Context: an optimization exercise on an open-source flow, tuned for small area. The choices shown serve that exercise and are no tape-out recipe. At most, simulation tests tie the RTL to the original design; equivalence was not proved. Some runs may be left out. An edit can pass the tests and still lose a function that they never use. No functional check of the RTL was part of runs 3 to 5. Power and IR-drop figures of this design are not reliable: the tool's default activity estimate is inflated in some of its runs.

Run 1, static IR drop:
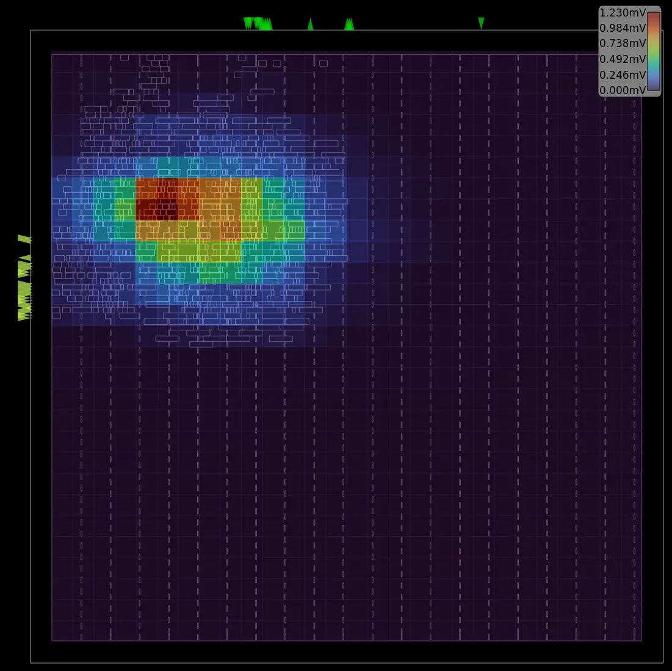
Run 1, routed metal per tile:
The die is cut into 30 by 30 equal tiles; white is low, dark blue is high, scaled to the fullest tile. Values are wire area over tile area, all layers added.
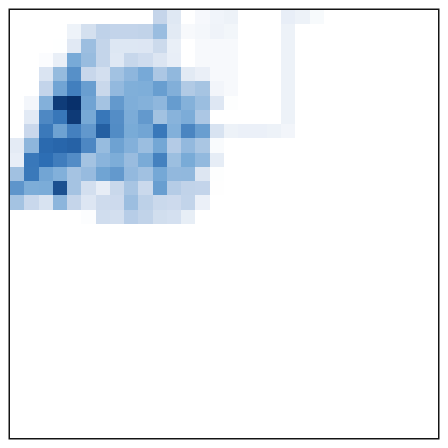
Run 1, cell area per tile:
The die is cut into 30 by 30 equal tiles; white is low, dark blue is high, 0 to 100% covered.
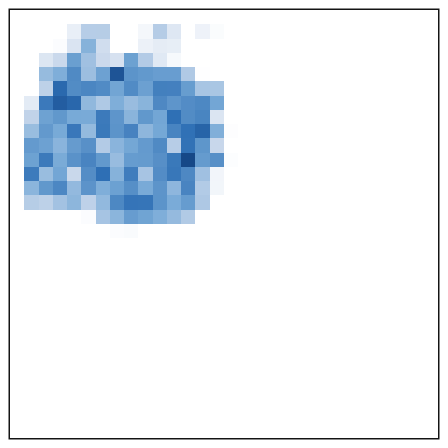
Run 1, wires after detailed routing:
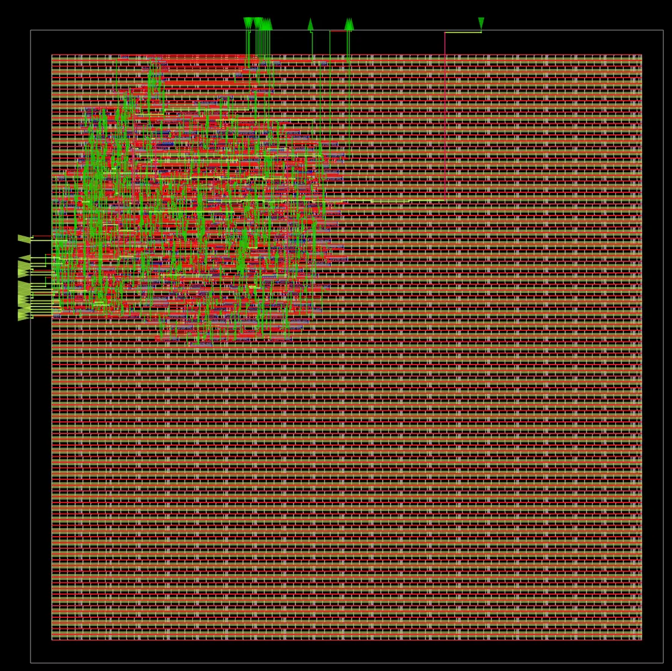
--- flow/run.sh ---
#!/bin/bash
# synth_recipe.tcl (not shown) runs the flow's synth.tcl, then flattens the netlist and writes it again
# the make line also repeats each setting of config.mk as NAME=value (left out here)
make -C /OpenROAD-flow-scripts/flow DESIGN_CONFIG=/design/flow/config.mk WORK_HOME=/design/flow/orfs CLKGATE_MAP_FILE= SYNTH_SCRIPT=/design/flow/synth_recipe.tcl finish
--- flow/config.mk ---
export PLATFORM = sky130hd
export DESIGN_NAME = top_gray_sobel
export DESIGN_NICKNAME = top_gray_sobel
export VERILOG_FILES = /design/flow/design.v
export SDC_FILE = /design/flow/constraint.sdc
export NUM_CORES = 4
export LEC_CHECK = 0
export CAP_MARGIN = 20
export CORE_AREA = 10 10 290 290
export DIE_AREA = 0 0 300 300
export SLEW_MARGIN = 20
--- flow/constraint.sdc ---
create_clock -name core_clock -period 10.0 [get_ports {clk_i}]
set_input_delay 2.0000 -clock core_clock [delete_from_list [all_inputs] [get_ports {clk_i}]]
set_output_delay 2.0000 -clock core_clock [all_outputs]
set_load 0.01 [all_outputs]
--- flow/design.v ---
package sobel_pkg;
localparam MAX_PIXEL_BITS = 15;
localparam PIXEL_WIDTH_OUT = 8;
endpackage
import sobel_pkg::*;
module gray_scale_core (
    input  logic clk_i,
    input  logic nreset_i,
    input  logic start_i,
    input  logic finish_i,
    input  logic zero_px_i,           
    input  logic [MAX_PIXEL_BITS-1:0] px_q_i,
    output logic [PIXEL_WIDTH_OUT-1:0] out_px_gray_o
);
logic busy_q, valid_q, busy_nx;
logic [4:0] r, g, b;
assign busy_nx = busy_q ? ~finish_i : start_i;
always_ff @(posedge clk_i or negedge nreset_i) begin
    if (!nreset_i) begin
        busy_q  <= 1'b0;
        valid_q <= 1'b0;
    end else begin
        busy_q  <= busy_nx;
        valid_q <= busy_nx & ~zero_px_i;
    end
end
assign r = px_q_i[14:10];
assign g = px_q_i[9:5];
assign b = px_q_i[4:0];
assign out_px_gray_o = valid_q ?
    ({2'b0, r, 1'b0} + {5'b0, r[4:2]} + {1'b0, g, 2'b0} + {4'b0, g[4:1]} +
     {4'b0, b[4:1]} + {5'b0, b[4:2]}) : 8'd0;
endmodule
import sobel_pkg::*;
module sobel_core (
    input  logic [PIXEL_WIDTH_OUT-1:0] a, b, c, d, f, g, h, i,
    output logic [PIXEL_WIDTH_OUT-1:0] out_sobel_core_o
);
logic signed [10:0] s1, s2;
logic [6:0] m1, m2;
logic sat1, sat2;
assign s1 = ({3'b0, f} + {3'b0, h} + {3'b0, i}) - ({3'b0, a} + {3'b0, b} + {3'b0, d});
assign s2 = ({3'b0, b} + {3'b0, c} + {3'b0, f}) - ({3'b0, d} + {3'b0, g} + {3'b0, h});
assign sat1 = s1[10] ? ~(&s1[9:7] & |s1[6:0]) : |s1[9:7];
assign sat2 = s2[10] ? ~(&s2[9:7] & |s2[6:0]) : |s2[9:7];
assign m1 = s1[10] ? -s1[6:0] : s1[6:0];
assign m2 = s2[10] ? -s2[6:0] : s2[6:0];
assign out_sobel_core_o = (sat1 | sat2) ? 8'hff : {((m1 > m2) ? m1 : m2), 1'b0};
endmodule
import sobel_pkg::*;
module sobel_control (
    input  logic clk_i,
    input  logic nreset_i,
    input  logic start_i,
    input  logic finish_i,
    input  logic [PIXEL_WIDTH_OUT-1:0] in_px_gray_i,
    output logic [PIXEL_WIDTH_OUT-1:0] out_px_sobel_o,
    output logic px_ready_o
);
localparam logic [3:0] S_IDLE = 4'd0;    
localparam logic [3:0] S_F9   = 4'd9;
localparam logic [3:0] S_WAIT = 4'd10;
localparam logic [3:0] S_N1   = 4'd11;
localparam logic [3:0] S_N2   = 4'd12;
localparam logic [3:0] S_N3   = 4'd13;
localparam logic [3:0] S_N0   = 4'd14;
logic [3:0] st_q, st_nx;
logic shift, result;
logic [PIXEL_WIDTH_OUT-1:0] w1, w2, w3, w4, w5, w6, w7, w8;
logic [PIXEL_WIDTH_OUT-1:0] p2_q, res_q, core;
always_comb begin
    st_nx  = st_q;
    shift  = 1'b0;
    result = 1'b0;
    case (st_q)
        S_IDLE: if (start_i) st_nx = 4'd1;
        4'd1, 4'd2, 4'd3, 4'd4, 4'd5, 4'd6, 4'd7, 4'd8: begin
            st_nx = st_q + 4'd1;
            shift = 1'b1;
        end
        S_F9: begin
            st_nx  = S_WAIT;
            shift  = 1'b1;
            result = 1'b1;
        end
        S_WAIT: st_nx = S_N1;
        S_N1, S_N2: begin
            st_nx = finish_i ? S_IDLE : st_q + 4'd1;
            shift = ~finish_i;
        end
        S_N3: begin
            st_nx  = finish_i ? S_IDLE : S_N0;
            shift  = ~finish_i;
            result = ~finish_i;
        end
        S_N0: st_nx = finish_i ? S_IDLE : S_N1;
        default: st_nx = S_IDLE;
    endcase
end
always_ff @(posedge clk_i or negedge nreset_i) begin
    if (!nreset_i) begin
        st_q <= S_IDLE;
        p2_q <= '0;
    end else begin
        st_q <= st_nx;
        if (result) p2_q <= in_px_gray_i;
    end
end
always_ff @(posedge clk_i) begin
    if (shift) begin
        w1 <= w2; w2 <= w3; w3 <= w4; w4 <= w5;
        w5 <= w6; w6 <= w7; w7 <= w8; w8 <= in_px_gray_i;
    end
end
sobel_core sobel (
    .a(w1), .b(w2), .c(w3), .d(w4), .f(w6), .g(w7), .h(w8), .i(p2_q),
    .out_sobel_core_o(core)
);
always_ff @(posedge clk_i) res_q <= core;
assign px_ready_o = (st_q == S_WAIT) | (st_q == S_N0);
assign out_px_sobel_o = px_ready_o ? res_q : '0;
endmodule
import sobel_pkg::*;
module top_gray_sobel (
        input logic    clk_i,
        input logic    nreset_i,
        input logic    [1:0] select_i,
        input logic    finish_i,
        input logic    start_i,
        input logic    [MAX_PIXEL_BITS-1:0] in_pixel_i,
        output logic   [MAX_PIXEL_BITS-1:0] out_pixel_o,
        output logic   px_ready_sobel_o
    );
    logic [MAX_PIXEL_BITS-1:0] px_q;
    logic byp_q, byp_nx;
    logic [PIXEL_WIDTH_OUT-1:0] out_px_gray;
    logic [PIXEL_WIDTH_OUT-1:0] out_px_sobel;
    logic [PIXEL_WIDTH_OUT-1:0] in_px_gray;
    logic px_ready_sobel;
    wire sel0 = (select_i == 2'd0);
    wire sel1 = (select_i == 2'd1);
    wire sel2 = (select_i == 2'd2);
    wire sel3 = (select_i == 2'd3);
    always_ff @(posedge clk_i) px_q <= in_pixel_i;
    gray_scale_core gray_scale0 (
        .clk_i(clk_i),
        .nreset_i(nreset_i),
        .start_i(start_i & (sel0 | sel2)),
        .finish_i(finish_i),
        .zero_px_i(sel1),
        .px_q_i(px_q),
        .out_px_gray_o(out_px_gray)
    );
    assign in_px_gray = sel1 ? in_pixel_i[PIXEL_WIDTH_OUT-1:0] : sel2 ? out_px_gray : '0;
    sobel_control sobel0 (
        .clk_i(clk_i),
        .nreset_i(nreset_i),
        .start_i(start_i & (sel1 | sel2)),
        .finish_i(finish_i),
        .in_px_gray_i(in_px_gray),
        .out_px_sobel_o(out_px_sobel),
        .px_ready_o(px_ready_sobel)
    );
    assign byp_nx = byp_q ? ~finish_i : (start_i & sel3);
    always_ff @(posedge clk_i or negedge nreset_i) begin
        if (!nreset_i) byp_q <= 1'b0;
        else           byp_q <= byp_nx;
    end
    assign out_pixel_o = (sel1 | sel2) ? {7'b0, out_px_sobel} :
                         sel0          ? {7'b0, out_px_gray}  :
                         byp_q         ? px_q : '0;
    assign px_ready_sobel_o = (sel1 | sel2) & px_ready_sobel;
endmodule
==> impl_metrics.toml, run 1 <==
[critical_path]
reg2reg_from = "sobel0.w6[0]$_DFFE_PP_"

[clock_tree]
cts_resized = 0
cts_root_buffer = "clkbuf_16"
clock_latency_ns = 0.36
clkSinkCount = 102

[final_layout]
clk_share_pct = 3.07
layout_common_cells = "inv_1 (146), ha_1 (68), fa_1 (66)"
multi_input_gates = 428
multi_input_area_share_pct = 43.7
final_common_cell = "inv_1"
synthToLayoutAreaGrowth_pct = 25.9
fill_cells = 8943
non_clock_buffer_area_share_pct = 3.94
dominant_cells = "multi-input gates"
seq_cells = 102

[hold_path]
min_to = "sobel0.w4[2]$_DFFE_PP_"

[outcome]
status = "no timing/DRC/antenna violations"

[route]
drt_iter0_drc = 203
first_pass_iters = 4

[logic_synthesis]
ys_seq_area_share_pct = 37.2
synth_ff_type = "edfxtp_1"

[timing]
period_needed_ns = 7.19
holdWs_ns = 0.425
rsz0062_at_grt = "false"

[placed_design]
dpl_cell_area_sq_um = 9050
post-dp-hpwl_mm = 13.4
place_ws_ns = 3.23

[grt]
antenna_found_initial = 0
use_met1_pct = 4.95

[flow_run]
maxCapViolCount = 0
Back to the opening pictures, 'static IR drop':

Back to the opening pictures, 'routed metal per tile':
mean over tiles: 0.028
tiles over half the peak: 5.3%
nearly empty tiles: 77%
drt total wl: 16.3 mm
via count: 4777
Total Routing Usage GR: 3.70%
drt wl/cell: 9.22 um

Back to the opening pictures, 'cell area per tile':
mean over tiles: 8.9%
tiles over 75% full: 0.70%
densest ninth of the die: upper left
fullest tile: 90%
Core ar.: 77600 sq um
Initial Utilization: 9.55%
final core utilization: 12.0%

Back to the opening pictures, 'wires after detailed routing':
wire length on met3: 833 um
met1 wire length: 7.95 mm
met2 WL: 7.19 mm
max layer used: met4

[run 1: cell usage after synthesis (all sizes together), types with 7 or more instances]
cell type / count / area, sq um
inv: 145 / 544
ha: 68 / 851
fa: 66 / 1320
edfxtp: 64 / 1920
nand2: 35 / 131
o21ai: 35 / 186
nor2: 28 / 105
a21oi: 26 / 138
dfxtp: 23 / 460
xnor2: 22 / 193
xor2: 17 / 149
dfrtp: 15 / 375
nand3: 13 / 65.1
nor2b: 12 / 75.1
and3: 9 / 56.3
a21o: 8 / 60.1
clkbuf: 8 / 30.0
and2: 7 / 43.8
nand2b: 7 / 43.8
[run 1: worst max-delay path, stage by stage, from the launching register on]
cell and delay [ns]:
dfxtp_1 0.36, ha_1 0.22, fa_1 0.49, inv_1 0.05
fa_1 0.47, inv_1 0.05, fa_1 0.53, fa_1 0.43
ha_1 0.24, fa_1 0.40, xor2_1 0.22, a31oi_1 0.11
o21ai_0 0.55, clkdlybuf4s50_1 0.70
## Run 2: files that changed since run 1, shown whole
==> flow/design.v <==
package sobel_pkg;
localparam MAX_PIXEL_BITS = 15;
localparam PIXEL_WIDTH_OUT = 8;
endpackage
import sobel_pkg::*;
module gray_scale_core (
    input  logic clk_i,
    input  logic nreset_i,
    input  logic start_i,
    input  logic finish_i,
    input  logic zero_px_i,           
    input  logic [MAX_PIXEL_BITS-1:0] px_q_i,
    output logic [PIXEL_WIDTH_OUT-1:0] out_px_gray_o
);
function automatic logic [1:0] fa(input logic a, b, c);
    fa = {(a & b) | (a & c) | (b & c), a ^ b ^ c};
endfunction
logic busy_q, valid_q, busy_nx;
logic [4:0] r, g, b;
logic [1:0] a0, a1, a2, a3, a4, a5, a6, a7, a8, a9, a10, a11;
logic [7:0] x, y, t;
logic [8:0] cr;
assign busy_nx = busy_q ? ~finish_i : start_i;
always_ff @(posedge clk_i or negedge nreset_i) begin
    if (!nreset_i) begin
        busy_q  <= 1'b0;
        valid_q <= 1'b0;
    end else begin
        busy_q  <= busy_nx;
        valid_q <= busy_nx & ~zero_px_i;
    end
end
assign r = px_q_i[14:10];
assign g = px_q_i[9:5];
assign b = px_q_i[4:0];
always_comb begin
    a0  = fa(r[2], g[1], b[1]);             
    a1  = fa(r[0], r[3], g[2]);             
    a2  = fa(b[2], b[3], a0[1]);            
    a3  = fa(r[1], r[4], g[0]);             
    a4  = fa(g[3], b[3], b[4]);             
    a5  = fa(a1[1], a2[1], a3[0]);          
    a6  = fa(r[2], g[1], g[4]);             
    a7  = fa(b[4], a3[1], a4[1]);           
    a8  = fa(a5[1], a6[0], a7[0]);          
    a9  = fa(r[3], g[2], a6[1]);            
    a10 = fa(a7[1], a8[1], a9[0]);          
    a11 = fa(r[4], g[3], a9[1]);            
    x = {1'b0, a11[1], a11[0], a10[0], a8[0], a5[0], a1[0], a0[0]};
    y = {1'b0, g[4],   a10[1], 1'b0,   1'b0,  a4[0], a2[0], b[2]};
    cr[0] = 1'b0;
    for (int k = 0; k < 8; k++) {cr[k+1], t[k]} = fa(x[k], y[k], cr[k]);
end
assign out_px_gray_o = valid_q ? t : 8'd0;
endmodule
import sobel_pkg::*;
module sobel_core (
    input  logic [PIXEL_WIDTH_OUT-1:0] p0, p1, p2,
    input  logic [PIXEL_WIDTH_OUT-1:0] n0_n, n1_n, n2_n,
    output logic sat_o,
    output logic [6:0] mag_o
);
function automatic logic [21:0] csa(input logic [10:0] x, y, z);
    logic [10:0] s, c;
    s = x ^ y ^ z;
    c = (x & y) | (x & z) | (y & z);
    csa = {c[9:0], 1'b0, s};
endfunction
logic [10:0] s1, c1, s2, c2, s3, c3, s4, c4, t;
logic [11:0] cr;
logic [3:0] q;
always_comb begin
    {c1, s1} = csa({3'b0, p0}, {3'b0, p1}, {3'b0, p2});
    {c2, s2} = csa({3'b0, n0_n}, {3'b0, n1_n}, {3'b0, n2_n});
    {c3, s3} = csa(s1, c1 | 11'd1, s2);
    {c4, s4} = csa(s3, c3, c2 | 11'd1);    
    cr[0] = 1'b1;
    for (int k = 0; k < 11; k++) begin
        t[k] = s4[k] ^ c4[k] ^ cr[k];
        cr[k+1] = (s4[k] & c4[k]) | (s4[k] & cr[k]) | (c4[k] & cr[k]);
    end
end
assign q = t[10:7];
assign sat_o = ~((q == 4'd6) | ((q == 4'd5) & (|t[6:0])));
assign mag_o = q[0] ? -t[6:0] : t[6:0];
endmodule
import sobel_pkg::*;
module sobel_control (
    input  logic clk_i,
    input  logic nreset_i,
    input  logic start_i,
    input  logic finish_i,
    input  logic [PIXEL_WIDTH_OUT-1:0] in_px_gray_i,
    output logic [PIXEL_WIDTH_OUT-1:0] out_px_sobel_o,
    output logic px_ready_o
);
localparam logic [3:0] S_IDLE = 4'd0;    
localparam logic [3:0] S_F9   = 4'd9;
localparam logic [3:0] S_WAIT = 4'd10;
localparam logic [3:0] S_N1   = 4'd11;
localparam logic [3:0] S_N2   = 4'd12;
localparam logic [3:0] S_N3   = 4'd13;
localparam logic [3:0] S_N0   = 4'd14;
logic [3:0] st_q, st_nx;
logic shift, result, show;
logic [PIXEL_WIDTH_OUT-1:0] w1, w2, w3, w4, w5, w6, w7, w8, p2_n;
logic [PIXEL_WIDTH_OUT-1:0] x, y, z_n;
logic sat, sat_q, sat_all;
logic [6:0] mag, mag_q, mag_max;
always_comb begin
    st_nx  = st_q;
    shift  = 1'b0;
    result = 1'b0;
    case (st_q)
        S_IDLE: if (start_i) st_nx = 4'd1;
        4'd1, 4'd2, 4'd3, 4'd4, 4'd5, 4'd6, 4'd7, 4'd8: begin
            st_nx = st_q + 4'd1;
            shift = 1'b1;
        end
        S_F9: begin
            st_nx  = S_WAIT;
            shift  = 1'b1;
            result = 1'b1;
        end
        S_WAIT: st_nx = S_N1;
        S_N1, S_N2: begin
            st_nx = finish_i ? S_IDLE : st_q + 4'd1;
            shift = ~finish_i;
        end
        S_N3: begin
            st_nx  = finish_i ? S_IDLE : S_N0;
            shift  = ~finish_i;
            result = ~finish_i;
        end
        S_N0: st_nx = finish_i ? S_IDLE : S_N1;
        default: st_nx = S_IDLE;
    endcase
end
always_ff @(posedge clk_i or negedge nreset_i) begin
    if (!nreset_i) begin
        st_q <= S_IDLE;
        p2_n <= '1;
    end else begin
        st_q <= st_nx;
        if (result) p2_n <= ~in_px_gray_i;
    end
end
always_ff @(posedge clk_i) begin
    if (shift) begin
        w1 <= w2; w2 <= w3; w3 <= w4; w4 <= w5;
        w5 <= w6; w6 <= w7; w7 <= w8; w8 <= ~in_px_gray_i;
    end
end
assign show = (st_q == S_WAIT) | (st_q == S_N0);
assign x   = show ? ~w3 : ~w8;
assign y   = show ? ~w7 : ~p2_n;
assign z_n = show ? w5 : w4;
sobel_core sobel (
    .p0(~w6), .p1(x), .p2(y),
    .n0_n(w1), .n1_n(w2), .n2_n(z_n),
    .sat_o(sat), .mag_o(mag)
);
always_ff @(posedge clk_i) begin
    sat_q <= sat;
    mag_q <= mag;
end
assign sat_all = sat_q | sat;
assign mag_max = (mag_q > mag) ? mag_q : mag;
assign px_ready_o = show;
assign out_px_sobel_o = ~show ? 8'd0 : sat_all ? 8'hff : {mag_max, 1'b0};
endmodule
import sobel_pkg::*;
module top_gray_sobel (
        input logic    clk_i,
        input logic    nreset_i,
        input logic    [1:0] select_i,
        input logic    finish_i,
        input logic    start_i,
        input logic    [MAX_PIXEL_BITS-1:0] in_pixel_i,
        output logic   [MAX_PIXEL_BITS-1:0] out_pixel_o,
        output logic   px_ready_sobel_o
    );
    logic [MAX_PIXEL_BITS-1:0] px_q;
    logic byp_q, byp_nx;
    logic [PIXEL_WIDTH_OUT-1:0] out_px_gray;
    logic [PIXEL_WIDTH_OUT-1:0] out_px_sobel;
    logic [PIXEL_WIDTH_OUT-1:0] in_px_gray;
    logic px_ready_sobel;
    wire sel0 = (select_i == 2'd0);
    wire sel1 = (select_i == 2'd1);
    wire sel2 = (select_i == 2'd2);
    wire sel3 = (select_i == 2'd3);
    always_ff @(posedge clk_i) px_q <= in_pixel_i;
    gray_scale_core gray_scale0 (
        .clk_i(clk_i),
        .nreset_i(nreset_i),
        .start_i(start_i & (sel0 | sel2)),
        .finish_i(finish_i),
        .zero_px_i(sel1),
        .px_q_i(px_q),
        .out_px_gray_o(out_px_gray)
    );
    assign in_px_gray = sel1 ? in_pixel_i[PIXEL_WIDTH_OUT-1:0] : sel2 ? out_px_gray : '0;
    sobel_control sobel0 (
        .clk_i(clk_i),
        .nreset_i(nreset_i),
        .start_i(start_i & (sel1 | sel2)),
        .finish_i(finish_i),
        .in_px_gray_i(in_px_gray),
        .out_px_sobel_o(out_px_sobel),
        .px_ready_o(px_ready_sobel)
    );
    assign byp_nx = byp_q ? ~finish_i : (start_i & sel3);
    always_ff @(posedge clk_i or negedge nreset_i) begin
        if (!nreset_i) byp_q <= 1'b0;
        else           byp_q <= byp_nx;
    end
    assign out_pixel_o = (sel1 | sel2) ? {7'b0, out_px_sobel} :
                         sel0          ? {7'b0, out_px_gray}  :
                         byp_q         ? px_q : '0;
    assign px_ready_sobel_o = (sel1 | sel2) & px_ready_sobel;
endmodule
Run 2, static IR drop:
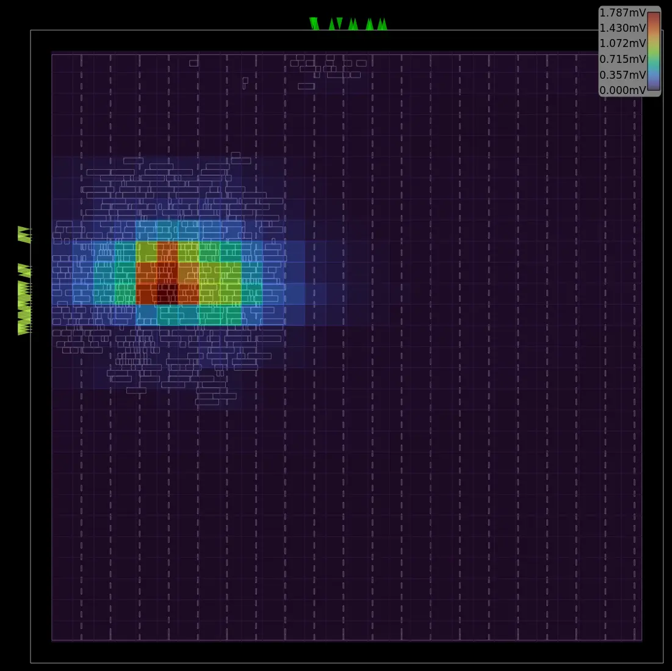

==> impl_metrics.toml, run 2 <==
[hold_path]
min_to = "sobel0.w1[6]$_DFFE_PP_"

[route]
vias = 3412
first_pass_iters = 4
met3_length_um = 694
m1WireLength_mm = 5.73
routed.top_layer = "met4"
routed_wl_mm = 12.3

[critical_path]
critPathMostFrequentCell = "fa_1"
slowest_stage = "fa_1"

[floorplan]
initial_core_util_pct = 7.35
coreArea_sq_um = 77600

[timing]
period_needed_ns = 9.57

[logic_synthesis]
synth_ff_type = "edfxtp_1"
ys_top_cells_by_count = "inv_1 (104), edfxtp_1 (64), fa_1 (54)"
ys_seq_area_share_pct = 48.5
yosysTopAreaCellShare_pct = 33.7
yosys-top-cells-area = "edfxtp_1 (34%), fa_1 (19%), dfxtp_1 (8.1%), inv_1 (6.8%), mux2i_1 (5.3%)"

[placed_design]
post-dp-hpwl_mm = 9.64

[final_layout]
synthToLayoutAreaGrowth_pct = 36.4
non_clock_buffer_area_share_pct = 5.97
multi_input_gates = 232
layout_common_cells = "inv_1 (103), edfxtp_1 (64), fa_1 (53)"
clk_share_pct = 3.91
postLayoutCoreUtil_pct = 10.0
dominant_cells = "sequential cells"
seq_cells = 102
fill_cells = 8995

[grt]
grt_usage_pct = 2.80
use_met1_pct = 3.72

[outcome]
status = "no timing/DRC/antenna violations"

[flow_run]
maxCapViolCount = 0

[clock_tree]
clkSinkCount = 102
cts_resized = 7

[power_and_ir_drop]
Run 2, selected gate families:
Bar = 100 um.
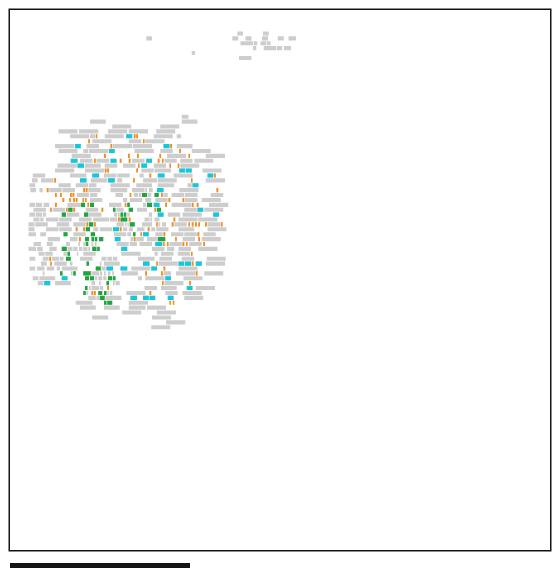
| family | color | cells | most used |
|---|---|---|---|
| inverting AOI/OAI gates | green | 49 | a21oi_1 |
| multiplexers | cyan | 42 | mux2i_1 |
| inverters | orange | 104 | inv_1 |
Non-Filler Instances: 1543
commonest non-fill, non-tap cell in the layout: inv_1
fraction of area in multi-input gates: 32.7%

==> run 2: changes by cell type in the layout (fill, tap and decap cells not counted), moves of 11 or more <==
cell / previous run / this run
a21oi_1: 24 / 11
buf_4: 1 / 12
fa_1: 66 / 53
ha_1: 68 / 19
inv_1: 146 / 103
mux2i_1: 5 / 30
nand2_1: 34 / 10
nor2_1: 28 / 11
o21ai_0: 26 / 5
xnor2_1: 22 / 3
xor2_1: 17 / 0
==> run 2: worst max-delay path: cells and delay by family (launching register included) <==
kind,cells,cell delay (ns)
compound gates,4,0.55
xor+xnor,1,0.20
fa+ha+maj,11,4.11
buf+inv,11,1.34
flops,1,0.44
mux,2,0.35
simple gates,2,0.22
==> run 2: metrics by stage <==
step                      setup slack [ns]  setup TNS [ns]  instance area (sq um)
final                                0.432               0                   7780
after global routing              -0.00801        -0.00801                   7770
after CTS                           0.0431               0                   7710
after detailed placement            0.0540               0                   7360
after global placement               0.294               0                   7360
after floorplan                       1.16               0                   5700
## Run 3: files that changed since run 2, shown whole
==> flow/design.v <==
package sobel_pkg;
localparam MAX_PIXEL_BITS = 15;
localparam PIXEL_WIDTH_OUT = 8;
localparam SOBEL_COUNTER_MAX_BITS = 3;
localparam MAX_GRADIENT_WIDTH = $clog2((1 << PIXEL_WIDTH_OUT)*3);
localparam MAX_PIXEL_VAL = 1<< PIXEL_WIDTH_OUT;
localparam MAX_GRADIENT_SUM_WIDTH = $clog2((1 << MAX_GRADIENT_WIDTH)*2);
localparam MAX_RESOLUTION_BITS = 24;
    typedef struct packed {
        logic signed [PIXEL_WIDTH_OUT-1:0] pix0;
        logic signed [PIXEL_WIDTH_OUT-1:0] pix1;
        logic signed [PIXEL_WIDTH_OUT-1:0] pix2;
    } sobel_vector;
    typedef struct packed {
        sobel_vector vector0;
        sobel_vector vector1;
        sobel_vector vector2;
    } sobel_matrix;
endpackage
import sobel_pkg::*;
module gray_scale_core (
    input logic    clk_i,
    input logic    nreset_i,
    input logic    start_i,
    input logic    finish_i,
    input logic    [MAX_PIXEL_BITS-1:0] in_px_rgb_i,
    output logic   [PIXEL_WIDTH_OUT-1:0] out_px_gray_o);
logic [PIXEL_WIDTH_OUT-1:0] red;
logic [PIXEL_WIDTH_OUT-1:0] green;
logic [PIXEL_WIDTH_OUT-1:0] blue;
typedef enum logic [1:0]{
    IDLE,
    PROCESSING} state_t;
state_t fsm_state, next;
always_ff @(posedge clk_i or negedge nreset_i)begin
    if(!nreset_i)begin
        fsm_state <= IDLE;
    end else begin
        fsm_state <= next;
    end
end
always_comb begin
    case(fsm_state)
        IDLE: begin
            if(start_i) begin next = PROCESSING; end
            else begin next = IDLE; end
        end
        PROCESSING: begin 
            if (finish_i) begin next = IDLE; end 
            else begin next = PROCESSING; end
        end
        default: begin
            next = IDLE; 
        end
    endcase
end
always_ff @(posedge clk_i or negedge nreset_i)begin
    if (!nreset_i)begin
        red <= 'b0;
        green <= 'b0;
        blue <= 'b0;
    end else begin
        case (next)
            IDLE: begin
                red <= 'b0;
                green <= 'b0;
                blue <= 'b0;
            end
            PROCESSING: begin
                red <= {3'b0, in_px_rgb_i[MAX_PIXEL_BITS-1:10]} <<3;
                green <= {3'b0, in_px_rgb_i[9:5]} <<3;
                blue <= {3'b0, in_px_rgb_i[4:0]} <<3;
            end
            default: begin
                red <= 'b0;
                green <= 'b0;
                blue <= 'b0;
            end
        endcase
    end
end
assign  out_px_gray_o = (red>>2)+(red>>5)+(green>>1)+(green>>4)+(blue>>4)+(blue>>5);
endmodule
import sobel_pkg::*;
module sobel_core (
    input sobel_pkg::sobel_matrix matrix_pixels_i,
    output [PIXEL_WIDTH_OUT-1:0] out_sobel_core_o                           
);
logic signed [MAX_GRADIENT_WIDTH:0] x_grad;       
logic signed [MAX_GRADIENT_WIDTH:0] y_grad;                                    
logic signed [MAX_GRADIENT_WIDTH:0] abs_x_grad;
logic signed [MAX_GRADIENT_WIDTH:0] abs_y_grad;                
logic [MAX_GRADIENT_SUM_WIDTH:0] sum_xy_grad;                                    
assign x_grad = (({3'b0, matrix_pixels_i.vector0.pix2} - {3'b0, matrix_pixels_i.vector0.pix0}) + 
                (({3'b0, matrix_pixels_i.vector1.pix2} - {3'b0, matrix_pixels_i.vector1.pix0}) << 1) + 
                ({3'b0, matrix_pixels_i.vector2.pix2} - {3'b0, matrix_pixels_i.vector2.pix0}));
assign y_grad = (({3'b0, matrix_pixels_i.vector2.pix0} - {3'b0, matrix_pixels_i.vector0.pix0}) + 
                (({3'b0, matrix_pixels_i.vector2.pix1} - {3'b0, matrix_pixels_i.vector0.pix1}) << 1) + 
                ({3'b0, matrix_pixels_i.vector2.pix2} - {3'b0, matrix_pixels_i.vector0.pix2}));  
assign abs_x_grad = (x_grad[MAX_GRADIENT_WIDTH]? ~x_grad+1 : x_grad);   
assign abs_y_grad = (y_grad[MAX_GRADIENT_WIDTH]? ~y_grad+1 : y_grad);          
assign sum_xy_grad = (abs_x_grad + abs_y_grad);    
assign out_sobel_core_o = (|sum_xy_grad[MAX_GRADIENT_SUM_WIDTH:PIXEL_WIDTH_OUT])? MAX_PIXEL_VAL-1 : sum_xy_grad[PIXEL_WIDTH_OUT-1:0];   
endmodule
import sobel_pkg::*;
module sobel_control (
        input logic    clk_i,
        input logic    nreset_i,
        input logic    start_i,
        input logic    finish_i,
        input logic    [PIXEL_WIDTH_OUT-1:0] in_px_gray_i,
        output logic   [PIXEL_WIDTH_OUT-1:0] out_px_sobel_o,
        output logic   px_ready_o
    );
    logic [SOBEL_COUNTER_MAX_BITS:0] counter_sobel;
    logic [MAX_RESOLUTION_BITS-1:0] counter_pixels;
    logic px_ready;
    sobel_pkg::sobel_matrix sobel_pixels; 
    logic [PIXEL_WIDTH_OUT-1:0] out_sobel_core;
    logic [PIXEL_WIDTH_OUT-1:0] out_sobel;
    typedef enum logic [2:0]{
        IDLE,
        FIRST_MATRIX, 
        NEXT_MATRIX, 
        END_FRAME} state_t;
    state_t fsm_state, next;
    sobel_core sobel(
        .matrix_pixels_i(sobel_pixels),
        .out_sobel_core_o(out_sobel_core)
    );
    always_ff @(posedge clk_i or negedge nreset_i)begin
        if(!nreset_i)begin
            fsm_state <= IDLE;
        end else begin
            fsm_state <= next;
        end
    end
    always_comb begin
        case(fsm_state)
            IDLE: begin
                if(start_i) next = FIRST_MATRIX;
                else next = IDLE;
            end
            FIRST_MATRIX: begin 
                if (counter_pixels == 1) next = NEXT_MATRIX; 
                else next = FIRST_MATRIX;
            end
            NEXT_MATRIX:begin
                if (finish_i) next = IDLE; 
                else next = NEXT_MATRIX;
            end
            default: next = IDLE;
        endcase
    end
    always_ff @(posedge clk_i or negedge nreset_i)begin
        if (!nreset_i)begin
            counter_sobel <= 'b0;
            counter_pixels <= 'b0;
            out_sobel <= 'b0;
            px_ready <= 'b0;
            sobel_pixels <= 'b0;
        end else begin
            case (next)
                IDLE: begin
                    px_ready <= 'b0;
                    out_sobel <= 'b0;
                    counter_pixels <= 'b0;
                    counter_sobel <= 'b0;
                end
                FIRST_MATRIX: begin
                    px_ready <= 'b0;
                    out_sobel <= '0;
                    case(counter_sobel)
                        1: sobel_pixels.vector0.pix0 <= in_px_gray_i;
                        2: sobel_pixels.vector0.pix1 <= in_px_gray_i;
                        3: sobel_pixels.vector0.pix2 <= in_px_gray_i;
                        4: sobel_pixels.vector1.pix0 <= in_px_gray_i;
                        5: sobel_pixels.vector1.pix1 <= in_px_gray_i;
                        6: sobel_pixels.vector1.pix2 <= in_px_gray_i;
                        7: sobel_pixels.vector2.pix0 <= in_px_gray_i;
                        8: sobel_pixels.vector2.pix1 <= in_px_gray_i;
                        9: sobel_pixels.vector2.pix2 <= in_px_gray_i;
                    endcase
                    counter_sobel <= counter_sobel + 1;
                    if (counter_sobel == 9) begin
                        counter_pixels <= counter_pixels + 1;
                        counter_sobel <= 'b0;
                        px_ready <= 'b1;
                        out_sobel <= out_sobel_core;
                    end
                end
                NEXT_MATRIX: begin
                    px_ready <= 'b0;
                    out_sobel <= '0;
                    case(counter_sobel)
                        1: begin 
                            sobel_pixels.vector0 <= sobel_pixels.vector1;
                            sobel_pixels.vector1 <= sobel_pixels.vector2;
                            sobel_pixels.vector2.pix0 <= in_px_gray_i;
                        end
                        2: begin
                            sobel_pixels.vector2.pix1 <= in_px_gray_i;
                        end
                        3: begin
                            sobel_pixels.vector2.pix2 <= in_px_gray_i;
                        end
                    endcase
                    counter_sobel <= counter_sobel + 1;
                    if (counter_sobel == 3) begin
                        counter_pixels <= counter_pixels + 1;
                        counter_sobel <= 'b0;
                        px_ready <= 'b1;
                        out_sobel <= out_sobel_core;
                    end
                end
                default: begin
                    px_ready <= 'b0;
                    out_sobel <= 'b0;
                    counter_pixels <= 'b0;
                    counter_sobel <= 'b0;
                end
            endcase
        end
    end
    assign  out_px_sobel_o = out_sobel;
    assign  px_ready_o = px_ready; 
endmodule
import sobel_pkg::*;
module top_gray_sobel (
        input logic    clk_i,
        input logic    nreset_i,
        input logic    [1:0] select_i,
        input logic    finish_i,
        input logic    start_i,
        input logic    [MAX_PIXEL_BITS-1:0] in_pixel_i,
        output logic   [MAX_PIXEL_BITS-1:0] out_pixel_o,
        output logic   px_ready_sobel_o
    );
    logic start_gray;
    logic start_sobel;
    logic [MAX_PIXEL_BITS-1:0] in_px_rgb;
    logic [PIXEL_WIDTH_OUT-1:0] in_px_gray;
    logic [PIXEL_WIDTH_OUT-1:0] out_px_gray;
    logic [PIXEL_WIDTH_OUT-1:0] out_px_sobel;
    logic [MAX_PIXEL_BITS-1:0] out_px_rgb;
    logic px_ready_sobel;
    gray_scale_core gray_scale0 (
        .clk_i(clk_i),
        .nreset_i(nreset_i),
        .start_i(start_gray),
        .finish_i(finish_i),
        .in_px_rgb_i(in_px_rgb),
        .out_px_gray_o(out_px_gray)
    );
    sobel_control sobel0 (
        .clk_i(clk_i),
        .nreset_i(nreset_i),
        .start_i(start_sobel),
        .finish_i(finish_i),
        .in_px_gray_i(in_px_gray),
        .out_px_sobel_o(out_px_sobel),
        .px_ready_o(px_ready_sobel)
    );
    typedef enum logic [1:0]{
        IDLE,
        BYPASS} state_t;
    state_t fsm_state, next;
    always_ff @(posedge clk_i or negedge nreset_i)begin
        if(!nreset_i)begin
            fsm_state <= IDLE;
        end else begin
            fsm_state <= next;
        end
    end
    always_comb begin
        case(fsm_state)
            IDLE: begin
                if(start_i && select_i == 'b11) begin next = BYPASS; end
                else begin next = IDLE; end
            end
            BYPASS: begin 
                if (finish_i) begin next = IDLE; end 
                else begin next = BYPASS; end
            end
            default: begin
                next = IDLE; 
            end
        endcase
    end
    always_ff @(posedge clk_i or negedge nreset_i)begin
        if (!nreset_i)begin
            out_px_rgb <= 'b0;
        end else begin
            case (next)
                IDLE: begin
                    out_px_rgb <= 'b0;
                end
                BYPASS: begin
                    out_px_rgb <= in_pixel_i;
                end
                default: begin
                    out_px_rgb <= 'b0;
                end
            endcase
        end
    end
    assign start_gray = (select_i == 'b0 || select_i == 'b10)? start_i : 'b0;
    assign start_sobel = (select_i == 'b01 || select_i == 'b10)? start_i : 'b0;
    assign in_px_rgb = (select_i == 'b0 || select_i == 'b10 || select_i == 'b11)?  in_pixel_i : 'b0;
    assign in_px_gray = (select_i == 'b01)?  in_pixel_i[PIXEL_WIDTH_OUT-1:0] : (select_i == 'b10)?  out_px_gray : 'b0;
    assign out_pixel_o = (select_i == 'b01 || select_i == 'b10)?  {7'b0, out_px_sobel} : (select_i == 'b0)?  {7'b0, out_px_gray} : out_px_rgb;
    assign px_ready_sobel_o = (select_i == 'b01 || select_i == 'b10)?  px_ready_sobel : 'b0;
endmodule
Run 3, cell area per tile:
The die is cut into 30 by 30 equal tiles; white is low, dark blue is high, 0 to 100% covered.
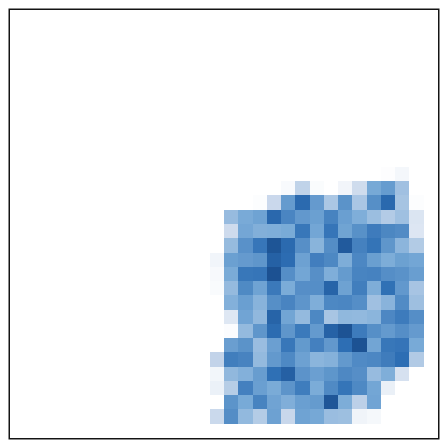
nearly empty tiles: 75%
mean over tiles: 13%
fullest tile: 87%
tiles over 75% full: 2.0%
final core utilization: 17.0%
Initial Utilization: 14.3%

==> impl_metrics.toml, run 3 <==
[flow_run]
maxCapViolCount = 0

[clock_tree]
cts_buffer_depth = 2
clkSinkCount = 142
cts_resized = 0

[final_layout]
dominant_cells = "multi-input gates"
reg_top3 = "sobel0.sobel_pixels x72, sobel0.counter_pixels x24, out_px_rgb x15"
clk_share_pct = 4.66
multi_input_area_share_pct = 52.4
antennaDiodeCount = 0
layout_common_cells = "dfrtp_1 (142), inv_1 (113), nand2_1 (110)"
seq_cells = 142
fin_cells = 2286
stdcell_area_sq_um = 13200
final_common_cell = "dfrtp_1"
synthToLayoutAreaGrowth_pct = 19.5

[grt]
grt_pass1_vias = 8618
grt_usage_pct = 6.31

[placed_design]
post-dp-hpwl_mm = 21.9
dpl_cell_area_sq_um = 12600
place_ws_ns = 3.30

[route]
first_pass_iters = 5

[timing]
period_needed_ns = 7.13
worst_slack_ns = 2.87
holdWs_ns = 0.471

[floorplan]
coreArea_sq_um = 77600

[logic_synthesis]
ys_top_cells_by_count = "dfrtp_1 (142), inv_1 (113), ha_1 (110), nand2_1 (110), a21oi_1 (100)"
synth_mux_area_share_pct = 3.07
synth_ff_type = "dfrtp_1"
yosysTopAreaCellShare_pct = 32.1
yosys-top-cells-area = "dfrtp_1 (32%), ha_1 (12%), fa_1 (6.9%), xnor2_1 (4.6%), a21oi_1 (4.5%)"
ys_seq_area_share_pct = 32.1

[outcome]
status = "no timing/DRC/antenna violations"

[critical_path]
crit_path_end = "out_pixel_o[7]"

[hold_path]
min_to = "gray_scale0.fsm_state[0]$_DFF_PN0_"
Run 3, routed metal per tile:
The die is cut into 30 by 30 equal tiles; white is low, dark blue is high, scaled to the fullest tile. Values are wire area over tile area, all layers added.
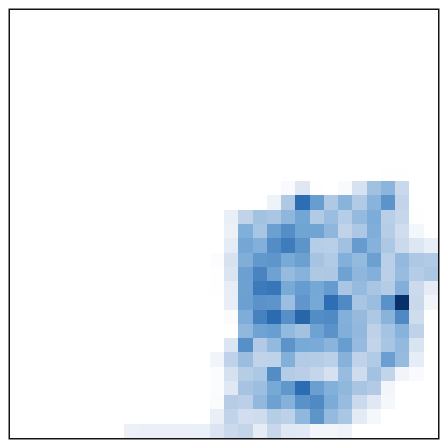
mean over tiles: 0.048
nearly empty tiles: 73%
densest ninth of the die: lower right
fullest tile: 0.48
tiles over half the peak: 6.8%
drt total wl: 28.1 mm
via count: 8546
drt wl/cell: 12.3 um

## run 3: cell count changes after synthesis, sizes merged, moves of 28 or more
| cell | previous run | this run |
|---|---|---|
| nand2 | 10 | 110 |
| xnor2 | 5 | 60 |
| and2 | 8 | 41 |
| a21o | 1 | 33 |
| o21ai | 8 | 65 |
| a21oi | 13 | 102 |
| edfxtp | 64 | 0 |
| nor2 | 12 | 60 |
| o31ai | 0 | 41 |
| ha | 20 | 110 |
| dfrtp | 7 | 142 |
| clkbuf | 2 | 30 |
| nor2b | 3 | 55 |
## run 3: worst max-delay path: stages, from the launching register on
cell and delay [ns]:
dfrtp_1 0.42, ha_1 0.22, fa_1 0.48, inv_1 0.05
fa_1 0.48, inv_1 0.05, fa_1 0.47, fa_1 0.45
ha_1 0.30, a21o_1 0.15, a21o_1 0.20, a2111o_1 0.40
o211ai_1 0.15, mux2i_1 0.12, o21ai_0 0.17, clkdlybuf4s50_1 0.57
## run 3: per-layer routing
metal  wire [um]  GRT usage (%)  up-vias  share of wire [%]
met3        1050           1.11       32                3.7
met1       13800           8.54     4159                 49
met4         450           1.86        0                1.6
li1            -              -     4212                  -
met2       12800           10.1      143                 46
met5           0              0        -                  0
## Run 4: files that changed since run 3, shown whole
==> flow/design.v <==
package sobel_pkg;
localparam MAX_PIXEL_BITS = 15;
localparam PIXEL_WIDTH_OUT = 8;
endpackage
module fa (input logic a, b, c, output logic s, co);
    assign s  = a ^ b ^ c;
    assign co = (a & b) | (a & c) | (b & c);
endmodule
module ha (input logic a, b, output logic s, co);
    assign s  = a ^ b;
    assign co = a & b;
endmodule
import sobel_pkg::*;
module top_gray_sobel (
        input logic    clk_i,
        input logic    nreset_i,
        input logic    [1:0] select_i,
        input logic    finish_i,
        input logic    start_i,
        input logic    [MAX_PIXEL_BITS-1:0] in_pixel_i,
        output logic   [MAX_PIXEL_BITS-1:0] out_pixel_o,
        output logic   px_ready_sobel_o
    );
    wire sel0 = (select_i == 2'd0);
    wire sel1 = (select_i == 2'd1);
    wire sel2 = (select_i == 2'd2);
    wire sel3 = (select_i == 2'd3);
    logic [MAX_PIXEL_BITS-1:0] px_q;
    logic gray_busy_q, gray_valid_q, gray_busy_nx;
    logic byp_q, byp_nx;
    logic [7:0] gray_sum, gray;
    always_ff @(posedge clk_i) px_q <= in_pixel_i;
    assign gray_busy_nx = gray_busy_q ? ~finish_i : (start_i & (sel0 | sel2));
    assign byp_nx       = byp_q ? ~finish_i : (start_i & sel3);
    always_ff @(posedge clk_i or negedge nreset_i) begin
        if (!nreset_i) begin
            gray_busy_q  <= 1'b0;
            gray_valid_q <= 1'b0;
            byp_q        <= 1'b0;
        end else begin
            gray_busy_q  <= gray_busy_nx;
            gray_valid_q <= gray_busy_nx & ~sel1;
            byp_q        <= byp_nx;
        end
    end
    logic gs1, gs2;
    fa gsu2 (.a(px_q[12]), .b(px_q[6]), .c(px_q[1]), .s(gs1), .co(gs2));
    logic gs3, gs4;
    ha gsu4 (.a(px_q[2]), .b(gs1), .s(gs3), .co(gs4));
    assign gray_sum[0] = gs3;
    logic gs5, gs6;
    fa gsu6 (.a(px_q[10]), .b(px_q[13]), .c(px_q[7]), .s(gs5), .co(gs6));
    logic gs7, gs8;
    fa gsu8 (.a(px_q[2]), .b(px_q[3]), .c(gs2), .s(gs7), .co(gs8));
    logic gs9, gs10;
    fa gsu10 (.a(gs4), .b(gs5), .c(gs7), .s(gs9), .co(gs10));
    assign gray_sum[1] = gs9;
    logic gs11, gs12;
    fa gsu12 (.a(px_q[11]), .b(px_q[14]), .c(px_q[5]), .s(gs11), .co(gs12));
    logic gs13, gs14;
    fa gsu14 (.a(px_q[8]), .b(px_q[3]), .c(px_q[4]), .s(gs13), .co(gs14));
    logic gs15, gs16;
    fa gsu16 (.a(gs6), .b(gs8), .c(gs10), .s(gs15), .co(gs16));
    logic gs17, gs18;
    fa gsu18 (.a(gs11), .b(gs13), .c(gs15), .s(gs17), .co(gs18));
    assign gray_sum[2] = gs17;
    logic gs19, gs20;
    fa gsu20 (.a(px_q[12]), .b(px_q[6]), .c(px_q[9]), .s(gs19), .co(gs20));
    logic gs21, gs22;
    fa gsu22 (.a(px_q[4]), .b(gs12), .c(gs14), .s(gs21), .co(gs22));
    logic gs23, gs24;
    fa gsu24 (.a(gs16), .b(gs18), .c(gs19), .s(gs23), .co(gs24));
    logic gs25, gs26;
    ha gsu26 (.a(gs21), .b(gs23), .s(gs25), .co(gs26));
    assign gray_sum[3] = gs25;
    logic gs27, gs28;
    fa gsu28 (.a(px_q[13]), .b(px_q[7]), .c(gs20), .s(gs27), .co(gs28));
    logic gs29, gs30;
    fa gsu30 (.a(gs22), .b(gs24), .c(gs26), .s(gs29), .co(gs30));
    logic gs31, gs32;
    ha gsu32 (.a(gs27), .b(gs29), .s(gs31), .co(gs32));
    assign gray_sum[4] = gs31;
    logic gs33, gs34;
    fa gsu34 (.a(px_q[14]), .b(px_q[8]), .c(gs28), .s(gs33), .co(gs34));
    logic gs35, gs36;
    fa gsu36 (.a(gs30), .b(gs32), .c(gs33), .s(gs35), .co(gs36));
    assign gray_sum[5] = gs35;
    logic gs37, gs38;
    fa gsu38 (.a(px_q[9]), .b(gs34), .c(gs36), .s(gs37), .co(gs38));
    assign gray_sum[6] = gs37;
    assign gray_sum[7] = gs38;
    assign gray = gray_valid_q ? gray_sum : 8'd0;
    localparam logic [3:0] S_IDLE = 4'd0;    
    localparam logic [3:0] S_F9   = 4'd9;
    localparam logic [3:0] S_WAIT = 4'd10;
    localparam logic [3:0] S_N1   = 4'd11;
    localparam logic [3:0] S_N2   = 4'd12;
    localparam logic [3:0] S_N3   = 4'd13;
    localparam logic [3:0] S_N0   = 4'd14;
    logic start_sobel;
    logic [7:0] in_gray_n;             
    logic [3:0] st_q, st_nx;
    logic result, show;
    logic [7:0] w1, w2, w3, w4, w5, w6, w7, w8, p2_n;
    logic [7:0] op_p0, op_p1, op_p2, op_n0, op_n1, op_n2;
    logic [10:0] s_sum;
    logic [3:0] q;
    logic sat, sat_q, sat_all;
    logic [6:0] mag, mag_q, mag_max;
    logic [7:0] sobel;
    assign start_sobel = start_i & (sel1 | sel2);
    assign in_gray_n = ~(sel1 ? in_pixel_i[7:0] : sel2 ? gray : 8'd0);
    always_comb begin
        st_nx  = st_q;
        result = 1'b0;
        case (st_q)
            S_IDLE: if (start_sobel) st_nx = 4'd1;
            4'd1, 4'd2, 4'd3, 4'd4, 4'd5, 4'd6, 4'd7, 4'd8: st_nx = st_q + 4'd1;
            S_F9: begin
                st_nx  = S_WAIT;
                result = 1'b1;
            end
            S_WAIT: st_nx = S_N1;
            S_N1, S_N2: st_nx = finish_i ? S_IDLE : st_q + 4'd1;
            S_N3: begin
                st_nx  = finish_i ? S_IDLE : S_N0;
                result = ~finish_i;
            end
            S_N0: st_nx = finish_i ? S_IDLE : S_N1;
            default: st_nx = S_IDLE;
        endcase
    end
    assign show = (st_q == S_WAIT) | (st_q == S_N0);
    always_ff @(posedge clk_i or negedge nreset_i) begin
        if (!nreset_i) begin
            st_q <= S_IDLE;
            p2_n <= '1;
        end else begin
            st_q <= st_nx;
            if (result) p2_n <= in_gray_n;
        end
    end
    always_ff @(posedge clk_i) begin
        if (!show) begin
            w1 <= w2; w2 <= w3; w3 <= w4; w4 <= w5;
            w5 <= w6; w6 <= w7; w7 <= w8; w8 <= in_gray_n;
        end
    end
    assign op_p0 = ~w6;
    assign op_p1 = show ? ~w3 : ~w8;
    assign op_p2 = show ? ~w7 : ~p2_n;
    assign op_n0 = w1;
    assign op_n1 = w2;
    assign op_n2 = show ? w5 : w4;
    logic ss1, ss2;
    fa ssu2 (.a(op_p0[0]), .b(op_p1[0]), .c(op_p2[0]), .s(ss1), .co(ss2));
    logic ss3, ss4;
    fa ssu4 (.a(op_n0[0]), .b(op_n1[0]), .c(op_n2[0]), .s(ss3), .co(ss4));
    logic ss5, ss6;
    assign ss5 = ~(ss1 ^ ss3);
    assign ss6 = ss1 | ss3;
    assign s_sum[0] = ss5;
    logic ss7, ss8;
    fa ssu8 (.a(op_p0[1]), .b(op_p1[1]), .c(op_p2[1]), .s(ss7), .co(ss8));
    logic ss9, ss10;
    fa ssu10 (.a(op_n0[1]), .b(op_n1[1]), .c(op_n2[1]), .s(ss9), .co(ss10));
    logic ss11, ss12;
    fa ssu12 (.a(ss2), .b(ss4), .c(ss6), .s(ss11), .co(ss12));
    logic ss13, ss14;
    fa ssu14 (.a(ss7), .b(ss9), .c(ss11), .s(ss13), .co(ss14));
    logic ss15, ss16;
    assign ss15 = ~ss13;
    assign ss16 = ss13;
    assign s_sum[1] = ss15;
    logic ss17, ss18;
    fa ssu18 (.a(op_p0[2]), .b(op_p1[2]), .c(op_p2[2]), .s(ss17), .co(ss18));
    logic ss19, ss20;
    fa ssu20 (.a(op_n0[2]), .b(op_n1[2]), .c(op_n2[2]), .s(ss19), .co(ss20));
    logic ss21, ss22;
    fa ssu22 (.a(ss8), .b(ss10), .c(ss12), .s(ss21), .co(ss22));
    logic ss23, ss24;
    fa ssu24 (.a(ss14), .b(ss16), .c(ss17), .s(ss23), .co(ss24));
    logic ss25, ss26;
    fa ssu26 (.a(ss19), .b(ss21), .c(ss23), .s(ss25), .co(ss26));
    assign s_sum[2] = ss25;
    logic ss27, ss28;
    fa ssu28 (.a(op_p0[3]), .b(op_p1[3]), .c(op_p2[3]), .s(ss27), .co(ss28));
    logic ss29, ss30;
    fa ssu30 (.a(op_n0[3]), .b(op_n1[3]), .c(op_n2[3]), .s(ss29), .co(ss30));
    logic ss31, ss32;
    fa ssu32 (.a(ss18), .b(ss20), .c(ss22), .s(ss31), .co(ss32));
    logic ss33, ss34;
    fa ssu34 (.a(ss24), .b(ss26), .c(ss27), .s(ss33), .co(ss34));
    logic ss35, ss36;
    fa ssu36 (.a(ss29), .b(ss31), .c(ss33), .s(ss35), .co(ss36));
    assign s_sum[3] = ss35;
    logic ss37, ss38;
    fa ssu38 (.a(op_p0[4]), .b(op_p1[4]), .c(op_p2[4]), .s(ss37), .co(ss38));
    logic ss39, ss40;
    fa ssu40 (.a(op_n0[4]), .b(op_n1[4]), .c(op_n2[4]), .s(ss39), .co(ss40));
    logic ss41, ss42;
    fa ssu42 (.a(ss28), .b(ss30), .c(ss32), .s(ss41), .co(ss42));
    logic ss43, ss44;
    fa ssu44 (.a(ss34), .b(ss36), .c(ss37), .s(ss43), .co(ss44));
    logic ss45, ss46;
    fa ssu46 (.a(ss39), .b(ss41), .c(ss43), .s(ss45), .co(ss46));
    assign s_sum[4] = ss45;
    logic ss47, ss48;
    fa ssu48 (.a(op_p0[5]), .b(op_p1[5]), .c(op_p2[5]), .s(ss47), .co(ss48));
    logic ss49, ss50;
    fa ssu50 (.a(op_n0[5]), .b(op_n1[5]), .c(op_n2[5]), .s(ss49), .co(ss50));
    logic ss51, ss52;
    fa ssu52 (.a(ss38), .b(ss40), .c(ss42), .s(ss51), .co(ss52));
    logic ss53, ss54;
    fa ssu54 (.a(ss44), .b(ss46), .c(ss47), .s(ss53), .co(ss54));
    logic ss55, ss56;
    fa ssu56 (.a(ss49), .b(ss51), .c(ss53), .s(ss55), .co(ss56));
    assign s_sum[5] = ss55;
    logic ss57, ss58;
    fa ssu58 (.a(op_p0[6]), .b(op_p1[6]), .c(op_p2[6]), .s(ss57), .co(ss58));
    logic ss59, ss60;
    fa ssu60 (.a(op_n0[6]), .b(op_n1[6]), .c(op_n2[6]), .s(ss59), .co(ss60));
    logic ss61, ss62;
    fa ssu62 (.a(ss48), .b(ss50), .c(ss52), .s(ss61), .co(ss62));
    logic ss63, ss64;
    fa ssu64 (.a(ss54), .b(ss56), .c(ss57), .s(ss63), .co(ss64));
    logic ss65, ss66;
    fa ssu66 (.a(ss59), .b(ss61), .c(ss63), .s(ss65), .co(ss66));
    assign s_sum[6] = ss65;
    logic ss67, ss68;
    fa ssu68 (.a(op_p0[7]), .b(op_p1[7]), .c(op_p2[7]), .s(ss67), .co(ss68));
    logic ss69, ss70;
    fa ssu70 (.a(op_n0[7]), .b(op_n1[7]), .c(op_n2[7]), .s(ss69), .co(ss70));
    logic ss71, ss72;
    fa ssu72 (.a(ss58), .b(ss60), .c(ss62), .s(ss71), .co(ss72));
    logic ss73, ss74;
    fa ssu74 (.a(ss64), .b(ss66), .c(ss67), .s(ss73), .co(ss74));
    logic ss75, ss76;
    fa ssu76 (.a(ss69), .b(ss71), .c(ss73), .s(ss75), .co(ss76));
    assign s_sum[7] = ss75;
    logic ss77, ss78;
    fa ssu78 (.a(ss68), .b(ss70), .c(ss72), .s(ss77), .co(ss78));
    logic ss79, ss80;
    fa ssu80 (.a(ss74), .b(ss76), .c(ss77), .s(ss79), .co(ss80));
    assign s_sum[8] = ss79;
    logic ss81, ss82;
    ha ssu82 (.a(ss78), .b(ss80), .s(ss81), .co(ss82));
    assign s_sum[9] = ss81;
    assign s_sum[10] = ss82;
    assign q   = s_sum[10:7];
    assign sat = ~((q == 4'd6) | ((q == 4'd5) & (|s_sum[6:0])));
    assign mag = q[0] ? -s_sum[6:0] : s_sum[6:0];
    always_ff @(posedge clk_i) begin
        sat_q <= sat;
        mag_q <= mag;
    end
    assign sat_all = sat_q | sat;
    assign mag_max = (mag_q > mag) ? mag_q : mag;
    assign sobel   = ~show ? 8'd0 : sat_all ? 8'hff : {mag_max, 1'b0};
    assign out_pixel_o = (sel1 | sel2) ? {7'b0, sobel} :
                         sel0          ? {7'b0, gray}  :
                         byp_q         ? px_q : '0;
    assign px_ready_sobel_o = (sel1 | sel2) & show;
endmodule
==> flow/config.mk <==
export PLATFORM = sky130hd
export DESIGN_NAME = top_gray_sobel
export DESIGN_NICKNAME = top_gray_sobel
export VERILOG_FILES = /design/flow/design.v
export SDC_FILE = /design/flow/constraint.sdc
export NUM_CORES = 4
export LEC_CHECK = 0
export CAP_MARGIN = 20
export CORE_AREA = 10 10 290 290
export DIE_AREA = 0 0 300 300
export SLEW_MARGIN = 20
export SYNTH_HIERARCHICAL = 1
export SYNTH_MINIMUM_KEEP_SIZE = 0
Run 4, wires after detailed routing:
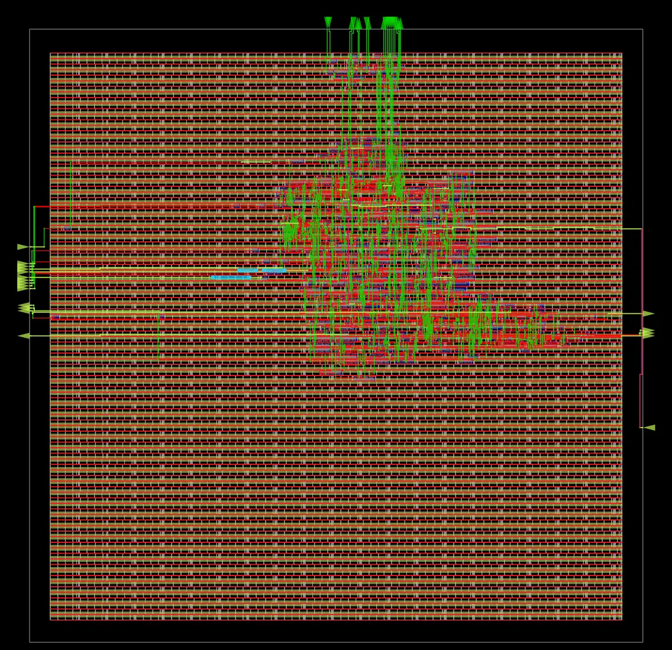
drt wl/cell: 9.79 um
via count: 3170

==> impl_metrics.toml, run 4 <==
[final_layout]
antennaDiodeCount = 0
seq_cells = 102
final_common_cell = "edfxtp_1"
layout_common_cells = "edfxtp_1 (64), fa_1 (47), clkdlybuf4s50_1 (28)"
synthToLayoutAreaGrowth_pct = 43.0
drive_gt1_share_pct = 26.5
dominant_cells = "multi-input gates"
sh_seq_area_pct = 34.9
stdcell_area_sq_um = 7930
fin_cells = 1481
clk_share_pct = 3.99

[grt]
grt_pass1_wl_mm = 22.1
grt_pass1_vias = 3466
use_met1_pct = 4.30
top_usage_layer = "met2"
grt_use_met3_pct = 1.41
use_met2_pct = 4.71

[placed_design]
dpl_cell_area_sq_um = 7440
place_ws_ns = -2.36
post-dp-hpwl_mm = 11.9

[critical_path]
cp_num_buf_inv = 6
critPathMostFrequentCell = "fa_1"

[logic_synthesis]
ys_types = 54
ys_top_cells_by_count = "edfxtp_1 (64), fa_1 (54), inv_1 (27)"
synth_mux_area_share_pct = 7.04
yosysTopAreaCellShare_pct = 34.7
yosys-top-cells-area = "edfxtp_1 (35%), fa_1 (19%), dfxtp_1 (8.3%), ha_1 (4.7%), dfstp_2 (3.8%)"
ys_seq_area_share_pct = 49.9
synth_ff_type = "edfxtp_1"

[route]
met3_length_mm = 1.05
first_pass_iters = 4
met2_wirelength_mm = 6.31
routed.top_layer = "met5"
m1WireLength_mm = 6.88

[clock_tree]
clkSinkCount = 102
cts_buffer_depth = 2
holdBufCountCts = 0
cts_resized = 52

[timing]
holdWs_ns = 0.452
setup_viol = 8
worst_slack_ns = -2.18

[flow_run]
maxCapViolCount = 0

[outcome]
status = "complete, but fails checks"
violations = "negative setup slack"

[floorplan]
initial_core_util_pct = 7.15
Run 4, routed metal per tile:
The die is cut into 30 by 30 equal tiles; white is low, dark blue is high, scaled to the fullest tile. Values are wire area over tile area, all layers added.
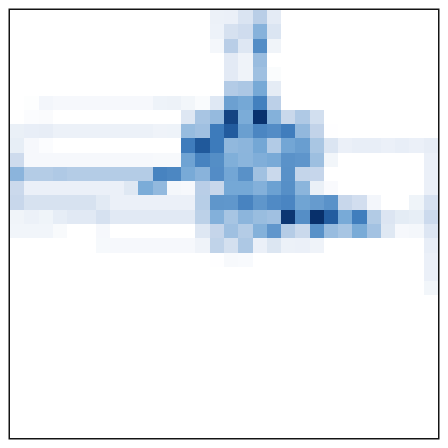
densest ninth of the die: center
mean over tiles: 0.026
nearly empty tiles: 70%
drt total wl: 14.5 mm
Total Routing Usage GR: 3.28%

run 4: cell types whose count changed in the layout (fill, tap and decap cells not counted), sizes merged, moves of 49 or more:
cell and change:
a21oi -98, dfrtp -135, edfxtp +64, ha -89, inv -91, nand2 -100, nor2b -49, o21ai -53
xnor2 -57
run 4: worst paths after layout:
kind / from / endpoint / slack, ns / cells past startpoint
min in group asynchronous: nreset_i / st_q[2]$_DFFE_PN0P_ / 2.10 / 1
worst min register to register: w5[4]$_DFFE_PP_ / w4[4]$_DFFE_PP_ / 0.45 / 0
max in group asynchronous: nreset_i / st_q[0]$_DFFE_PN0P_ / 7.42 / 1
worst max register to register: st_q[0]$_DFFE_PN0P_ / sat_q$_DFF_P_ / 1.47 / 26
worst min-delay path: w5[4]$_DFFE_PP_ / w4[4]$_DFFE_PP_ / 0.45 / 0
worst max-delay path: st_q[0]$_DFFE_PN0P_ / out_pixel_o[6] / -2.18 / 33
==> inputs of run 5 (changes only) <==
--- a/flow/config.mk
+++ b/flow/config.mk
@@ -6,8 +6,8 @@
 export NUM_CORES = 4
 export LEC_CHECK = 0
 export CAP_MARGIN = 20
-export CORE_AREA = 10 10 290 290
-export DIE_AREA = 0 0 300 300
+export CORE_AREA = 5 5 115 115
+export DIE_AREA = 0 0 120 120
 export SLEW_MARGIN = 20
 export SYNTH_HIERARCHICAL = 1
 export SYNTH_MINIMUM_KEEP_SIZE = 0
Run 5, routed metal per tile:
The die is cut into 24 by 24 equal tiles; white is low, dark blue is high, scaled to the fullest tile. Values are wire area over tile area, all layers added.
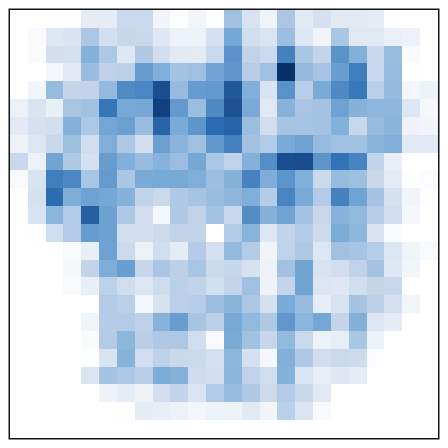
fullest tile: 0.45
tiles over half the peak: 13%
mean over tiles: 0.11
emptiest ninth of the die: lower left
nearly empty tiles: 22%
densest ninth of the die: top center
drt wl/cell: 18.1 um
Total Routing Usage GR: 16.2%
via count: 3154
drt total wl: 10.8 mm

==> impl_metrics.toml, run 5 <==
[final_layout]
fin_cells = 598
stdcell_area_sq_um = 6780
synthToLayoutAreaGrowth_pct = 22.3

[timing]
setup_viol = 8
worst_slack_ns = -2.08

[critical_path]
cp_num_cells = 35
reg2reg_depth = 29
cp_num_buf_inv = 8

[placed_design]
dpl_cell_area_sq_um = 6260
place_ws_ns = -2.17
post-dp-hpwl_mm = 7.93

[outcome]
violations = "negative setup slack"
status = "complete, but fails checks"

[route]
first_pass_iters = 4
routed.top_layer = "met4"

[hold_path]
min_to = "w4[5]$_DFFE_PP_"
holdPathStages = 0

[logic_synthesis]
ys_types = 54
ys_seq_area_share_pct = 49.9
ys_top_cells_by_count = "edfxtp_1 (64), fa_1 (54), inv_1 (27)"

[clock_tree]
cts_buffer_depth = 2

[flow_run]
maxCapViolCount = 0
Run 5, wires after detailed routing:
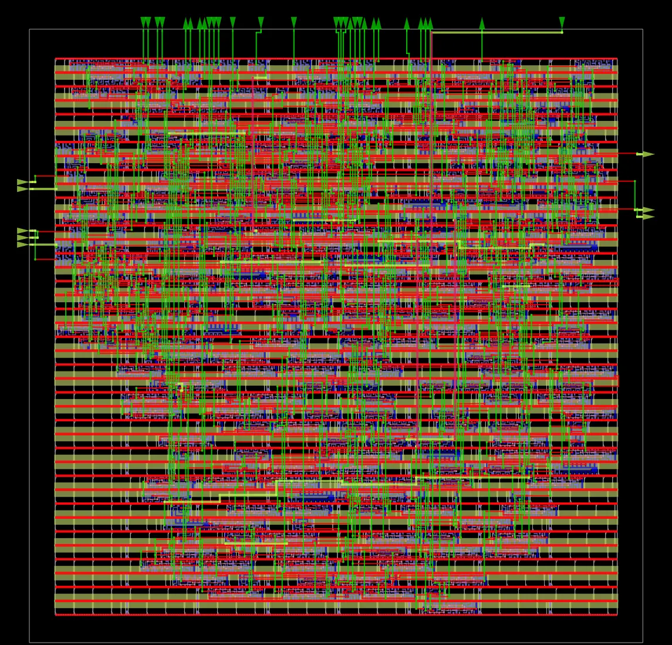
wire length on met3: 247 um
met2 WL: 5.32 mm

run 5: cell count changes in the layout (fill, tap and decap cells not counted), moves of 3 or more:
cell | previous run | this run
buf_12 | 3 | 0
inv_6 | 3 | 0
buf_2 | 4 | 7
buf_4 | 25 | 34
clkinv_8 | 3 | 0
run 5: cells by family (layout without fill, tap and decap cells):
| family | count (synthesis) | in the layout |
|---|---|---|
| flops | 102 | 102 |
| fa+ha+maj | 75 | 75 |
| compound gates | 57 | 57 |
| simple gates | 54 | 54 |
| buf+inv | 40 | 121 |
| mux | 37 | 37 |
| xor+xnor | 5 | 5 |
run 5: cell type report:
class | instances | share of cell area [%]
Multi-Input combinational cell | 228 | 40.9
Sequential cell | 102 | 40.8
Clock inverter | 6 | 0.923
Tap cell | 147 | 2.71
Timing Repair Buffer | 78 | 9.82
Clock buffer | 10 | 3.38
Inverter | 27 | 1.49
--- run 6 (changed files replaced; the others as in run 5) ---
==> flow/design.v <==
package sobel_pkg;
localparam MAX_PIXEL_BITS = 15;
localparam PIXEL_WIDTH_OUT = 8;
endpackage
module fa (input logic a, b, c, output logic s, co);
    assign s  = a ^ b ^ c;
    assign co = (a & b) | (a & c) | (b & c);
endmodule
module ha (input logic a, b, output logic s, co);
    assign s  = a ^ b;
    assign co = a & b;
endmodule
import sobel_pkg::*;
module top_gray_sobel (
        input logic    clk_i,
        input logic    nreset_i,
        input logic    [1:0] select_i,
        input logic    finish_i,
        input logic    start_i,
        input logic    [MAX_PIXEL_BITS-1:0] in_pixel_i,
        output logic   [MAX_PIXEL_BITS-1:0] out_pixel_o,
        output logic   px_ready_sobel_o
    );
    wire sel0 = (select_i == 2'd0);
    wire sel1 = (select_i == 2'd1);
    wire sel2 = (select_i == 2'd2);
    wire sel3 = (select_i == 2'd3);
    logic [MAX_PIXEL_BITS-1:0] px_q;
    logic gray_busy_q, gray_valid_q, gray_busy_nx;
    logic byp_q, byp_nx;
    logic [7:0] gray_sum, gray;
    always_ff @(posedge clk_i) px_q <= in_pixel_i;
    assign gray_busy_nx = gray_busy_q ? ~finish_i : (start_i & (sel0 | sel2));
    assign byp_nx       = byp_q ? ~finish_i : (start_i & sel3);
    always_ff @(posedge clk_i or negedge nreset_i) begin
        if (!nreset_i) begin
            gray_busy_q  <= 1'b0;
            gray_valid_q <= 1'b0;
            byp_q        <= 1'b0;
        end else begin
            gray_busy_q  <= gray_busy_nx;
            gray_valid_q <= gray_busy_nx & ~sel1;
            byp_q        <= byp_nx;
        end
    end
    logic gs1, gs2;
    ha gsu2 (.a(px_q[10]), .b(px_q[13]), .s(gs1), .co(gs2));
    logic gs3, gs4;
    fa gsu4 (.a(px_q[11]), .b(px_q[14]), .c(px_q[5]), .s(gs3), .co(gs4));
    logic gs5, gs6;
    ha gsu6 (.a(px_q[8]), .b(px_q[3]), .s(gs5), .co(gs6));
    logic gs7, gs8;
    fa gsu8 (.a(px_q[12]), .b(px_q[6]), .c(px_q[9]), .s(gs7), .co(gs8));
    logic gs9, gs10;
    ha gsu10 (.a(px_q[12]), .b(px_q[6]), .s(gs9), .co(gs10));
    logic gs11, gs12;
    fa gsu12 (.a(gs1), .b(px_q[7]), .c(px_q[2]), .s(gs11), .co(gs12));
    logic gs13, gs14;
    fa gsu14 (.a(gs3), .b(gs5), .c(px_q[4]), .s(gs13), .co(gs14));
    logic gs15, gs16;
    fa gsu16 (.a(gs7), .b(px_q[4]), .c(gs4), .s(gs15), .co(gs16));
    logic gs17, gs18;
    ha gsu18 (.a(px_q[13]), .b(px_q[7]), .s(gs17), .co(gs18));
    logic gs19, gs20;
    ha gsu20 (.a(gs9), .b(px_q[1]), .s(gs19), .co(gs20));
    logic gs21, gs22;
    fa gsu22 (.a(gs11), .b(px_q[3]), .c(gs10), .s(gs21), .co(gs22));
    logic gs23, gs24;
    fa gsu24 (.a(gs13), .b(gs2), .c(gs12), .s(gs23), .co(gs24));
    logic gs25, gs26;
    fa gsu26 (.a(gs15), .b(gs6), .c(gs14), .s(gs25), .co(gs26));
    logic gs27, gs28;
    fa gsu28 (.a(gs17), .b(gs8), .c(gs16), .s(gs27), .co(gs28));
    logic gs29, gs30;
    fa gsu30 (.a(px_q[14]), .b(px_q[8]), .c(gs18), .s(gs29), .co(gs30));
    logic gs31, gs32;
    ha gsu32 (.a(gs19), .b(px_q[2]), .s(gs31), .co(gs32));
    assign gray_sum[0] = gs31;
    logic gs33, gs34;
    fa gsu34 (.a(gs21), .b(gs20), .c(gs32), .s(gs33), .co(gs34));
    assign gray_sum[1] = gs33;
    logic gs35, gs36;
    fa gsu36 (.a(gs23), .b(gs22), .c(gs34), .s(gs35), .co(gs36));
    assign gray_sum[2] = gs35;
    logic gs37, gs38;
    fa gsu38 (.a(gs25), .b(gs24), .c(gs36), .s(gs37), .co(gs38));
    assign gray_sum[3] = gs37;
    logic gs39, gs40;
    fa gsu40 (.a(gs27), .b(gs26), .c(gs38), .s(gs39), .co(gs40));
    assign gray_sum[4] = gs39;
    logic gs41, gs42;
    fa gsu42 (.a(gs29), .b(gs28), .c(gs40), .s(gs41), .co(gs42));
    assign gray_sum[5] = gs41;
    logic gs43, gs44;
    fa gsu44 (.a(px_q[9]), .b(gs30), .c(gs42), .s(gs43), .co(gs44));
    assign gray_sum[6] = gs43;
    assign gray_sum[7] = gs44;
    assign gray = gray_valid_q ? gray_sum : 8'd0;
    localparam logic [3:0] S_IDLE = 4'd0;    
    localparam logic [3:0] S_F9   = 4'd9;
    localparam logic [3:0] S_WAIT = 4'd10;
    localparam logic [3:0] S_N1   = 4'd11;
    localparam logic [3:0] S_N2   = 4'd12;
    localparam logic [3:0] S_N3   = 4'd13;
    localparam logic [3:0] S_N0   = 4'd14;
    logic start_sobel;
    logic [7:0] in_gray_n;             
    logic [3:0] st_q, st_nx;
    logic result, show, second;
    logic [7:0] w1, w2, w3, w4, w5, w6, w7, w8, p2_n;
    logic [7:0] op_p0, op_p1, op_p2, op_n0, op_n1, op_n2;
    logic [10:0] s_sum;
    logic [3:0] q;
    logic neg, sat, sat1_q, sat2_q, q_gt;
    logic [6:0] mag, mag1_q, mag2_q, mag_max;
    logic [6:0] low_or;
    logic [7:0] sobel;
    assign start_sobel = start_i & (sel1 | sel2);
    assign in_gray_n = ~(sel1 ? in_pixel_i[7:0] : sel2 ? gray : 8'd0);
    always_comb begin
        st_nx  = st_q;
        result = 1'b0;
        case (st_q)
            S_IDLE: if (start_sobel) st_nx = 4'd1;
            4'd1, 4'd2, 4'd3, 4'd4, 4'd5, 4'd6, 4'd7, 4'd8: st_nx = st_q + 4'd1;
            S_F9: begin
                st_nx  = S_WAIT;
                result = 1'b1;
            end
            S_WAIT: st_nx = S_N1;
            S_N1, S_N2: st_nx = finish_i ? S_IDLE : st_q + 4'd1;
            S_N3: begin
                st_nx  = finish_i ? S_IDLE : S_N0;
                result = ~finish_i;
            end
            S_N0: st_nx = finish_i ? S_IDLE : S_N1;
            default: st_nx = S_IDLE;
        endcase
    end
    assign show   = (st_q == S_WAIT) | (st_q == S_N0);
    assign second = (st_q == S_F9) | (st_q == S_N3);
    always_ff @(posedge clk_i or negedge nreset_i) begin
        if (!nreset_i) begin
            st_q <= S_IDLE;
            p2_n <= '1;
        end else begin
            st_q <= st_nx;
            if (result) p2_n <= in_gray_n;
        end
    end
    always_ff @(posedge clk_i) begin
        if (!show) begin
            w1 <= w2; w2 <= w3; w3 <= w4; w4 <= w5;
            w5 <= w6; w6 <= w7; w7 <= w8; w8 <= in_gray_n;
        end
    end
    assign op_p0 = ~w7;
    assign op_p1 = second ? ~w4 : ~in_gray_n;
    assign op_p2 = second ? ~w8 : ~p2_n;
    assign op_n0 = w2;
    assign op_n1 = w3;
    assign op_n2 = second ? w6 : w5;
    logic ss1, ss2;
    fa ssu2 (.a(op_p0[0]), .b(op_p2[0]), .c(op_n0[0]), .s(ss1), .co(ss2));
    logic ss3, ss4;
    fa ssu4 (.a(op_p0[1]), .b(op_p2[1]), .c(op_n0[1]), .s(ss3), .co(ss4));
    logic ss5, ss6;
    ha ssu6 (.a(op_n1[1]), .b(op_n2[1]), .s(ss5), .co(ss6));
    logic ss7, ss8;
    fa ssu8 (.a(op_p0[2]), .b(op_p2[2]), .c(op_n0[2]), .s(ss7), .co(ss8));
    logic ss9, ss10;
    ha ssu10 (.a(op_n1[2]), .b(op_n2[2]), .s(ss9), .co(ss10));
    logic ss11, ss12;
    fa ssu12 (.a(op_p0[3]), .b(op_p2[3]), .c(op_n0[3]), .s(ss11), .co(ss12));
    logic ss13, ss14;
    ha ssu14 (.a(op_n1[3]), .b(op_n2[3]), .s(ss13), .co(ss14));
    logic ss15, ss16;
    fa ssu16 (.a(op_p0[4]), .b(op_p2[4]), .c(op_n0[4]), .s(ss15), .co(ss16));
    logic ss17, ss18;
    ha ssu18 (.a(op_n1[4]), .b(op_n2[4]), .s(ss17), .co(ss18));
    logic ss19, ss20;
    fa ssu20 (.a(op_p0[5]), .b(op_p2[5]), .c(op_n0[5]), .s(ss19), .co(ss20));
    logic ss21, ss22;
    ha ssu22 (.a(op_n1[5]), .b(op_n2[5]), .s(ss21), .co(ss22));
    logic ss23, ss24;
    fa ssu24 (.a(op_p0[6]), .b(op_p2[6]), .c(op_n0[6]), .s(ss23), .co(ss24));
    logic ss25, ss26;
    ha ssu26 (.a(op_n1[6]), .b(op_n2[6]), .s(ss25), .co(ss26));
    logic ss27, ss28;
    fa ssu28 (.a(op_p0[7]), .b(op_p2[7]), .c(op_n0[7]), .s(ss27), .co(ss28));
    logic ss29, ss30;
    ha ssu30 (.a(op_n1[7]), .b(op_n2[7]), .s(ss29), .co(ss30));
    logic ss31, ss32;
    ha ssu32 (.a(ss1), .b(op_n1[0]), .s(ss31), .co(ss32));
    logic ss33, ss34;
    fa ssu34 (.a(ss3), .b(ss5), .c(ss2), .s(ss33), .co(ss34));
    logic ss35, ss36;
    fa ssu36 (.a(ss7), .b(ss9), .c(ss4), .s(ss35), .co(ss36));
    logic ss37, ss38;
    fa ssu38 (.a(ss11), .b(ss13), .c(ss8), .s(ss37), .co(ss38));
    logic ss39, ss40;
    fa ssu40 (.a(ss15), .b(ss17), .c(ss12), .s(ss39), .co(ss40));
    logic ss41, ss42;
    fa ssu42 (.a(ss19), .b(ss21), .c(ss16), .s(ss41), .co(ss42));
    logic ss43, ss44;
    fa ssu44 (.a(ss23), .b(ss25), .c(ss20), .s(ss43), .co(ss44));
    logic ss45, ss46;
    fa ssu46 (.a(ss27), .b(ss29), .c(ss24), .s(ss45), .co(ss46));
    logic ss47, ss48;
    ha ssu48 (.a(ss31), .b(op_n2[0]), .s(ss47), .co(ss48));
    logic ss49, ss50;
    assign ss49 = ~(ss33 ^ ss32);
    assign ss50 = ss33 | ss32;
    logic ss51, ss52;
    fa ssu52 (.a(ss35), .b(ss6), .c(ss34), .s(ss51), .co(ss52));
    logic ss53, ss54;
    fa ssu54 (.a(ss37), .b(ss10), .c(ss36), .s(ss53), .co(ss54));
    logic ss55, ss56;
    fa ssu56 (.a(ss39), .b(ss14), .c(ss38), .s(ss55), .co(ss56));
    logic ss57, ss58;
    fa ssu58 (.a(ss41), .b(ss18), .c(ss40), .s(ss57), .co(ss58));
    logic ss59, ss60;
    fa ssu60 (.a(ss43), .b(ss22), .c(ss42), .s(ss59), .co(ss60));
    logic ss61, ss62;
    fa ssu62 (.a(ss45), .b(ss26), .c(ss44), .s(ss61), .co(ss62));
    logic ss63, ss64;
    fa ssu64 (.a(ss28), .b(ss30), .c(ss46), .s(ss63), .co(ss64));
    logic ss65, ss66;
    ha ssu66 (.a(ss47), .b(op_p1[0]), .s(ss65), .co(ss66));
    logic ss67, ss68;
    fa ssu68 (.a(ss49), .b(ss48), .c(op_p1[1]), .s(ss67), .co(ss68));
    logic ss69, ss70;
    fa ssu70 (.a(ss51), .b(ss50), .c(op_p1[2]), .s(ss69), .co(ss70));
    logic ss71, ss72;
    fa ssu72 (.a(ss53), .b(ss52), .c(op_p1[3]), .s(ss71), .co(ss72));
    logic ss73, ss74;
    fa ssu74 (.a(ss55), .b(ss54), .c(op_p1[4]), .s(ss73), .co(ss74));
    logic ss75, ss76;
    fa ssu76 (.a(ss57), .b(ss56), .c(op_p1[5]), .s(ss75), .co(ss76));
    logic ss77, ss78;
    fa ssu78 (.a(ss59), .b(ss58), .c(op_p1[6]), .s(ss77), .co(ss78));
    logic ss79, ss80;
    fa ssu80 (.a(ss61), .b(ss60), .c(op_p1[7]), .s(ss79), .co(ss80));
    logic ss81, ss82;
    ha ssu82 (.a(ss63), .b(ss62), .s(ss81), .co(ss82));
    logic ss83, ss84;
    assign ss83 = ~ss65;
    assign ss84 = ss65;
    assign s_sum[0] = ss83;
    logic ss85, ss86;
    fa ssu86 (.a(ss67), .b(ss66), .c(ss84), .s(ss85), .co(ss86));
    assign s_sum[1] = ss85;
    logic ss87, ss88;
    fa ssu88 (.a(ss69), .b(ss68), .c(ss86), .s(ss87), .co(ss88));
    assign s_sum[2] = ss87;
    logic ss89, ss90;
    fa ssu90 (.a(ss71), .b(ss70), .c(ss88), .s(ss89), .co(ss90));
    assign s_sum[3] = ss89;
    logic ss91, ss92;
    fa ssu92 (.a(ss73), .b(ss72), .c(ss90), .s(ss91), .co(ss92));
    assign s_sum[4] = ss91;
    logic ss93, ss94;
    fa ssu94 (.a(ss75), .b(ss74), .c(ss92), .s(ss93), .co(ss94));
    assign s_sum[5] = ss93;
    logic ss95, ss96;
    fa ssu96 (.a(ss77), .b(ss76), .c(ss94), .s(ss95), .co(ss96));
    assign s_sum[6] = ss95;
    logic ss97, ss98;
    fa ssu98 (.a(ss79), .b(ss78), .c(ss96), .s(ss97), .co(ss98));
    assign s_sum[7] = ss97;
    logic ss99, ss100;
    fa ssu100 (.a(ss81), .b(ss80), .c(ss98), .s(ss99), .co(ss100));
    assign s_sum[8] = ss99;
    logic ss101, ss102;
    fa ssu102 (.a(ss64), .b(ss82), .c(ss100), .s(ss101), .co(ss102));
    assign s_sum[9] = ss101;
    assign s_sum[10] = ss102;
    assign q   = s_sum[10:7];
    assign neg = q[0];
    assign sat = ~((q == 4'd6) | ((q == 4'd5) & (|s_sum[6:0])));
    always_comb begin
        low_or[0] = 1'b0;
        for (int k = 1; k < 7; k++) low_or[k] = low_or[k-1] | s_sum[k-1];
    end
    assign mag = s_sum[6:0] ^ ({7{neg}} & low_or);
    always_ff @(posedge clk_i) begin
        sat1_q <= sat;
        mag1_q <= mag;
        sat2_q <= sat1_q;
        mag2_q <= mag1_q;
    end
    always_comb begin
        q_gt = 1'b0;
        for (int k = 0; k < 7; k++)
            q_gt = (mag1_q[k] & ~mag2_q[k]) | (~(mag1_q[k] ^ mag2_q[k]) & q_gt);
    end
    assign mag_max = q_gt ? mag1_q : mag2_q;
    assign sobel   = ~show ? 8'd0 : (sat1_q | sat2_q) ? 8'hff : {mag_max, 1'b0};
    always_comb begin
        case (select_i)
            2'd0:       out_pixel_o = {7'b0, gray};
            2'd1, 2'd2: out_pixel_o = {7'b0, sobel};
            default:    out_pixel_o = byp_q ? px_q : '0;
        endcase
        case (select_i)
            2'd1, 2'd2: px_ready_sobel_o = show;
            default:    px_ready_sobel_o = 1'b0;
        endcase
    end
endmodule
==> flow/config.mk <==
export PLATFORM = sky130hd
export DESIGN_NAME = top_gray_sobel
export DESIGN_NICKNAME = top_gray_sobel
export VERILOG_FILES = /design/flow/design.v
export SDC_FILE = /design/flow/constraint.sdc
export NUM_CORES = 4
export LEC_CHECK = 0
export CAP_MARGIN = 20
export CORE_AREA = 10 10 290 290
export DIE_AREA = 0 0 300 300
export SLEW_MARGIN = 20
export SYNTH_HIERARCHICAL = 1
export SYNTH_MINIMUM_KEEP_SIZE = 0
Run 6, register map, names as in the netlist:
Bar = 100 um. Other sequential cells in the stronger gray, the rest of the logic in the fainter gray.
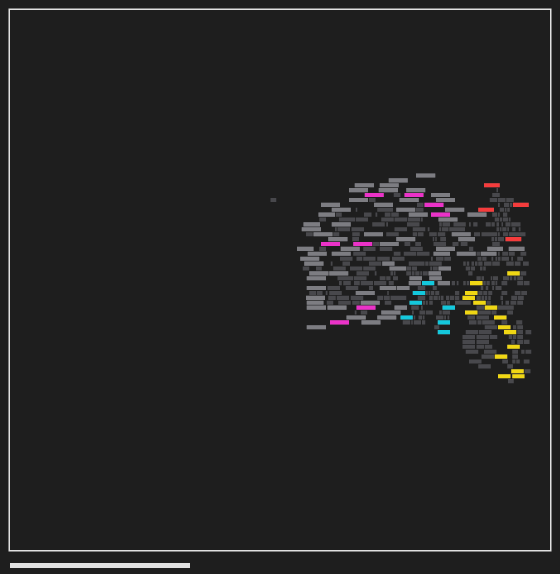
| name in the netlist | color | placed flops |
|---|---|---|
| mag2_q | cyan | 7 |
| px_q | yellow | 15 |
| w4 | magenta | 8 |
| st_q | red | 4 |
fraction of area in registers: 36.4%
register area: 2690 sq um
final core utilization: 9.51%

==> impl_metrics.toml, run 6 <==
[outcome]
status = "no timing/DRC/antenna violations"

[route]
routed.top_layer = "met4"
met2_wirelength_mm = 4.88
wire_per_inst_um = 7.58
vias = 3100
drc = 0
routed_wl_mm = 11.1
first_pass_iters = 4

[floorplan]
die_y_um = 300
nWellTaps = 1040

[grt]
grt_usage_pct = 2.60
use_met2_pct = 3.79

[final_layout]
n_clock_buffer = 11
seq_cells = 102
buffers = 38
nNonClkInverters = 29
clk_share_pct = 3.63
synthToLayoutAreaGrowth_pct = 34.9
multi_input_gates = 240
dominant_cells = "sequential cells"
drive_gt1_share_pct = 11.1
non_clock_buffer_area_share_pct = 5.09

[critical_path]
critPathMostFrequentCell = "fa_1"
cp_num_buf_inv = 2
slowest_stage = "fa_1"
reg2reg_depth = 18

[flow_run]
maxCapViolCount = 0

[clock_tree]
clkSinkCount = 102
cts_buffer_depth = 2
cts_resized = 0
clk_pin_slew_ns = 0.07

[placed_design]
dpl_cell_area_sq_um = 7110
place_ws_ns = 2.03
post-dp-hpwl_mm = 8.77
portBuffers = 36

[logic_synthesis]
ys_top_cells_by_count = "edfxtp_1 (56), fa_1 (54), ha_1 (34)"
ys_seq_area_share_pct = 49.2
yosys-top-cells-area = "edfxtp_1 (31%), fa_1 (20%), dfxtp_1 (11%), ha_1 (7.8%), dfstp_2 (3.8%)"
ys_types = 45

[timing]
setup_viol = 0
worst_slack_ns = 2.46
tightest_slew_ns = 0.939
holdWs_ns = 0.372

[hold_path]
holdPathStages = 0
min_to = "mag2_q[6]$_DFF_P_"
hp-class = "flop to flop"
Run 6, selected gate families:
Bar = 100 um.
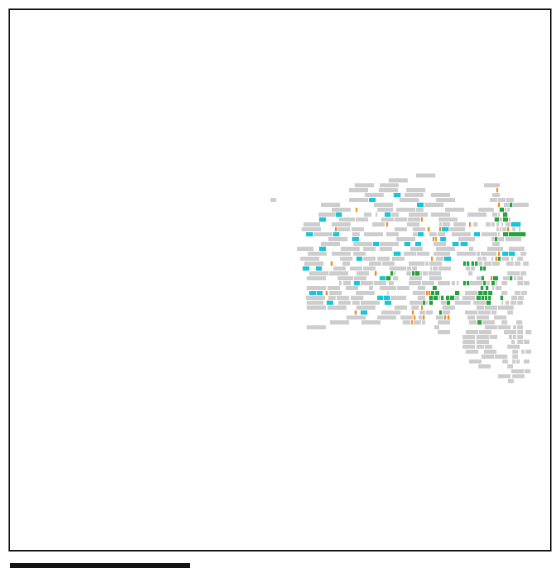
| family | color | cells | most used |
|---|---|---|---|
| inverting AOI/OAI gates | green | 51 | a21oi_1 |
| multiplexers | cyan | 36 | mux2i_1 |
| inverters | orange | 29 | inv_1 |
fraction of area in multi-input gates: 35.7%
commonest non-fill, non-tap cell in the layout: edfxtp_1
Non-Filler Instances: 1466

[run 6: cell count changes after synthesis, sizes merged, moves of 8 or more]
| cell | before | now |
|---|---|---|
| a211oi | 8 | 0 |
| a21oi | 4 | 13 |
| a32oi | 15 | 1 |
| dfxtp | 23 | 31 |
| edfxtp | 64 | 56 |
| ha | 21 | 34 |
| nor2 | 14 | 5 |
| nor3b | 0 | 8 |
[run 6: worst max path at each step]
| stage | depth (start not counted) | slack, ns | from | end |
|---|---|---|---|---|
| global placement | 17 | 2.17 | select_i[1] | sat1_q$_DFF_P_ |
| detailed placement | 17 | 2.03 | select_i[1] | sat1_q$_DFF_P_ |
| finish | 17 | 2.46 | select_i[1] | sat1_q$_DFF_P_ |
| CTS | 17 | 2.41 | select_i[1] | sat1_q$_DFF_P_ |
| floorplan | 17 | 2.88 | select_i[1] | sat1_q$_DFF_P_ |
| global route | 17 | 2.19 | select_i[1] | sat1_q$_DFF_P_ |
==> inputs of run 7 (changes only) <==
--- a/flow/config.mk
+++ b/flow/config.mk
@@ -6,8 +6,9 @@
 export NUM_CORES = 4
 export LEC_CHECK = 0
 export CAP_MARGIN = 20
-export CORE_AREA = 10 10 290 290
-export DIE_AREA = 0 0 300 300
+export CORE_AREA = 5 5 115 115
+export CTS_BUF_LIST = sky130_fd_sc_hd__clkbuf_4 sky130_fd_sc_hd__clkbuf_8
+export DIE_AREA = 0 0 120 120
 export SLEW_MARGIN = 20
 export SYNTH_HIERARCHICAL = 1
 export SYNTH_MINIMUM_KEEP_SIZE = 0
Run 7, static IR drop:
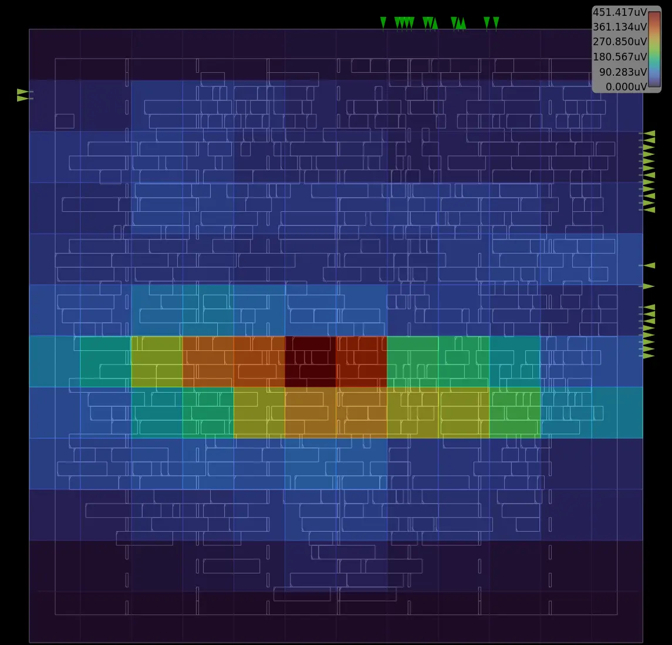

==> impl_metrics.toml, run 7 <==
[outcome]
status = "no timing/DRC/antenna violations"

[route]
vias = 3018
drc = 0
routed.top_layer = "met4"
wire_per_inst_um = 17.7
routed_wl_mm = 10.1
first_pass_iters = 4

[final_layout]
postLayoutCoreUtil_pct = 51.9
multi_input_gates = 240
non_clock_buffer_area_share_pct = 6.04
regArea_sq_um = 2690
seq_cells = 102
nNonClkInverters = 29

[logic_synthesis]
ys_types = 45
yosys-top-cells-area = "edfxtp_1 (31%), fa_1 (20%), dfxtp_1 (11%), ha_1 (7.8%), dfstp_2 (3.8%)"
ys_seq_area_share_pct = 49.2

[hold_path]
hp-class = "flop to flop"

[grt]
grt_usage_pct = 15.5
use_met2_pct = 24.3

[critical_path]
reg2reg_depth = 18
crit_path_end = "out_pixel_o[6]"

[floorplan]
nWellTaps = 147

[timing]
holdWs_ns = 0.380

[placed_design]
portBuffers = 36
Run 7, selected gate families:
Bar = 20 um.
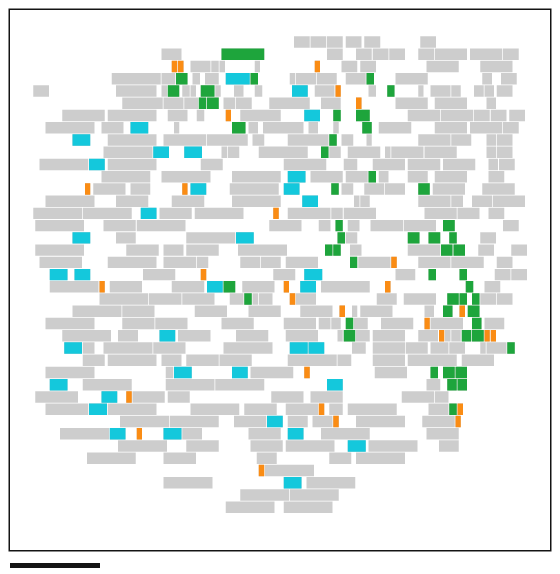
| family | color | cells | most used |
|---|---|---|---|
| inverters | orange | 29 | inv_1 |
| multiplexers | cyan | 36 | mux2i_1 |
| inverting AOI/OAI gates | green | 51 | a21oi_1 |
fraction of area in multi-input gates: 42.4%
Non-Filler Instances: 572

-- run 7: changes by cell type in the layout (fill, tap and decap cells not counted) --
cell / delta
bufinv_16: +2
clkbuf_8: +9
clkinv_2: -1
clkbuf_16: -9
clkinvlp_4: +1
diode_2: -1
clkbuf_1: -2
-- run 7: critical path, stage by stage (launching register included) --
cell             delay [ns]
dfxtp_1                0.40
ha_1                   0.27
fa_1                   0.51
fa_1                   0.54
fa_1                   0.48
fa_1                   0.40
fa_1                   0.39
fa_1                   0.39
fa_1                   0.39
fa_1                   0.53
a22oi_1                0.09
o21ai_0                0.11
clkdlybuf4s50_1        0.56
-- run 7: metrics by stage --
stage,std cells,instance area (sq um)
floorplan,380,5470
global placement,556,5990
detailed placement,556,5990
CTS,572,6210
global route,572,6210
finish,572,6210
-- run 7: per-module statistics from Yosys (local to each module, per instance) --
module / copies in the design / cells inside
ha: 17 / 1
top_gray_sobel: 1 / 309
fa: 54 / 1
==> inputs of run 8 (changes only) <==
==> flow/flow/run.sh (new file) <==
#!/bin/bash
# The standard layout (standard.sh: the standard flow's synthesis and ORFS flow), with
#  - port buffers of the smallest buffer cell instead of the default choice,
#  - clock tree synthesis without dummy loads at the tree's leaves.
# Each tool's full output goes to a log of its own under orfs/logs; make's
# output goes to flow_make.log here.
set -euo pipefail
export BUFFER_PORTS_ARGS="-buffer_cell sky130_fd_sc_hd__buf_1"
export CTS_ARGS="-sink_clustering_enable -repair_clock_nets -dont_use_dummy_load -buf_list sky130_fd_sc_hd__clkbuf_4 sky130_fd_sc_hd__clkbuf_8"
bash standard.sh > flow_make.log 2>&1
==> flow/standard.sh (new file) <==
#!/bin/bash
# synth_recipe.tcl (not shown) runs the flow's synth.tcl, then flattens the netlist and writes it again
# the make line also repeats each setting of config.mk as NAME=value (left out here)
make -C /OpenROAD-flow-scripts/flow DESIGN_CONFIG=/design/flow/config.mk WORK_HOME=/design/flow/orfs CLKGATE_MAP_FILE= SYNTH_SCRIPT=/design/flow/synth_recipe.tcl "${@:-finish}"
removed: flow/run.sh
==> impl_metrics.toml, run 8 <==
[placed_design]
post-dp-hpwl_mm = 7.53
place_inst = 556
gp_congestion = 0.813
portBuffers = 36
place_ws_ns = 2.50

[logic_synthesis]
synth_nets = 489
ys_seq_area_share_pct = 49.2
yosys.area.top_type = "edfxtp_1"
synth_area_sq_um = 5470
synth_edf_count = 56
yosys_warnings = 7
ys_types = 45
synth_area_per_cell_sq_um = 14.4
yosys-top-cells-area = "edfxtp_1 (31%), fa_1 (20%), dfxtp_1 (11%), ha_1 (7.8%), dfstp_2 (3.8%)"
yosysMostFrequentCell = "edfxtp_1"
syn_inst = 380
synth-async-reset-ratio_pct = 14.7
yosysTopAreaCellShare_pct = 30.8
ys_top_cells_by_count = "edfxtp_1 (56), fa_1 (54), ha_1 (34)"
synth_seq_cells = 102
synth_ff_type = "edfxtp_1"

[outcome]
failing_step = "clock tree synthesis (4_1_cts)"
error_line = "[ERROR STA-0564] clock_tree_synthesis positional arguments not supported."
status = "aborted with a tool error"

[floorplan]
initial_core_util_pct = 45.7
die_y_um = 120
die_w_um = 120
io-pin-count = 37
rows = 40
==> run 8: cell counts after synthesis <==
No cell type changed its count.
==> run 8: cell families after synthesis <==
family | after synthesis | synth area share [%]
DFF | 102 | 49.2
adders and majority gates | 88 | 27.6
AOI/OAI and AO/OA | 55 | 6.84
and+or+nand+nor | 54 | 5.58
buffers and inverters | 38 | 2.70
muxes | 36 | 7.05
xor gates and xnor gates | 7 | 1.12
==> run 8: worst max path at each step <==
stage                 from             end  slack (ns)  cells past startpoint
2_1_floorplan  select_i[1]  sat1_q$_DFF_P_        2.88                     17
3_3_place_gp   select_i[1]  sat1_q$_DFF_P_        2.59                     17
3_5_place_dp   select_i[1]  sat1_q$_DFF_P_        2.50                     17
==> run 8: per-stage QoR <==
stage          instance area [sq um]
2_1_floorplan                   5470
3_3_place_gp                    5770
3_5_place_dp                    5770
==> inputs of run 9 (changes only) <==
--- a/flow/flow/run.sh
+++ b/flow/flow/run.sh
@@ -6,5 +6,5 @@
 # output goes to flow_make.log here.
 set -euo pipefail
 export BUFFER_PORTS_ARGS="-buffer_cell sky130_fd_sc_hd__buf_1"
-export CTS_ARGS="-sink_clustering_enable -repair_clock_nets -dont_use_dummy_load -buf_list sky130_fd_sc_hd__clkbuf_4 sky130_fd_sc_hd__clkbuf_8"
+export CTS_ARGS="-sink_clustering_enable -repair_clock_nets -dont_use_dummy_load -buf_list {sky130_fd_sc_hd__clkbuf_4 sky130_fd_sc_hd__clkbuf_8}"
 bash standard.sh > flow_make.log 2>&1
Run 9, wires after detailed routing:
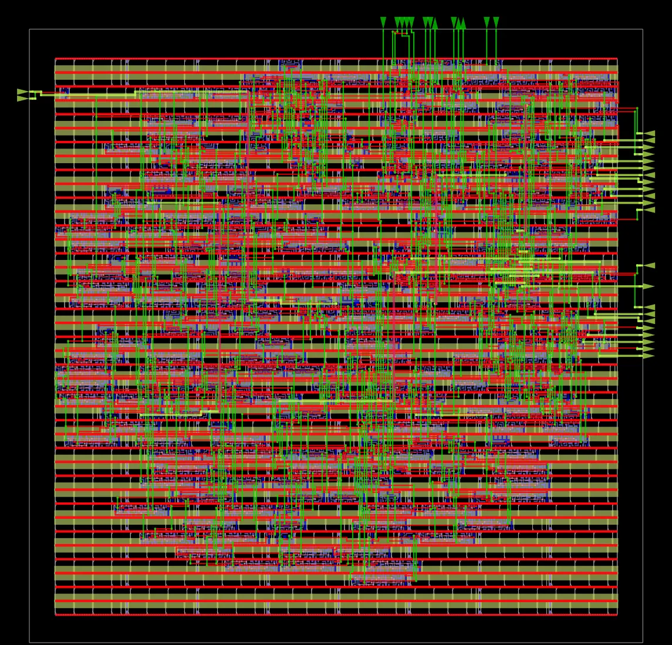
Total Routing Usage GR: 14.8%
drt wl/cell: 17.5 um
met1 wire length: 4.69 mm
met2 WL: 4.63 mm

==> impl_metrics.toml, run 9 <==
[floorplan]
initial_core_util_pct = 45.7
die_w_um = 120
io-pin-count = 37
rows = 40
die_y_um = 120

[logic_synthesis]
synth_area_per_cell_sq_um = 14.4
synth-xor-area-share_pct = 1.12
synth-compound-area-share_pct = 6.84
synth_seq_cells = 102
synth_edf_count = 56
synth_mux_area_share_pct = 7.05
ys_types = 45
ys_seq_area_share_pct = 49.2
synth_ff_type = "edfxtp_1"
yosysMostFrequentCell = "edfxtp_1"
yosys.area.top_type = "edfxtp_1"
yosys_warnings = 7
synth_top_family_by_area = "adder cells"
synth_area_sq_um = 5470
ys_top_cells_by_count = "edfxtp_1 (56), fa_1 (54), ha_1 (34)"
synth-async-reset-ratio_pct = 14.7
yosysTopAreaCellShare_pct = 30.8
syn_inst = 380
synth_adder_area_share_pct = 27.6
yosys-top-cells-area = "edfxtp_1 (31%), fa_1 (20%), dfxtp_1 (11%), ha_1 (7.8%), dfstp_2 (3.8%)"
yosys.area_share.simple_pct = 5.58

[route]
drc = 0

[critical_path]
critPathKind = "flop to flop"
reg2reg_from = "px_q[13]$_DFF_P_"

[placed_design]
gp_congestion = 0.813
place_inst = 556
post-dp-hpwl_mm = 7.53
place_ws_ns = 2.50
portBuffers = 36
dpl_cell_area_sq_um = 5770

[final_layout]
fill_cells = 1063

[clock_tree]
cts_root_buffer = "clkbuf_8"

[outcome]
status = "no timing/DRC/antenna violations"
Run 9, routed metal per tile:
The die is cut into 24 by 24 equal tiles; white is low, dark blue is high, scaled to the fullest tile. Values are wire area over tile area, all layers added.
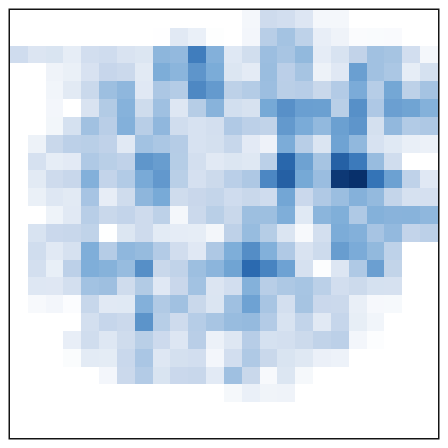
nearly empty tiles: 29%
mean over tiles: 0.11
tiles over half the peak: 7.3%
fullest tile: 0.52
emptiest ninth of the die: lower right
via count: 2993
drt total wl: 9.89 mm

## run 9: cell counts after synthesis
Identical to the previous run, type by type.
## run 9: worst register-to-register path: stages, from the launching register on
cell      delay (ns)
dfxtp_1         0.33
ha_1            0.30
fa_1            0.51
fa_1            0.53
fa_1            0.46
fa_1            0.40
fa_1            0.39
fa_1            0.40
fa_1            0.50
nor3b_1         0.17
a21oi_1         0.38
mux2i_1         0.18
fa_1            0.48
fa_1            0.44
fa_1            0.39
fa_1            0.39
fa_1            0.39
fa_1            0.49
nand3b_1        0.07
## run 9: per-module statistics from Yosys, one instance, submodules excluded
module          copies in the design  flip-flops and latches  cells inside
top_gray_sobel                     1                     102           309
fa                                54                       0             1
ha                                17                       0             1
## run 9: metal layers
layer	up-vias	global-route usage [%]	part of all wire, %
li1	1423	-	-
met1	1506	19.7	47
met2	52	22.9	47
met3	12	5.14	4.1
met4	0	4.29	1.6
met5	-	0	0
## run 9: layout make-up
| type | instances | share of cell area [%] |
|---|---|---|
| repair buffers | 38 | 2.57 |
| inverters | 29 | 1.85 |
| clock buffers | 9 | 2.10 |
| multi-input cells | 240 | 44.7 |
| well taps | 147 | 3.12 |
| flip-flops and latches | 102 | 45.6 |
==> inputs of run 10 (changes only) <==
--- a/flow/design.v
+++ b/flow/design.v
@@ -96,7 +96,15 @@
     assign gray_sum[6] = gs43;
     assign gray_sum[7] = gs44;
     assign gray = gray_valid_q ? gray_sum : 8'd0;
-    localparam logic [3:0] S_IDLE = 4'd0;    
+    localparam logic [3:0] S_IDLE = 4'd0;
+    localparam logic [3:0] S_F1   = 4'd1;
+    localparam logic [3:0] S_F2   = 4'd2;
+    localparam logic [3:0] S_F3   = 4'd3;
+    localparam logic [3:0] S_F4   = 4'd4;
+    localparam logic [3:0] S_F5   = 4'd5;
+    localparam logic [3:0] S_F6   = 4'd6;
+    localparam logic [3:0] S_F7   = 4'd7;
+    localparam logic [3:0] S_F8   = 4'd8;
     localparam logic [3:0] S_F9   = 4'd9;
     localparam logic [3:0] S_WAIT = 4'd10;
     localparam logic [3:0] S_N1   = 4'd11;
@@ -111,8 +119,8 @@
     logic [7:0] op_p0, op_p1, op_p2, op_n0, op_n1, op_n2;
     logic [10:0] s_sum;
     logic [3:0] q;
-    logic neg, sat, sat1_q, sat2_q, q_gt;
-    logic [6:0] mag, mag1_q, mag2_q, mag_max;
+    logic neg, sat, sat_q, q_gt;
+    logic [6:0] mag, mag_q;
     logic [6:0] low_or;
     logic [7:0] sobel;
     assign start_sobel = start_i & (sel1 | sel2);
@@ -121,14 +129,22 @@
         st_nx  = st_q;
         result = 1'b0;
         case (st_q)
-            S_IDLE: if (start_sobel) st_nx = 4'd1;
-            4'd1, 4'd2, 4'd3, 4'd4, 4'd5, 4'd6, 4'd7, 4'd8: st_nx = st_q + 4'd1;
+            S_IDLE: if (start_sobel) st_nx = S_F1;
+            S_F1: st_nx = S_F2;
+            S_F2: st_nx = S_F3;
+            S_F3: st_nx = S_F4;
+            S_F4: st_nx = S_F5;
+            S_F5: st_nx = S_F6;
+            S_F6: st_nx = S_F7;
+            S_F7: st_nx = S_F8;
+            S_F8: st_nx = S_F9;
             S_F9: begin
                 st_nx  = S_WAIT;
                 result = 1'b1;
             end
             S_WAIT: st_nx = S_N1;
-            S_N1, S_N2: st_nx = finish_i ? S_IDLE : st_q + 4'd1;
+            S_N1: st_nx = finish_i ? S_IDLE : S_N2;
+            S_N2: st_nx = finish_i ? S_IDLE : S_N3;
             S_N3: begin
                 st_nx  = finish_i ? S_IDLE : S_N0;
                 result = ~finish_i;
@@ -283,19 +299,16 @@
         for (int k = 1; k < 7; k++) low_or[k] = low_or[k-1] | s_sum[k-1];
     end
     assign mag = s_sum[6:0] ^ ({7{neg}} & low_or);
-    always_ff @(posedge clk_i) begin
-        sat1_q <= sat;
-        mag1_q <= mag;
-        sat2_q <= sat1_q;
-        mag2_q <= mag1_q;
-    end
     always_comb begin
         q_gt = 1'b0;
         for (int k = 0; k < 7; k++)
-            q_gt = (mag1_q[k] & ~mag2_q[k]) | (~(mag1_q[k] ^ mag2_q[k]) & q_gt);
+            q_gt = (mag_q[k] & ~mag[k]) | (mag_q[k] & q_gt) | (~mag[k] & q_gt);
+    end
+    always_ff @(posedge clk_i) begin
+        sat_q <= sat | (second & sat_q);
+        mag_q <= (second & q_gt) ? mag_q : mag;
     end
-    assign mag_max = q_gt ? mag1_q : mag2_q;
-    assign sobel   = ~show ? 8'd0 : (sat1_q | sat2_q) ? 8'hff : {mag_max, 1'b0};
+    assign sobel = ~show ? 8'd0 : sat_q ? 8'hff : {mag_q, 1'b0};
     always_comb begin
         case (select_i)
             2'd0:       out_pixel_o = {7'b0, gray};
Run 10, cell area per tile:
The die is cut into 12 by 12 equal tiles; white is low, dark blue is high, 0 to 100% covered.
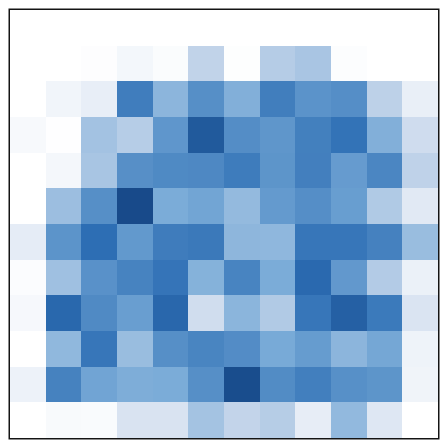
nearly empty tiles: 19%
emptiest ninth of the die: upper left
densest ninth of the die: center
fullest tile: 89%
tiles over 75% full: 5.6%
mean over tiles: 38%
Initial Utilization: 43.9%
Core ar.: 12000 sq um

==> impl_metrics.toml, run 10 <==
[logic_synthesis]
synth_edf_count = 63
synth-xor-area-share_pct = 0.834
synth_ff_type = "edfxtp_1"
synth_top_family_by_area = "adder cells"
synth-compound-area-share_pct = 6.33
yosysMostFrequentCell = "edfxtp_1"
synth_adder_area_share_pct = 26.1
yosys.area.top_type = "edfxtp_1"
ys_types = 47
synth-async-reset-ratio_pct = 16.0
synth_mux_area_share_pct = 5.36
synth_area_sq_um = 5250
synth_area_per_cell_sq_um = 13.4
yosysTopAreaCellShare_pct = 36.0
yosys.area_share.simple_pct = 9.17

[grt]
grt_use_met3_pct = 3.96
use_met1_pct = 22.6
grt_usage_pct = 15.4
top_usage_layer = "met1"
use_met2_pct = 22.2

[route]
m1WireLength_mm = 4.94
routed.top_layer = "met4"
wire_per_inst_um = 17.8
vias = 3034
met2_wirelength_mm = 4.69
met3_length_um = 410
drc = 0
routed_wl_mm = 10.2

[floorplan]
die_y_um = 120

[placed_design]
portBuffers = 36
place_ws_ns = 1.38
dpl_cell_area_sq_um = 5530

[outcome]
status = "no timing/DRC/antenna violations"

[critical_path]
reg2reg_from = "px_q[10]$_DFF_P_"
critPathKind = "flop to flop"

[final_layout]
fill_cells = 1068
Run 10, static IR drop:
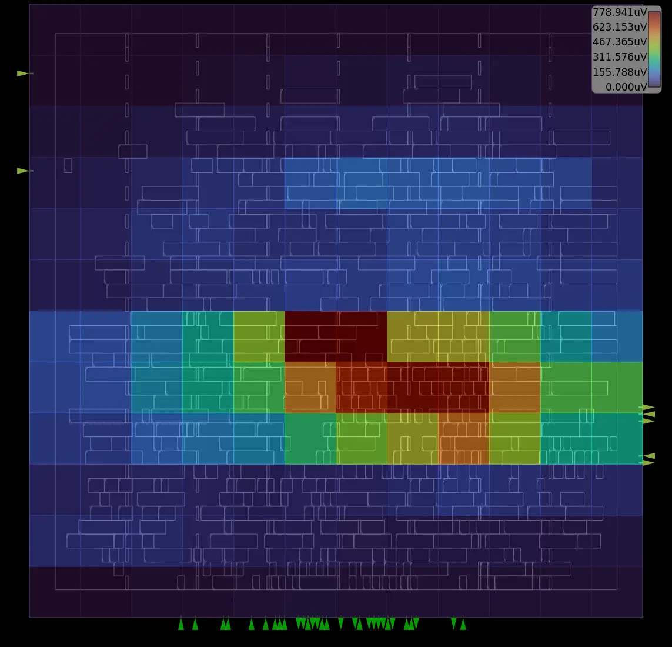

run 10: cell type report:
class / instances / area share (%)
sequential: 94 / 45.8
multi-input combinational: 258 / 44.2
tap: 147 / 3.24
timing repair buffer: 40 / 3.04
clock buffer: 9 / 2.18
inverter: 23 / 1.52
run 10: worst max path at each step:
stage	endpoint	slack, ns	cells after the start	startpoint
final	mag_q[5]$_DFFE_PN_	1.60	21	px_q[10]$_DFF_P_
after detailed placement	mag_q[4]$_DFFE_PN_	1.38	20	select_i[1]
after floorplan	mag_q[0]$_DFFE_PN_	2.00	21	select_i[1]
after CTS	mag_q[5]$_DFFE_PN_	1.55	21	px_q[10]$_DFF_P_
after global routing	mag_q[5]$_DFFE_PN_	1.25	21	px_q[10]$_DFF_P_
after global placement	mag_q[0]$_DFFE_PN_	1.63	20	select_i[1]
run 10: per-module statistics from Yosys (local to each module, per instance):
| module | flops+latches | area (sq um) | cells | times used |
|---|---|---|---|---|
| fa | 0 | 20.0 | 1 | 54 |
| ha | 0 | 12.5 | 1 | 17 |
| top_gray_sobel | 94 | 3960 | 320 | 1 |
## Run 11: large edit since run 10, in outline
flow/design.v: 323 -> 297 lines; modules unchanged: 2
  top_gray_sobel: edited, 310 -> 284 lines
--- a/flow/flow/run.sh
+++ b/flow/flow/run.sh
@@ -7,4 +7,4 @@
 set -euo pipefail
 export BUFFER_PORTS_ARGS="-buffer_cell sky130_fd_sc_hd__buf_1"
-export CTS_ARGS="-sink_clustering_enable -repair_clock_nets -dont_use_dummy_load -buf_list {sky130_fd_sc_hd__clkbuf_4 sky130_fd_sc_hd__clkbuf_8}"
+export CTS_ARGS="-sink_clustering_enable -repair_clock_nets -dont_use_dummy_load -sink_clustering_size 25 -sink_clustering_max_diameter 80 -buf_list {sky130_fd_sc_hd__clkbuf_8}"
 bash standard.sh > flow_make.log 2>&1
--- a/flow/config.mk
+++ b/flow/config.mk
@@ -6,4 +6,5 @@
 export NUM_CORES = 4
 export LEC_CHECK = 0
+export ABC_AREA = 1
 export CAP_MARGIN = 20
 export CORE_AREA = 5 5 115 115
Run 11, routed metal per tile:
The die is cut into 24 by 24 equal tiles; white is low, dark blue is high, scaled to the fullest tile. Values are wire area over tile area, all layers added.
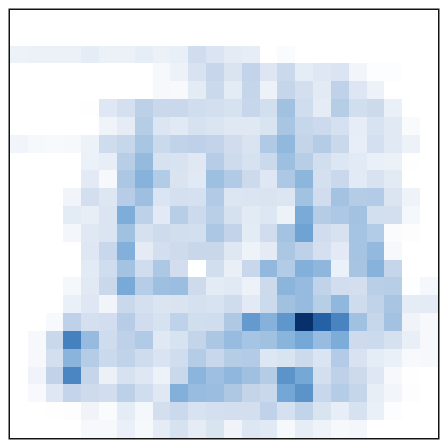
densest ninth of the die: bottom center
nearly empty tiles: 28%
emptiest ninth of the die: upper left
fullest tile: 0.69
tiles over half the peak: 2.3%
mean over tiles: 0.11
drt wl/cell: 15.8 um
via count: 3238
Total Routing Usage GR: 15.3%
drt total wl: 10.1 mm

==> impl_metrics.toml, run 11 <==
[final_layout]
nNonClkInverters = 61
largest_reg_flops = 15
sh_seq_area_pct = 46.5
dominant_cells = "sequential cells"
multi_input_gates = 292
non_clock_buffer_area_share_pct = 2.76
seq_cells = 94
buffers = 38
fill_cells = 1105
multi_input_area_share_pct = 41.1
clk_share_pct = 2.22

[logic_synthesis]
synth_adder_area_share_pct = 23.4
ys_types = 32
yosys.area_share.simple_pct = 13.4
synth_area_sq_um = 5170
yosysMostFrequentCell = "nand2_1"
synth_nets = 543
synth-async-reset-ratio_pct = 16.0
synth_edf_count = 63
synth-compound-area-share_pct = 5.59
synth_top_family_by_area = "adder cells"
synth-xor-area-share_pct = 0
synth_mux_area_share_pct = 1.94
synth_ff_type = "edfxtp_1"
synth_area_per_cell_sq_um = 11.3

[critical_path]
startpoint = "select_i[1]"
crit_path_end = "mag_q[0]$_DFFE_PN_"
cp.arrival_ns = 7.45
critPathKind = "input port to flop"

[route]
routed.top_layer = "met4"
met3_length_um = 366
m1WireLength_mm = 4.74
met2_wirelength_mm = 4.83
drc = 0

[clock_tree]
clock_latency_ns = 0.38
cts_setup_buffers = 0

[placed_design]
portBuffers = 36
post-dp-hpwl_mm = 7.85

[floorplan]
initial_core_util_pct = 43.2
die_y_um = 120
coreArea_sq_um = 12000
nWellTaps = 147

[outcome]
status = "no timing/DRC/antenna violations"

[grt]
use_met1_pct = 21.1
top_usage_layer = "met2"
grt_use_met3_pct = 2.92

[timing]
fin_setup_tns_ns = 0
final-hold-violation-count = 0
Run 11, static IR drop:
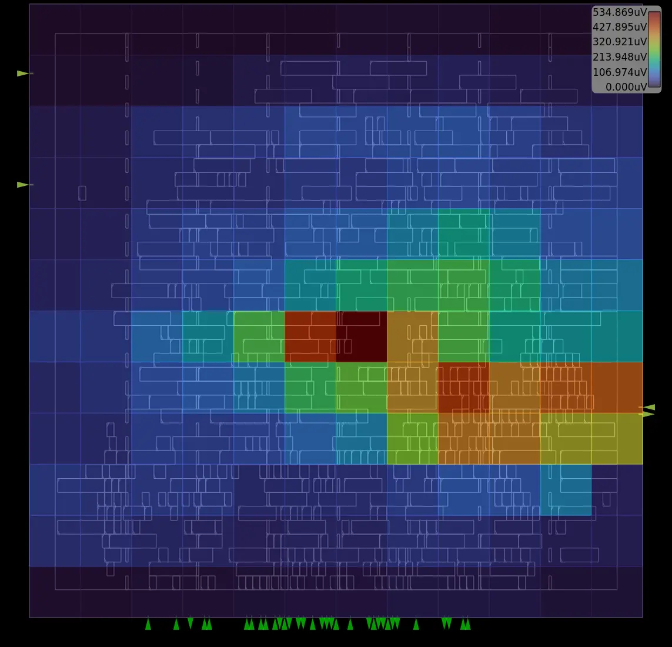

[run 11: cell types whose count changed in the layout (fill, tap and decap cells not counted), moves of 8 or more]
cell	before	now
nand3_1	1	23
inv_1	23	57
nor3b_1	8	0
o21a_1	0	8
a21oi_1	16	4
mux2i_1	18	10
nand2_1	42	117
o21ai_0	11	23
mux2_2	9	0
ha_1	23	12
[run 11: worst max-delay path: stages]
cell and delay, ns:
buf_1 0.15, inv_1 0.08, ha_1 0.31, nor2_1 0.17
inv_2 0.09, o21a_1 0.20, inv_1 0.08, nand2_1 0.05
o21ai_0 0.11, fa_1 0.45, ha_1 0.21, fa_1 0.38
fa_1 0.38, fa_1 0.38, fa_1 0.39, fa_1 0.39
fa_1 0.81, nand2_1 0.10, nand2_1 0.07, nand2_1 0.06
a21oi_1 0.12, nand2_1 0.06, nand3_1 0.06, nand2_1 0.05
nand2_1 0.05, nand2_1 0.04, nand2_1 0.22
[run 11: metrics by stage]
stage                     utilization [%]  area [sq um]  setup WS [ns]  std cells
after CTS                            46.6          5570           2.60        640
after floorplan                         -          5170           2.92        457
after detailed placement             45.6          5450           2.20        631
after global placement               45.6          5450           2.29        631
final                                46.7          5580           2.60        641
after global routing                 46.7          5580           2.13        641
==> inputs of run 12 (changes only) <==
--- a/flow/flow/run.sh
+++ b/flow/flow/run.sh
@@ -6,5 +6,5 @@
 # output goes to flow_make.log here.
 set -euo pipefail
 export BUFFER_PORTS_ARGS="-buffer_cell sky130_fd_sc_hd__buf_1"
-export CTS_ARGS="-sink_clustering_enable -repair_clock_nets -dont_use_dummy_load -sink_clustering_size 25 -sink_clustering_max_diameter 80 -buf_list {sky130_fd_sc_hd__clkbuf_8}"
+export CTS_ARGS="-sink_clustering_enable -repair_clock_nets -dont_use_dummy_load -buf_list {sky130_fd_sc_hd__clkbuf_4 sky130_fd_sc_hd__clkbuf_8}"
 bash standard.sh > flow_make.log 2>&1
Run 12, cell area per tile:
The die is cut into 12 by 12 equal tiles; white is low, dark blue is high, 0 to 100% covered.
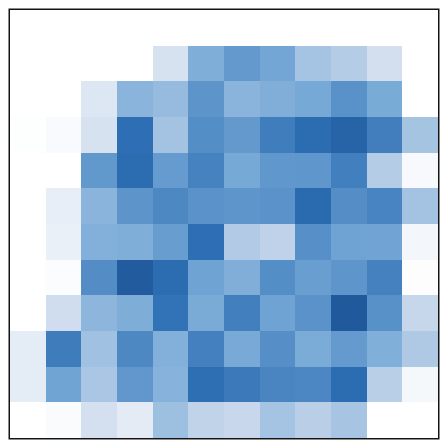
fullest tile: 83%
mean over tiles: 38%
nearly empty tiles: 22%
tiles over 75% full: 6.9%
emptiest ninth of the die: upper left
Initial Utilization: 43.2%
final core utilization: 46.7%

==> impl_metrics.toml, run 12 <==
[critical_path]
critPathKind = "input port to flop"
slowest_delay_ns = 0.81
slowest_stage = "fa_1"
cp_num_buf_inv = 4
cp.arrival_ns = 7.45
critPathMostFrequentCell = "nand2_1"
crit_family = "adder cells"

[logic_synthesis]
synth_area_sq_um = 5170
synth_edf_count = 63
ys_types = 32
yosysMostFrequentCell = "nand2_1"
synth_seq_cells = 94
synth_ff_type = "edfxtp_1"
synth-async-reset-ratio_pct = 16.0
synth_nets = 543
synth_area_per_cell_sq_um = 11.3

[placed_design]
portBuffers = 36
place_ws_ns = 2.20
place_inst = 631

[timing]
fin_worst_skew_ns = 0.0272
worst_slack_ns = 2.60
final-hold-violation-count = 0
tightest_slew_ns = 0.717

[grt]
top_usage_layer = "met2"
grt_usage_pct = 15.3
grt_pass1_vias = 3372
grt_use_met3_pct = 2.92

[final_layout]
layout_common_cells = "nand2_1 (117), edfxtp_1 (63), inv_1 (57)"
fill_cells = 1105

[route]
met2_wirelength_mm = 4.83
m1WireLength_mm = 4.74
met3_length_um = 366
routed.top_layer = "met4"
routed_wl_mm = 10.1
drc = 0

[floorplan]
coreArea_sq_um = 12000
die-area_sq_um = 14400
die_y_um = 120

[clock_tree]
clock_latency_ns = 0.38
cts_setup_buffers = 0

[outcome]
status = "no timing/DRC/antenna violations"
Run 12, selected gate families:
Bar = 20 um.
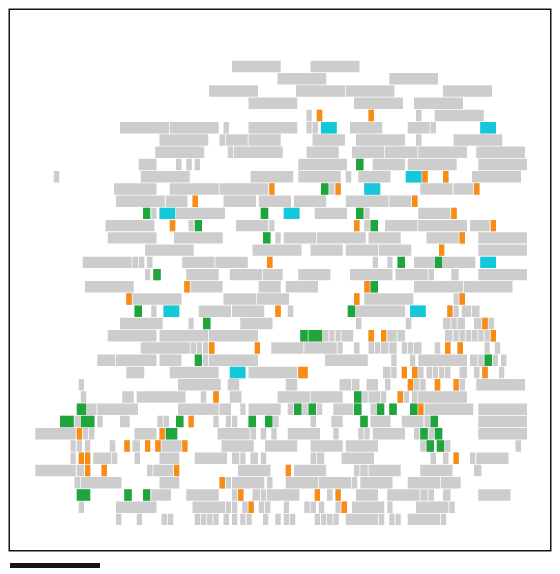
| family | color | cells | most used |
|---|---|---|---|
| inverters | orange | 61 | inv_1 |
| multiplexers | cyan | 10 | mux2i_1 |
| inverting AOI/OAI gates | green | 42 | o21ai_0 |
fraction of area in multi-input gates: 41.1%
Non-Filler Instances: 641
commonest non-fill, non-tap cell in the layout: nand2_1

==> run 12: path summary, 6_finish.rpt <==
check | start | depth (start not counted) | end
worst max register to register | px_q[6]$_DFF_P_ | 26 | mag_q[0]$_DFFE_PN_
max in group asynchronous | nreset_i | 2 | p2_n[7]$_DFFE_PN1P_
min in group asynchronous | nreset_i | 1 | p2_n[4]$_DFFE_PN1P_
worst min register to register | w5[6]$_DFFE_PP_ | 0 | w4[6]$_DFFE_PP_
worst min-delay path | w5[6]$_DFFE_PP_ | 0 | w4[6]$_DFFE_PP_
worst max-delay path | select_i[1] | 27 | mag_q[0]$_DFFE_PN_
==> run 12: final cells by class <==
class	instances	area share, %
flip-flops and latches	94	46.5
multi-input cells	292	41.1
inverters	61	4.15
well taps	147	3.29
repair buffers	38	2.76
clock buffers	9	2.22
==> run 12: cells by family (layout without fill, tap and decap cells) <==
kind of cell / Yosys count / in the layout / share of synthesized area, %
and+or+nand+nor: 167 / 167 / 13.4
muxes: 10 / 10 / 1.94
AOI/OAI and AO/OA: 50 / 50 / 5.59
DFF: 94 / 94 / 50.2
buffers and inverters: 71 / 108 / 5.49
adders and majority gates: 65 / 65 / 23.4
==> inputs of run 13 (changes only) <==
--- a/flow/design.v
+++ b/flow/design.v
@@ -9,6 +9,9 @@
 module ha (input logic a, b, output logic s, co);
     assign s  = a ^ b;
     assign co = a & b;
+endmodule
+module sel_xor (input logic a, b, output logic y);
+    assign y = a ^ b;
 endmodule
 import sobel_pkg::*;
 module top_gray_sobel (
@@ -21,6 +24,8 @@
         output logic   [MAX_PIXEL_BITS-1:0] out_pixel_o,
         output logic   px_ready_sobel_o
     );
+    logic sel12;
+    sel_xor sel_x (.a(select_i[0]), .b(select_i[1]), .y(sel12));
     wire sel0 = (select_i == 2'd0);
     wire sel1 = (select_i == 2'd1);
     wire sel2 = (select_i == 2'd2);
@@ -117,7 +122,7 @@
     logic [6:0] mag, mag_q;
     logic [6:0] low_or;
     logic [7:0] sobel;
-    assign start_sobel = start_i & (sel1 | sel2);
+    assign start_sobel = start_i & sel12;
     assign in_gray_n = ~(sel1 ? in_pixel_i[7:0] : sel2 ? gray : 8'd0);
     always_comb begin
         st_nx  = st_q;
@@ -284,14 +289,9 @@
     end
     assign sobel = ~show ? 8'd0 : sat_q ? 8'hff : {mag_q, 1'b0};
     always_comb begin
-        case (select_i)
-            2'd0:       out_pixel_o = {7'b0, gray};
-            2'd1, 2'd2: out_pixel_o = {7'b0, sobel};
-            default:    out_pixel_o = byp_q ? px_q : '0;
-        endcase
-        case (select_i)
-            2'd1, 2'd2: px_ready_sobel_o = show;
-            default:    px_ready_sobel_o = 1'b0;
-        endcase
-    end
-endmodule
+        if (sel12)     out_pixel_o = {7'b0, sobel};
+        else if (sel0) out_pixel_o = {7'b0, gray};
+        else           out_pixel_o = byp_q ? px_q : '0;
+        px_ready_sobel_o = sel12 & show;
+    end
+endmodule
--- a/flow/config.mk
+++ b/flow/config.mk
@@ -5,7 +5,6 @@
 export SDC_FILE = /design/flow/constraint.sdc
 export NUM_CORES = 4
 export LEC_CHECK = 0
-export ABC_AREA = 1
 export CAP_MARGIN = 20
 export CORE_AREA = 5 5 115 115
 export CTS_BUF_LIST = sky130_fd_sc_hd__clkbuf_4 sky130_fd_sc_hd__clkbuf_8
Run 13, cell area per tile:
The die is cut into 12 by 12 equal tiles; white is low, dark blue is high, 0 to 100% covered.
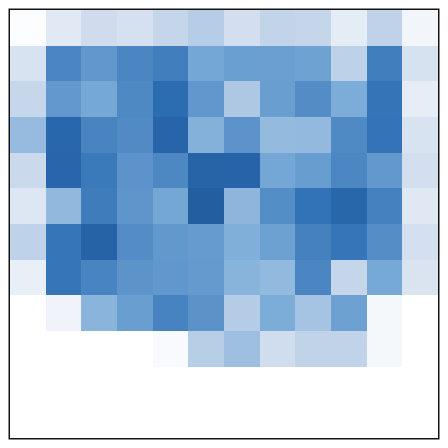
tiles over 75% full: 6.2%
mean over tiles: 37%
nearly empty tiles: 22%
emptiest ninth of the die: lower left
fullest tile: 81%
Initial Utilization: 42.4%
final core utilization: 45.6%

==> impl_metrics.toml, run 13 <==
[outcome]
status = "no timing/DRC/antenna violations"

[route]
m1WireLength_mm = 4.49
routed_wl_mm = 9.74
routed.top_layer = "met4"

[timing]
fin_worst_skew_ns = 0.0216

[logic_synthesis]
synth_seq_cells = 94
yosysMostFrequentCell = "edfxtp_1"
synth_nets = 449
synth_adder_area_share_pct = 22.8
synth-xor-area-share_pct = 1.21
ys_types = 50
synth-compound-area-share_pct = 7.57

[grt]
grt_usage_pct = 14.4
grt_use_met3_pct = 3.39

[critical_path]
reg2reg_depth = 19
critPathKind = "input port to flop"
slowest_delay_ns = 0.76
cp_num_buf_inv = 1

[final_layout]
final_common_cell = "edfxtp_1"
multi_input_area_share_pct = 42.6
multi_input_gates = 235
fill_cells = 1071
seq_cells = 94

[placed_design]
place_ws_ns = 1.81
portBuffers = 36

[floorplan]
die_y_um = 120
nWellTaps = 147
coreArea_sq_um = 12000

[hold_path]
hp-start = "w6[3]$_DFFE_PP_"

[clock_tree]
cts_setup_buffers = 0

[power_and_ir_drop]
Run 13, static IR drop:
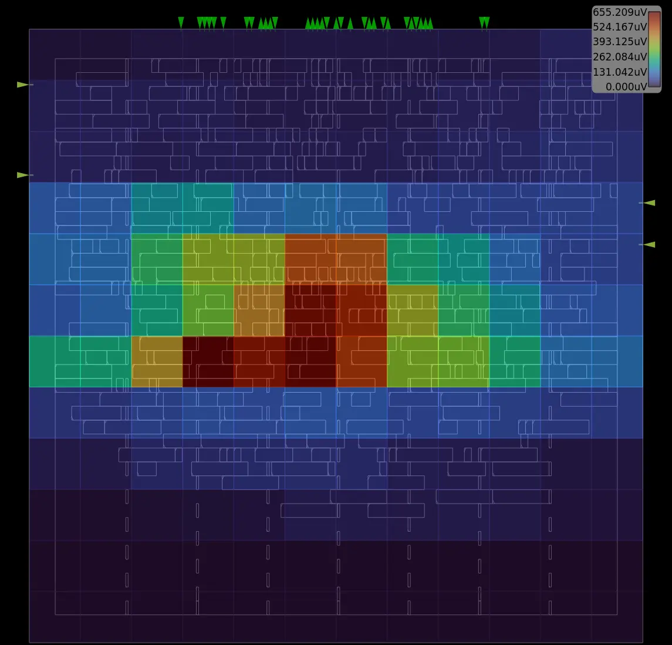

[run 13: stage by stage]
stage / cells / utilization [%] / hold WS (ns)
detailed placement: 534 / 44.6 / 0.433
finish: 543 / 45.6 / 0.443
global placement: 534 / 44.6 / 0.429
CTS: 543 / 45.6 / 0.452
global route: 543 / 45.6 / 0.471
floorplan: 368 / - / 0.426
[run 13: Yosys stat by module, one instance, submodules excluded]
| module | cell area, sq um | flops+latches | cells inside | copies in the design |
|---|---|---|---|---|
| sel_xor | 8.76 | 0 | 1 | 1 |
| ha | 12.5 | 0 | 1 | 5 |
| fa | 20.0 | 0 | 1 | 53 |
| top_gray_sobel | 3940 | 94 | 309 | 1 |
[run 13: worst min-delay path by stage]
stage | cells after the start | slack, ns | end
finish | 0 | 0.44 | w5[3]$_DFFE_PP_
detailed placement | 0 | 0.43 | w5[5]$_DFFE_PP_
CTS | 0 | 0.45 | w5[3]$_DFFE_PP_
global placement | 0 | 0.43 | w4[5]$_DFFE_PP_
floorplan | 0 | 0.43 | w3[0]$_DFFE_PP_
global route | 0 | 0.47 | w6[3]$_DFFE_PP_

==> separate check: timing with driven ports <==
Ports are ideal in the flow. The routed layouts listed here were re-timed in OpenROAD.
Step 1 assumes that a clkbuf_16 drives the clock port and a buf_2 every other input.
Step 2 moves the port delays by t, midway between the first and last clock arrival at a register: inputs arrive t later, outputs are due t later. That takes back most of the time a late clock gives input paths.
Slacks: ideal / step 1 / step 2; pairs: ideal / step 1.
run | t, ns | setup WS [ns] | slew at the worst register clock pin (ns) | worst data-port slew with drivers (ns) | cell pins on the clock port's net
run 1 | 0.406 | 2.809 / 2.758 / 3.164 | 0.07 / 0.07 | 0.10 | 1
run 2 | 0.382 | 0.432 / 0.398 / 0.779 | 0.08 / 0.08 | 0.04 | 1
run 3 | 0.495 | 2.871 / 2.815 / 3.310 | 0.08 / 0.08 | 0.12 | 1
run 4 | 0.401 | -2.176 / -2.225 / -1.823 | 0.09 / 0.09 | 0.11 | 1
run 5 | 0.380 | -2.082 / -2.118 / -1.738 | 0.07 / 0.07 | 0.04 | 1
run 6 | 0.407 | 2.456 / 2.485 / 2.078 | 0.07 / 0.07 | 0.12 | 1
run 7 | 0.413 | 2.553 / 2.521 / 2.146 | 0.10 / 0.10 | 0.04 | 1
run 9 | 0.381 | 2.729 / 2.729 / 2.514 | 0.09 / 0.09 | 0.03 | 1
run 10 | 0.403 | 1.597 / 1.597 / 1.411 | 0.09 / 0.09 | 0.04 | 1
run 11 | 0.396 | 2.597 / 2.607 / 2.211 | 0.10 / 0.10 | 0.03 | 1
run 12 | 0.396 | 2.597 / 2.607 / 2.211 | 0.10 / 0.10 | 0.03 | 1
run 13 | 0.383 | 2.256 / 2.268 / 1.885 | 0.09 / 0.09 | 0.04 | 1
The setup slack of run 7, which loses most, moves by -0.032 ns with the drivers and by -0.407 ns with both steps.
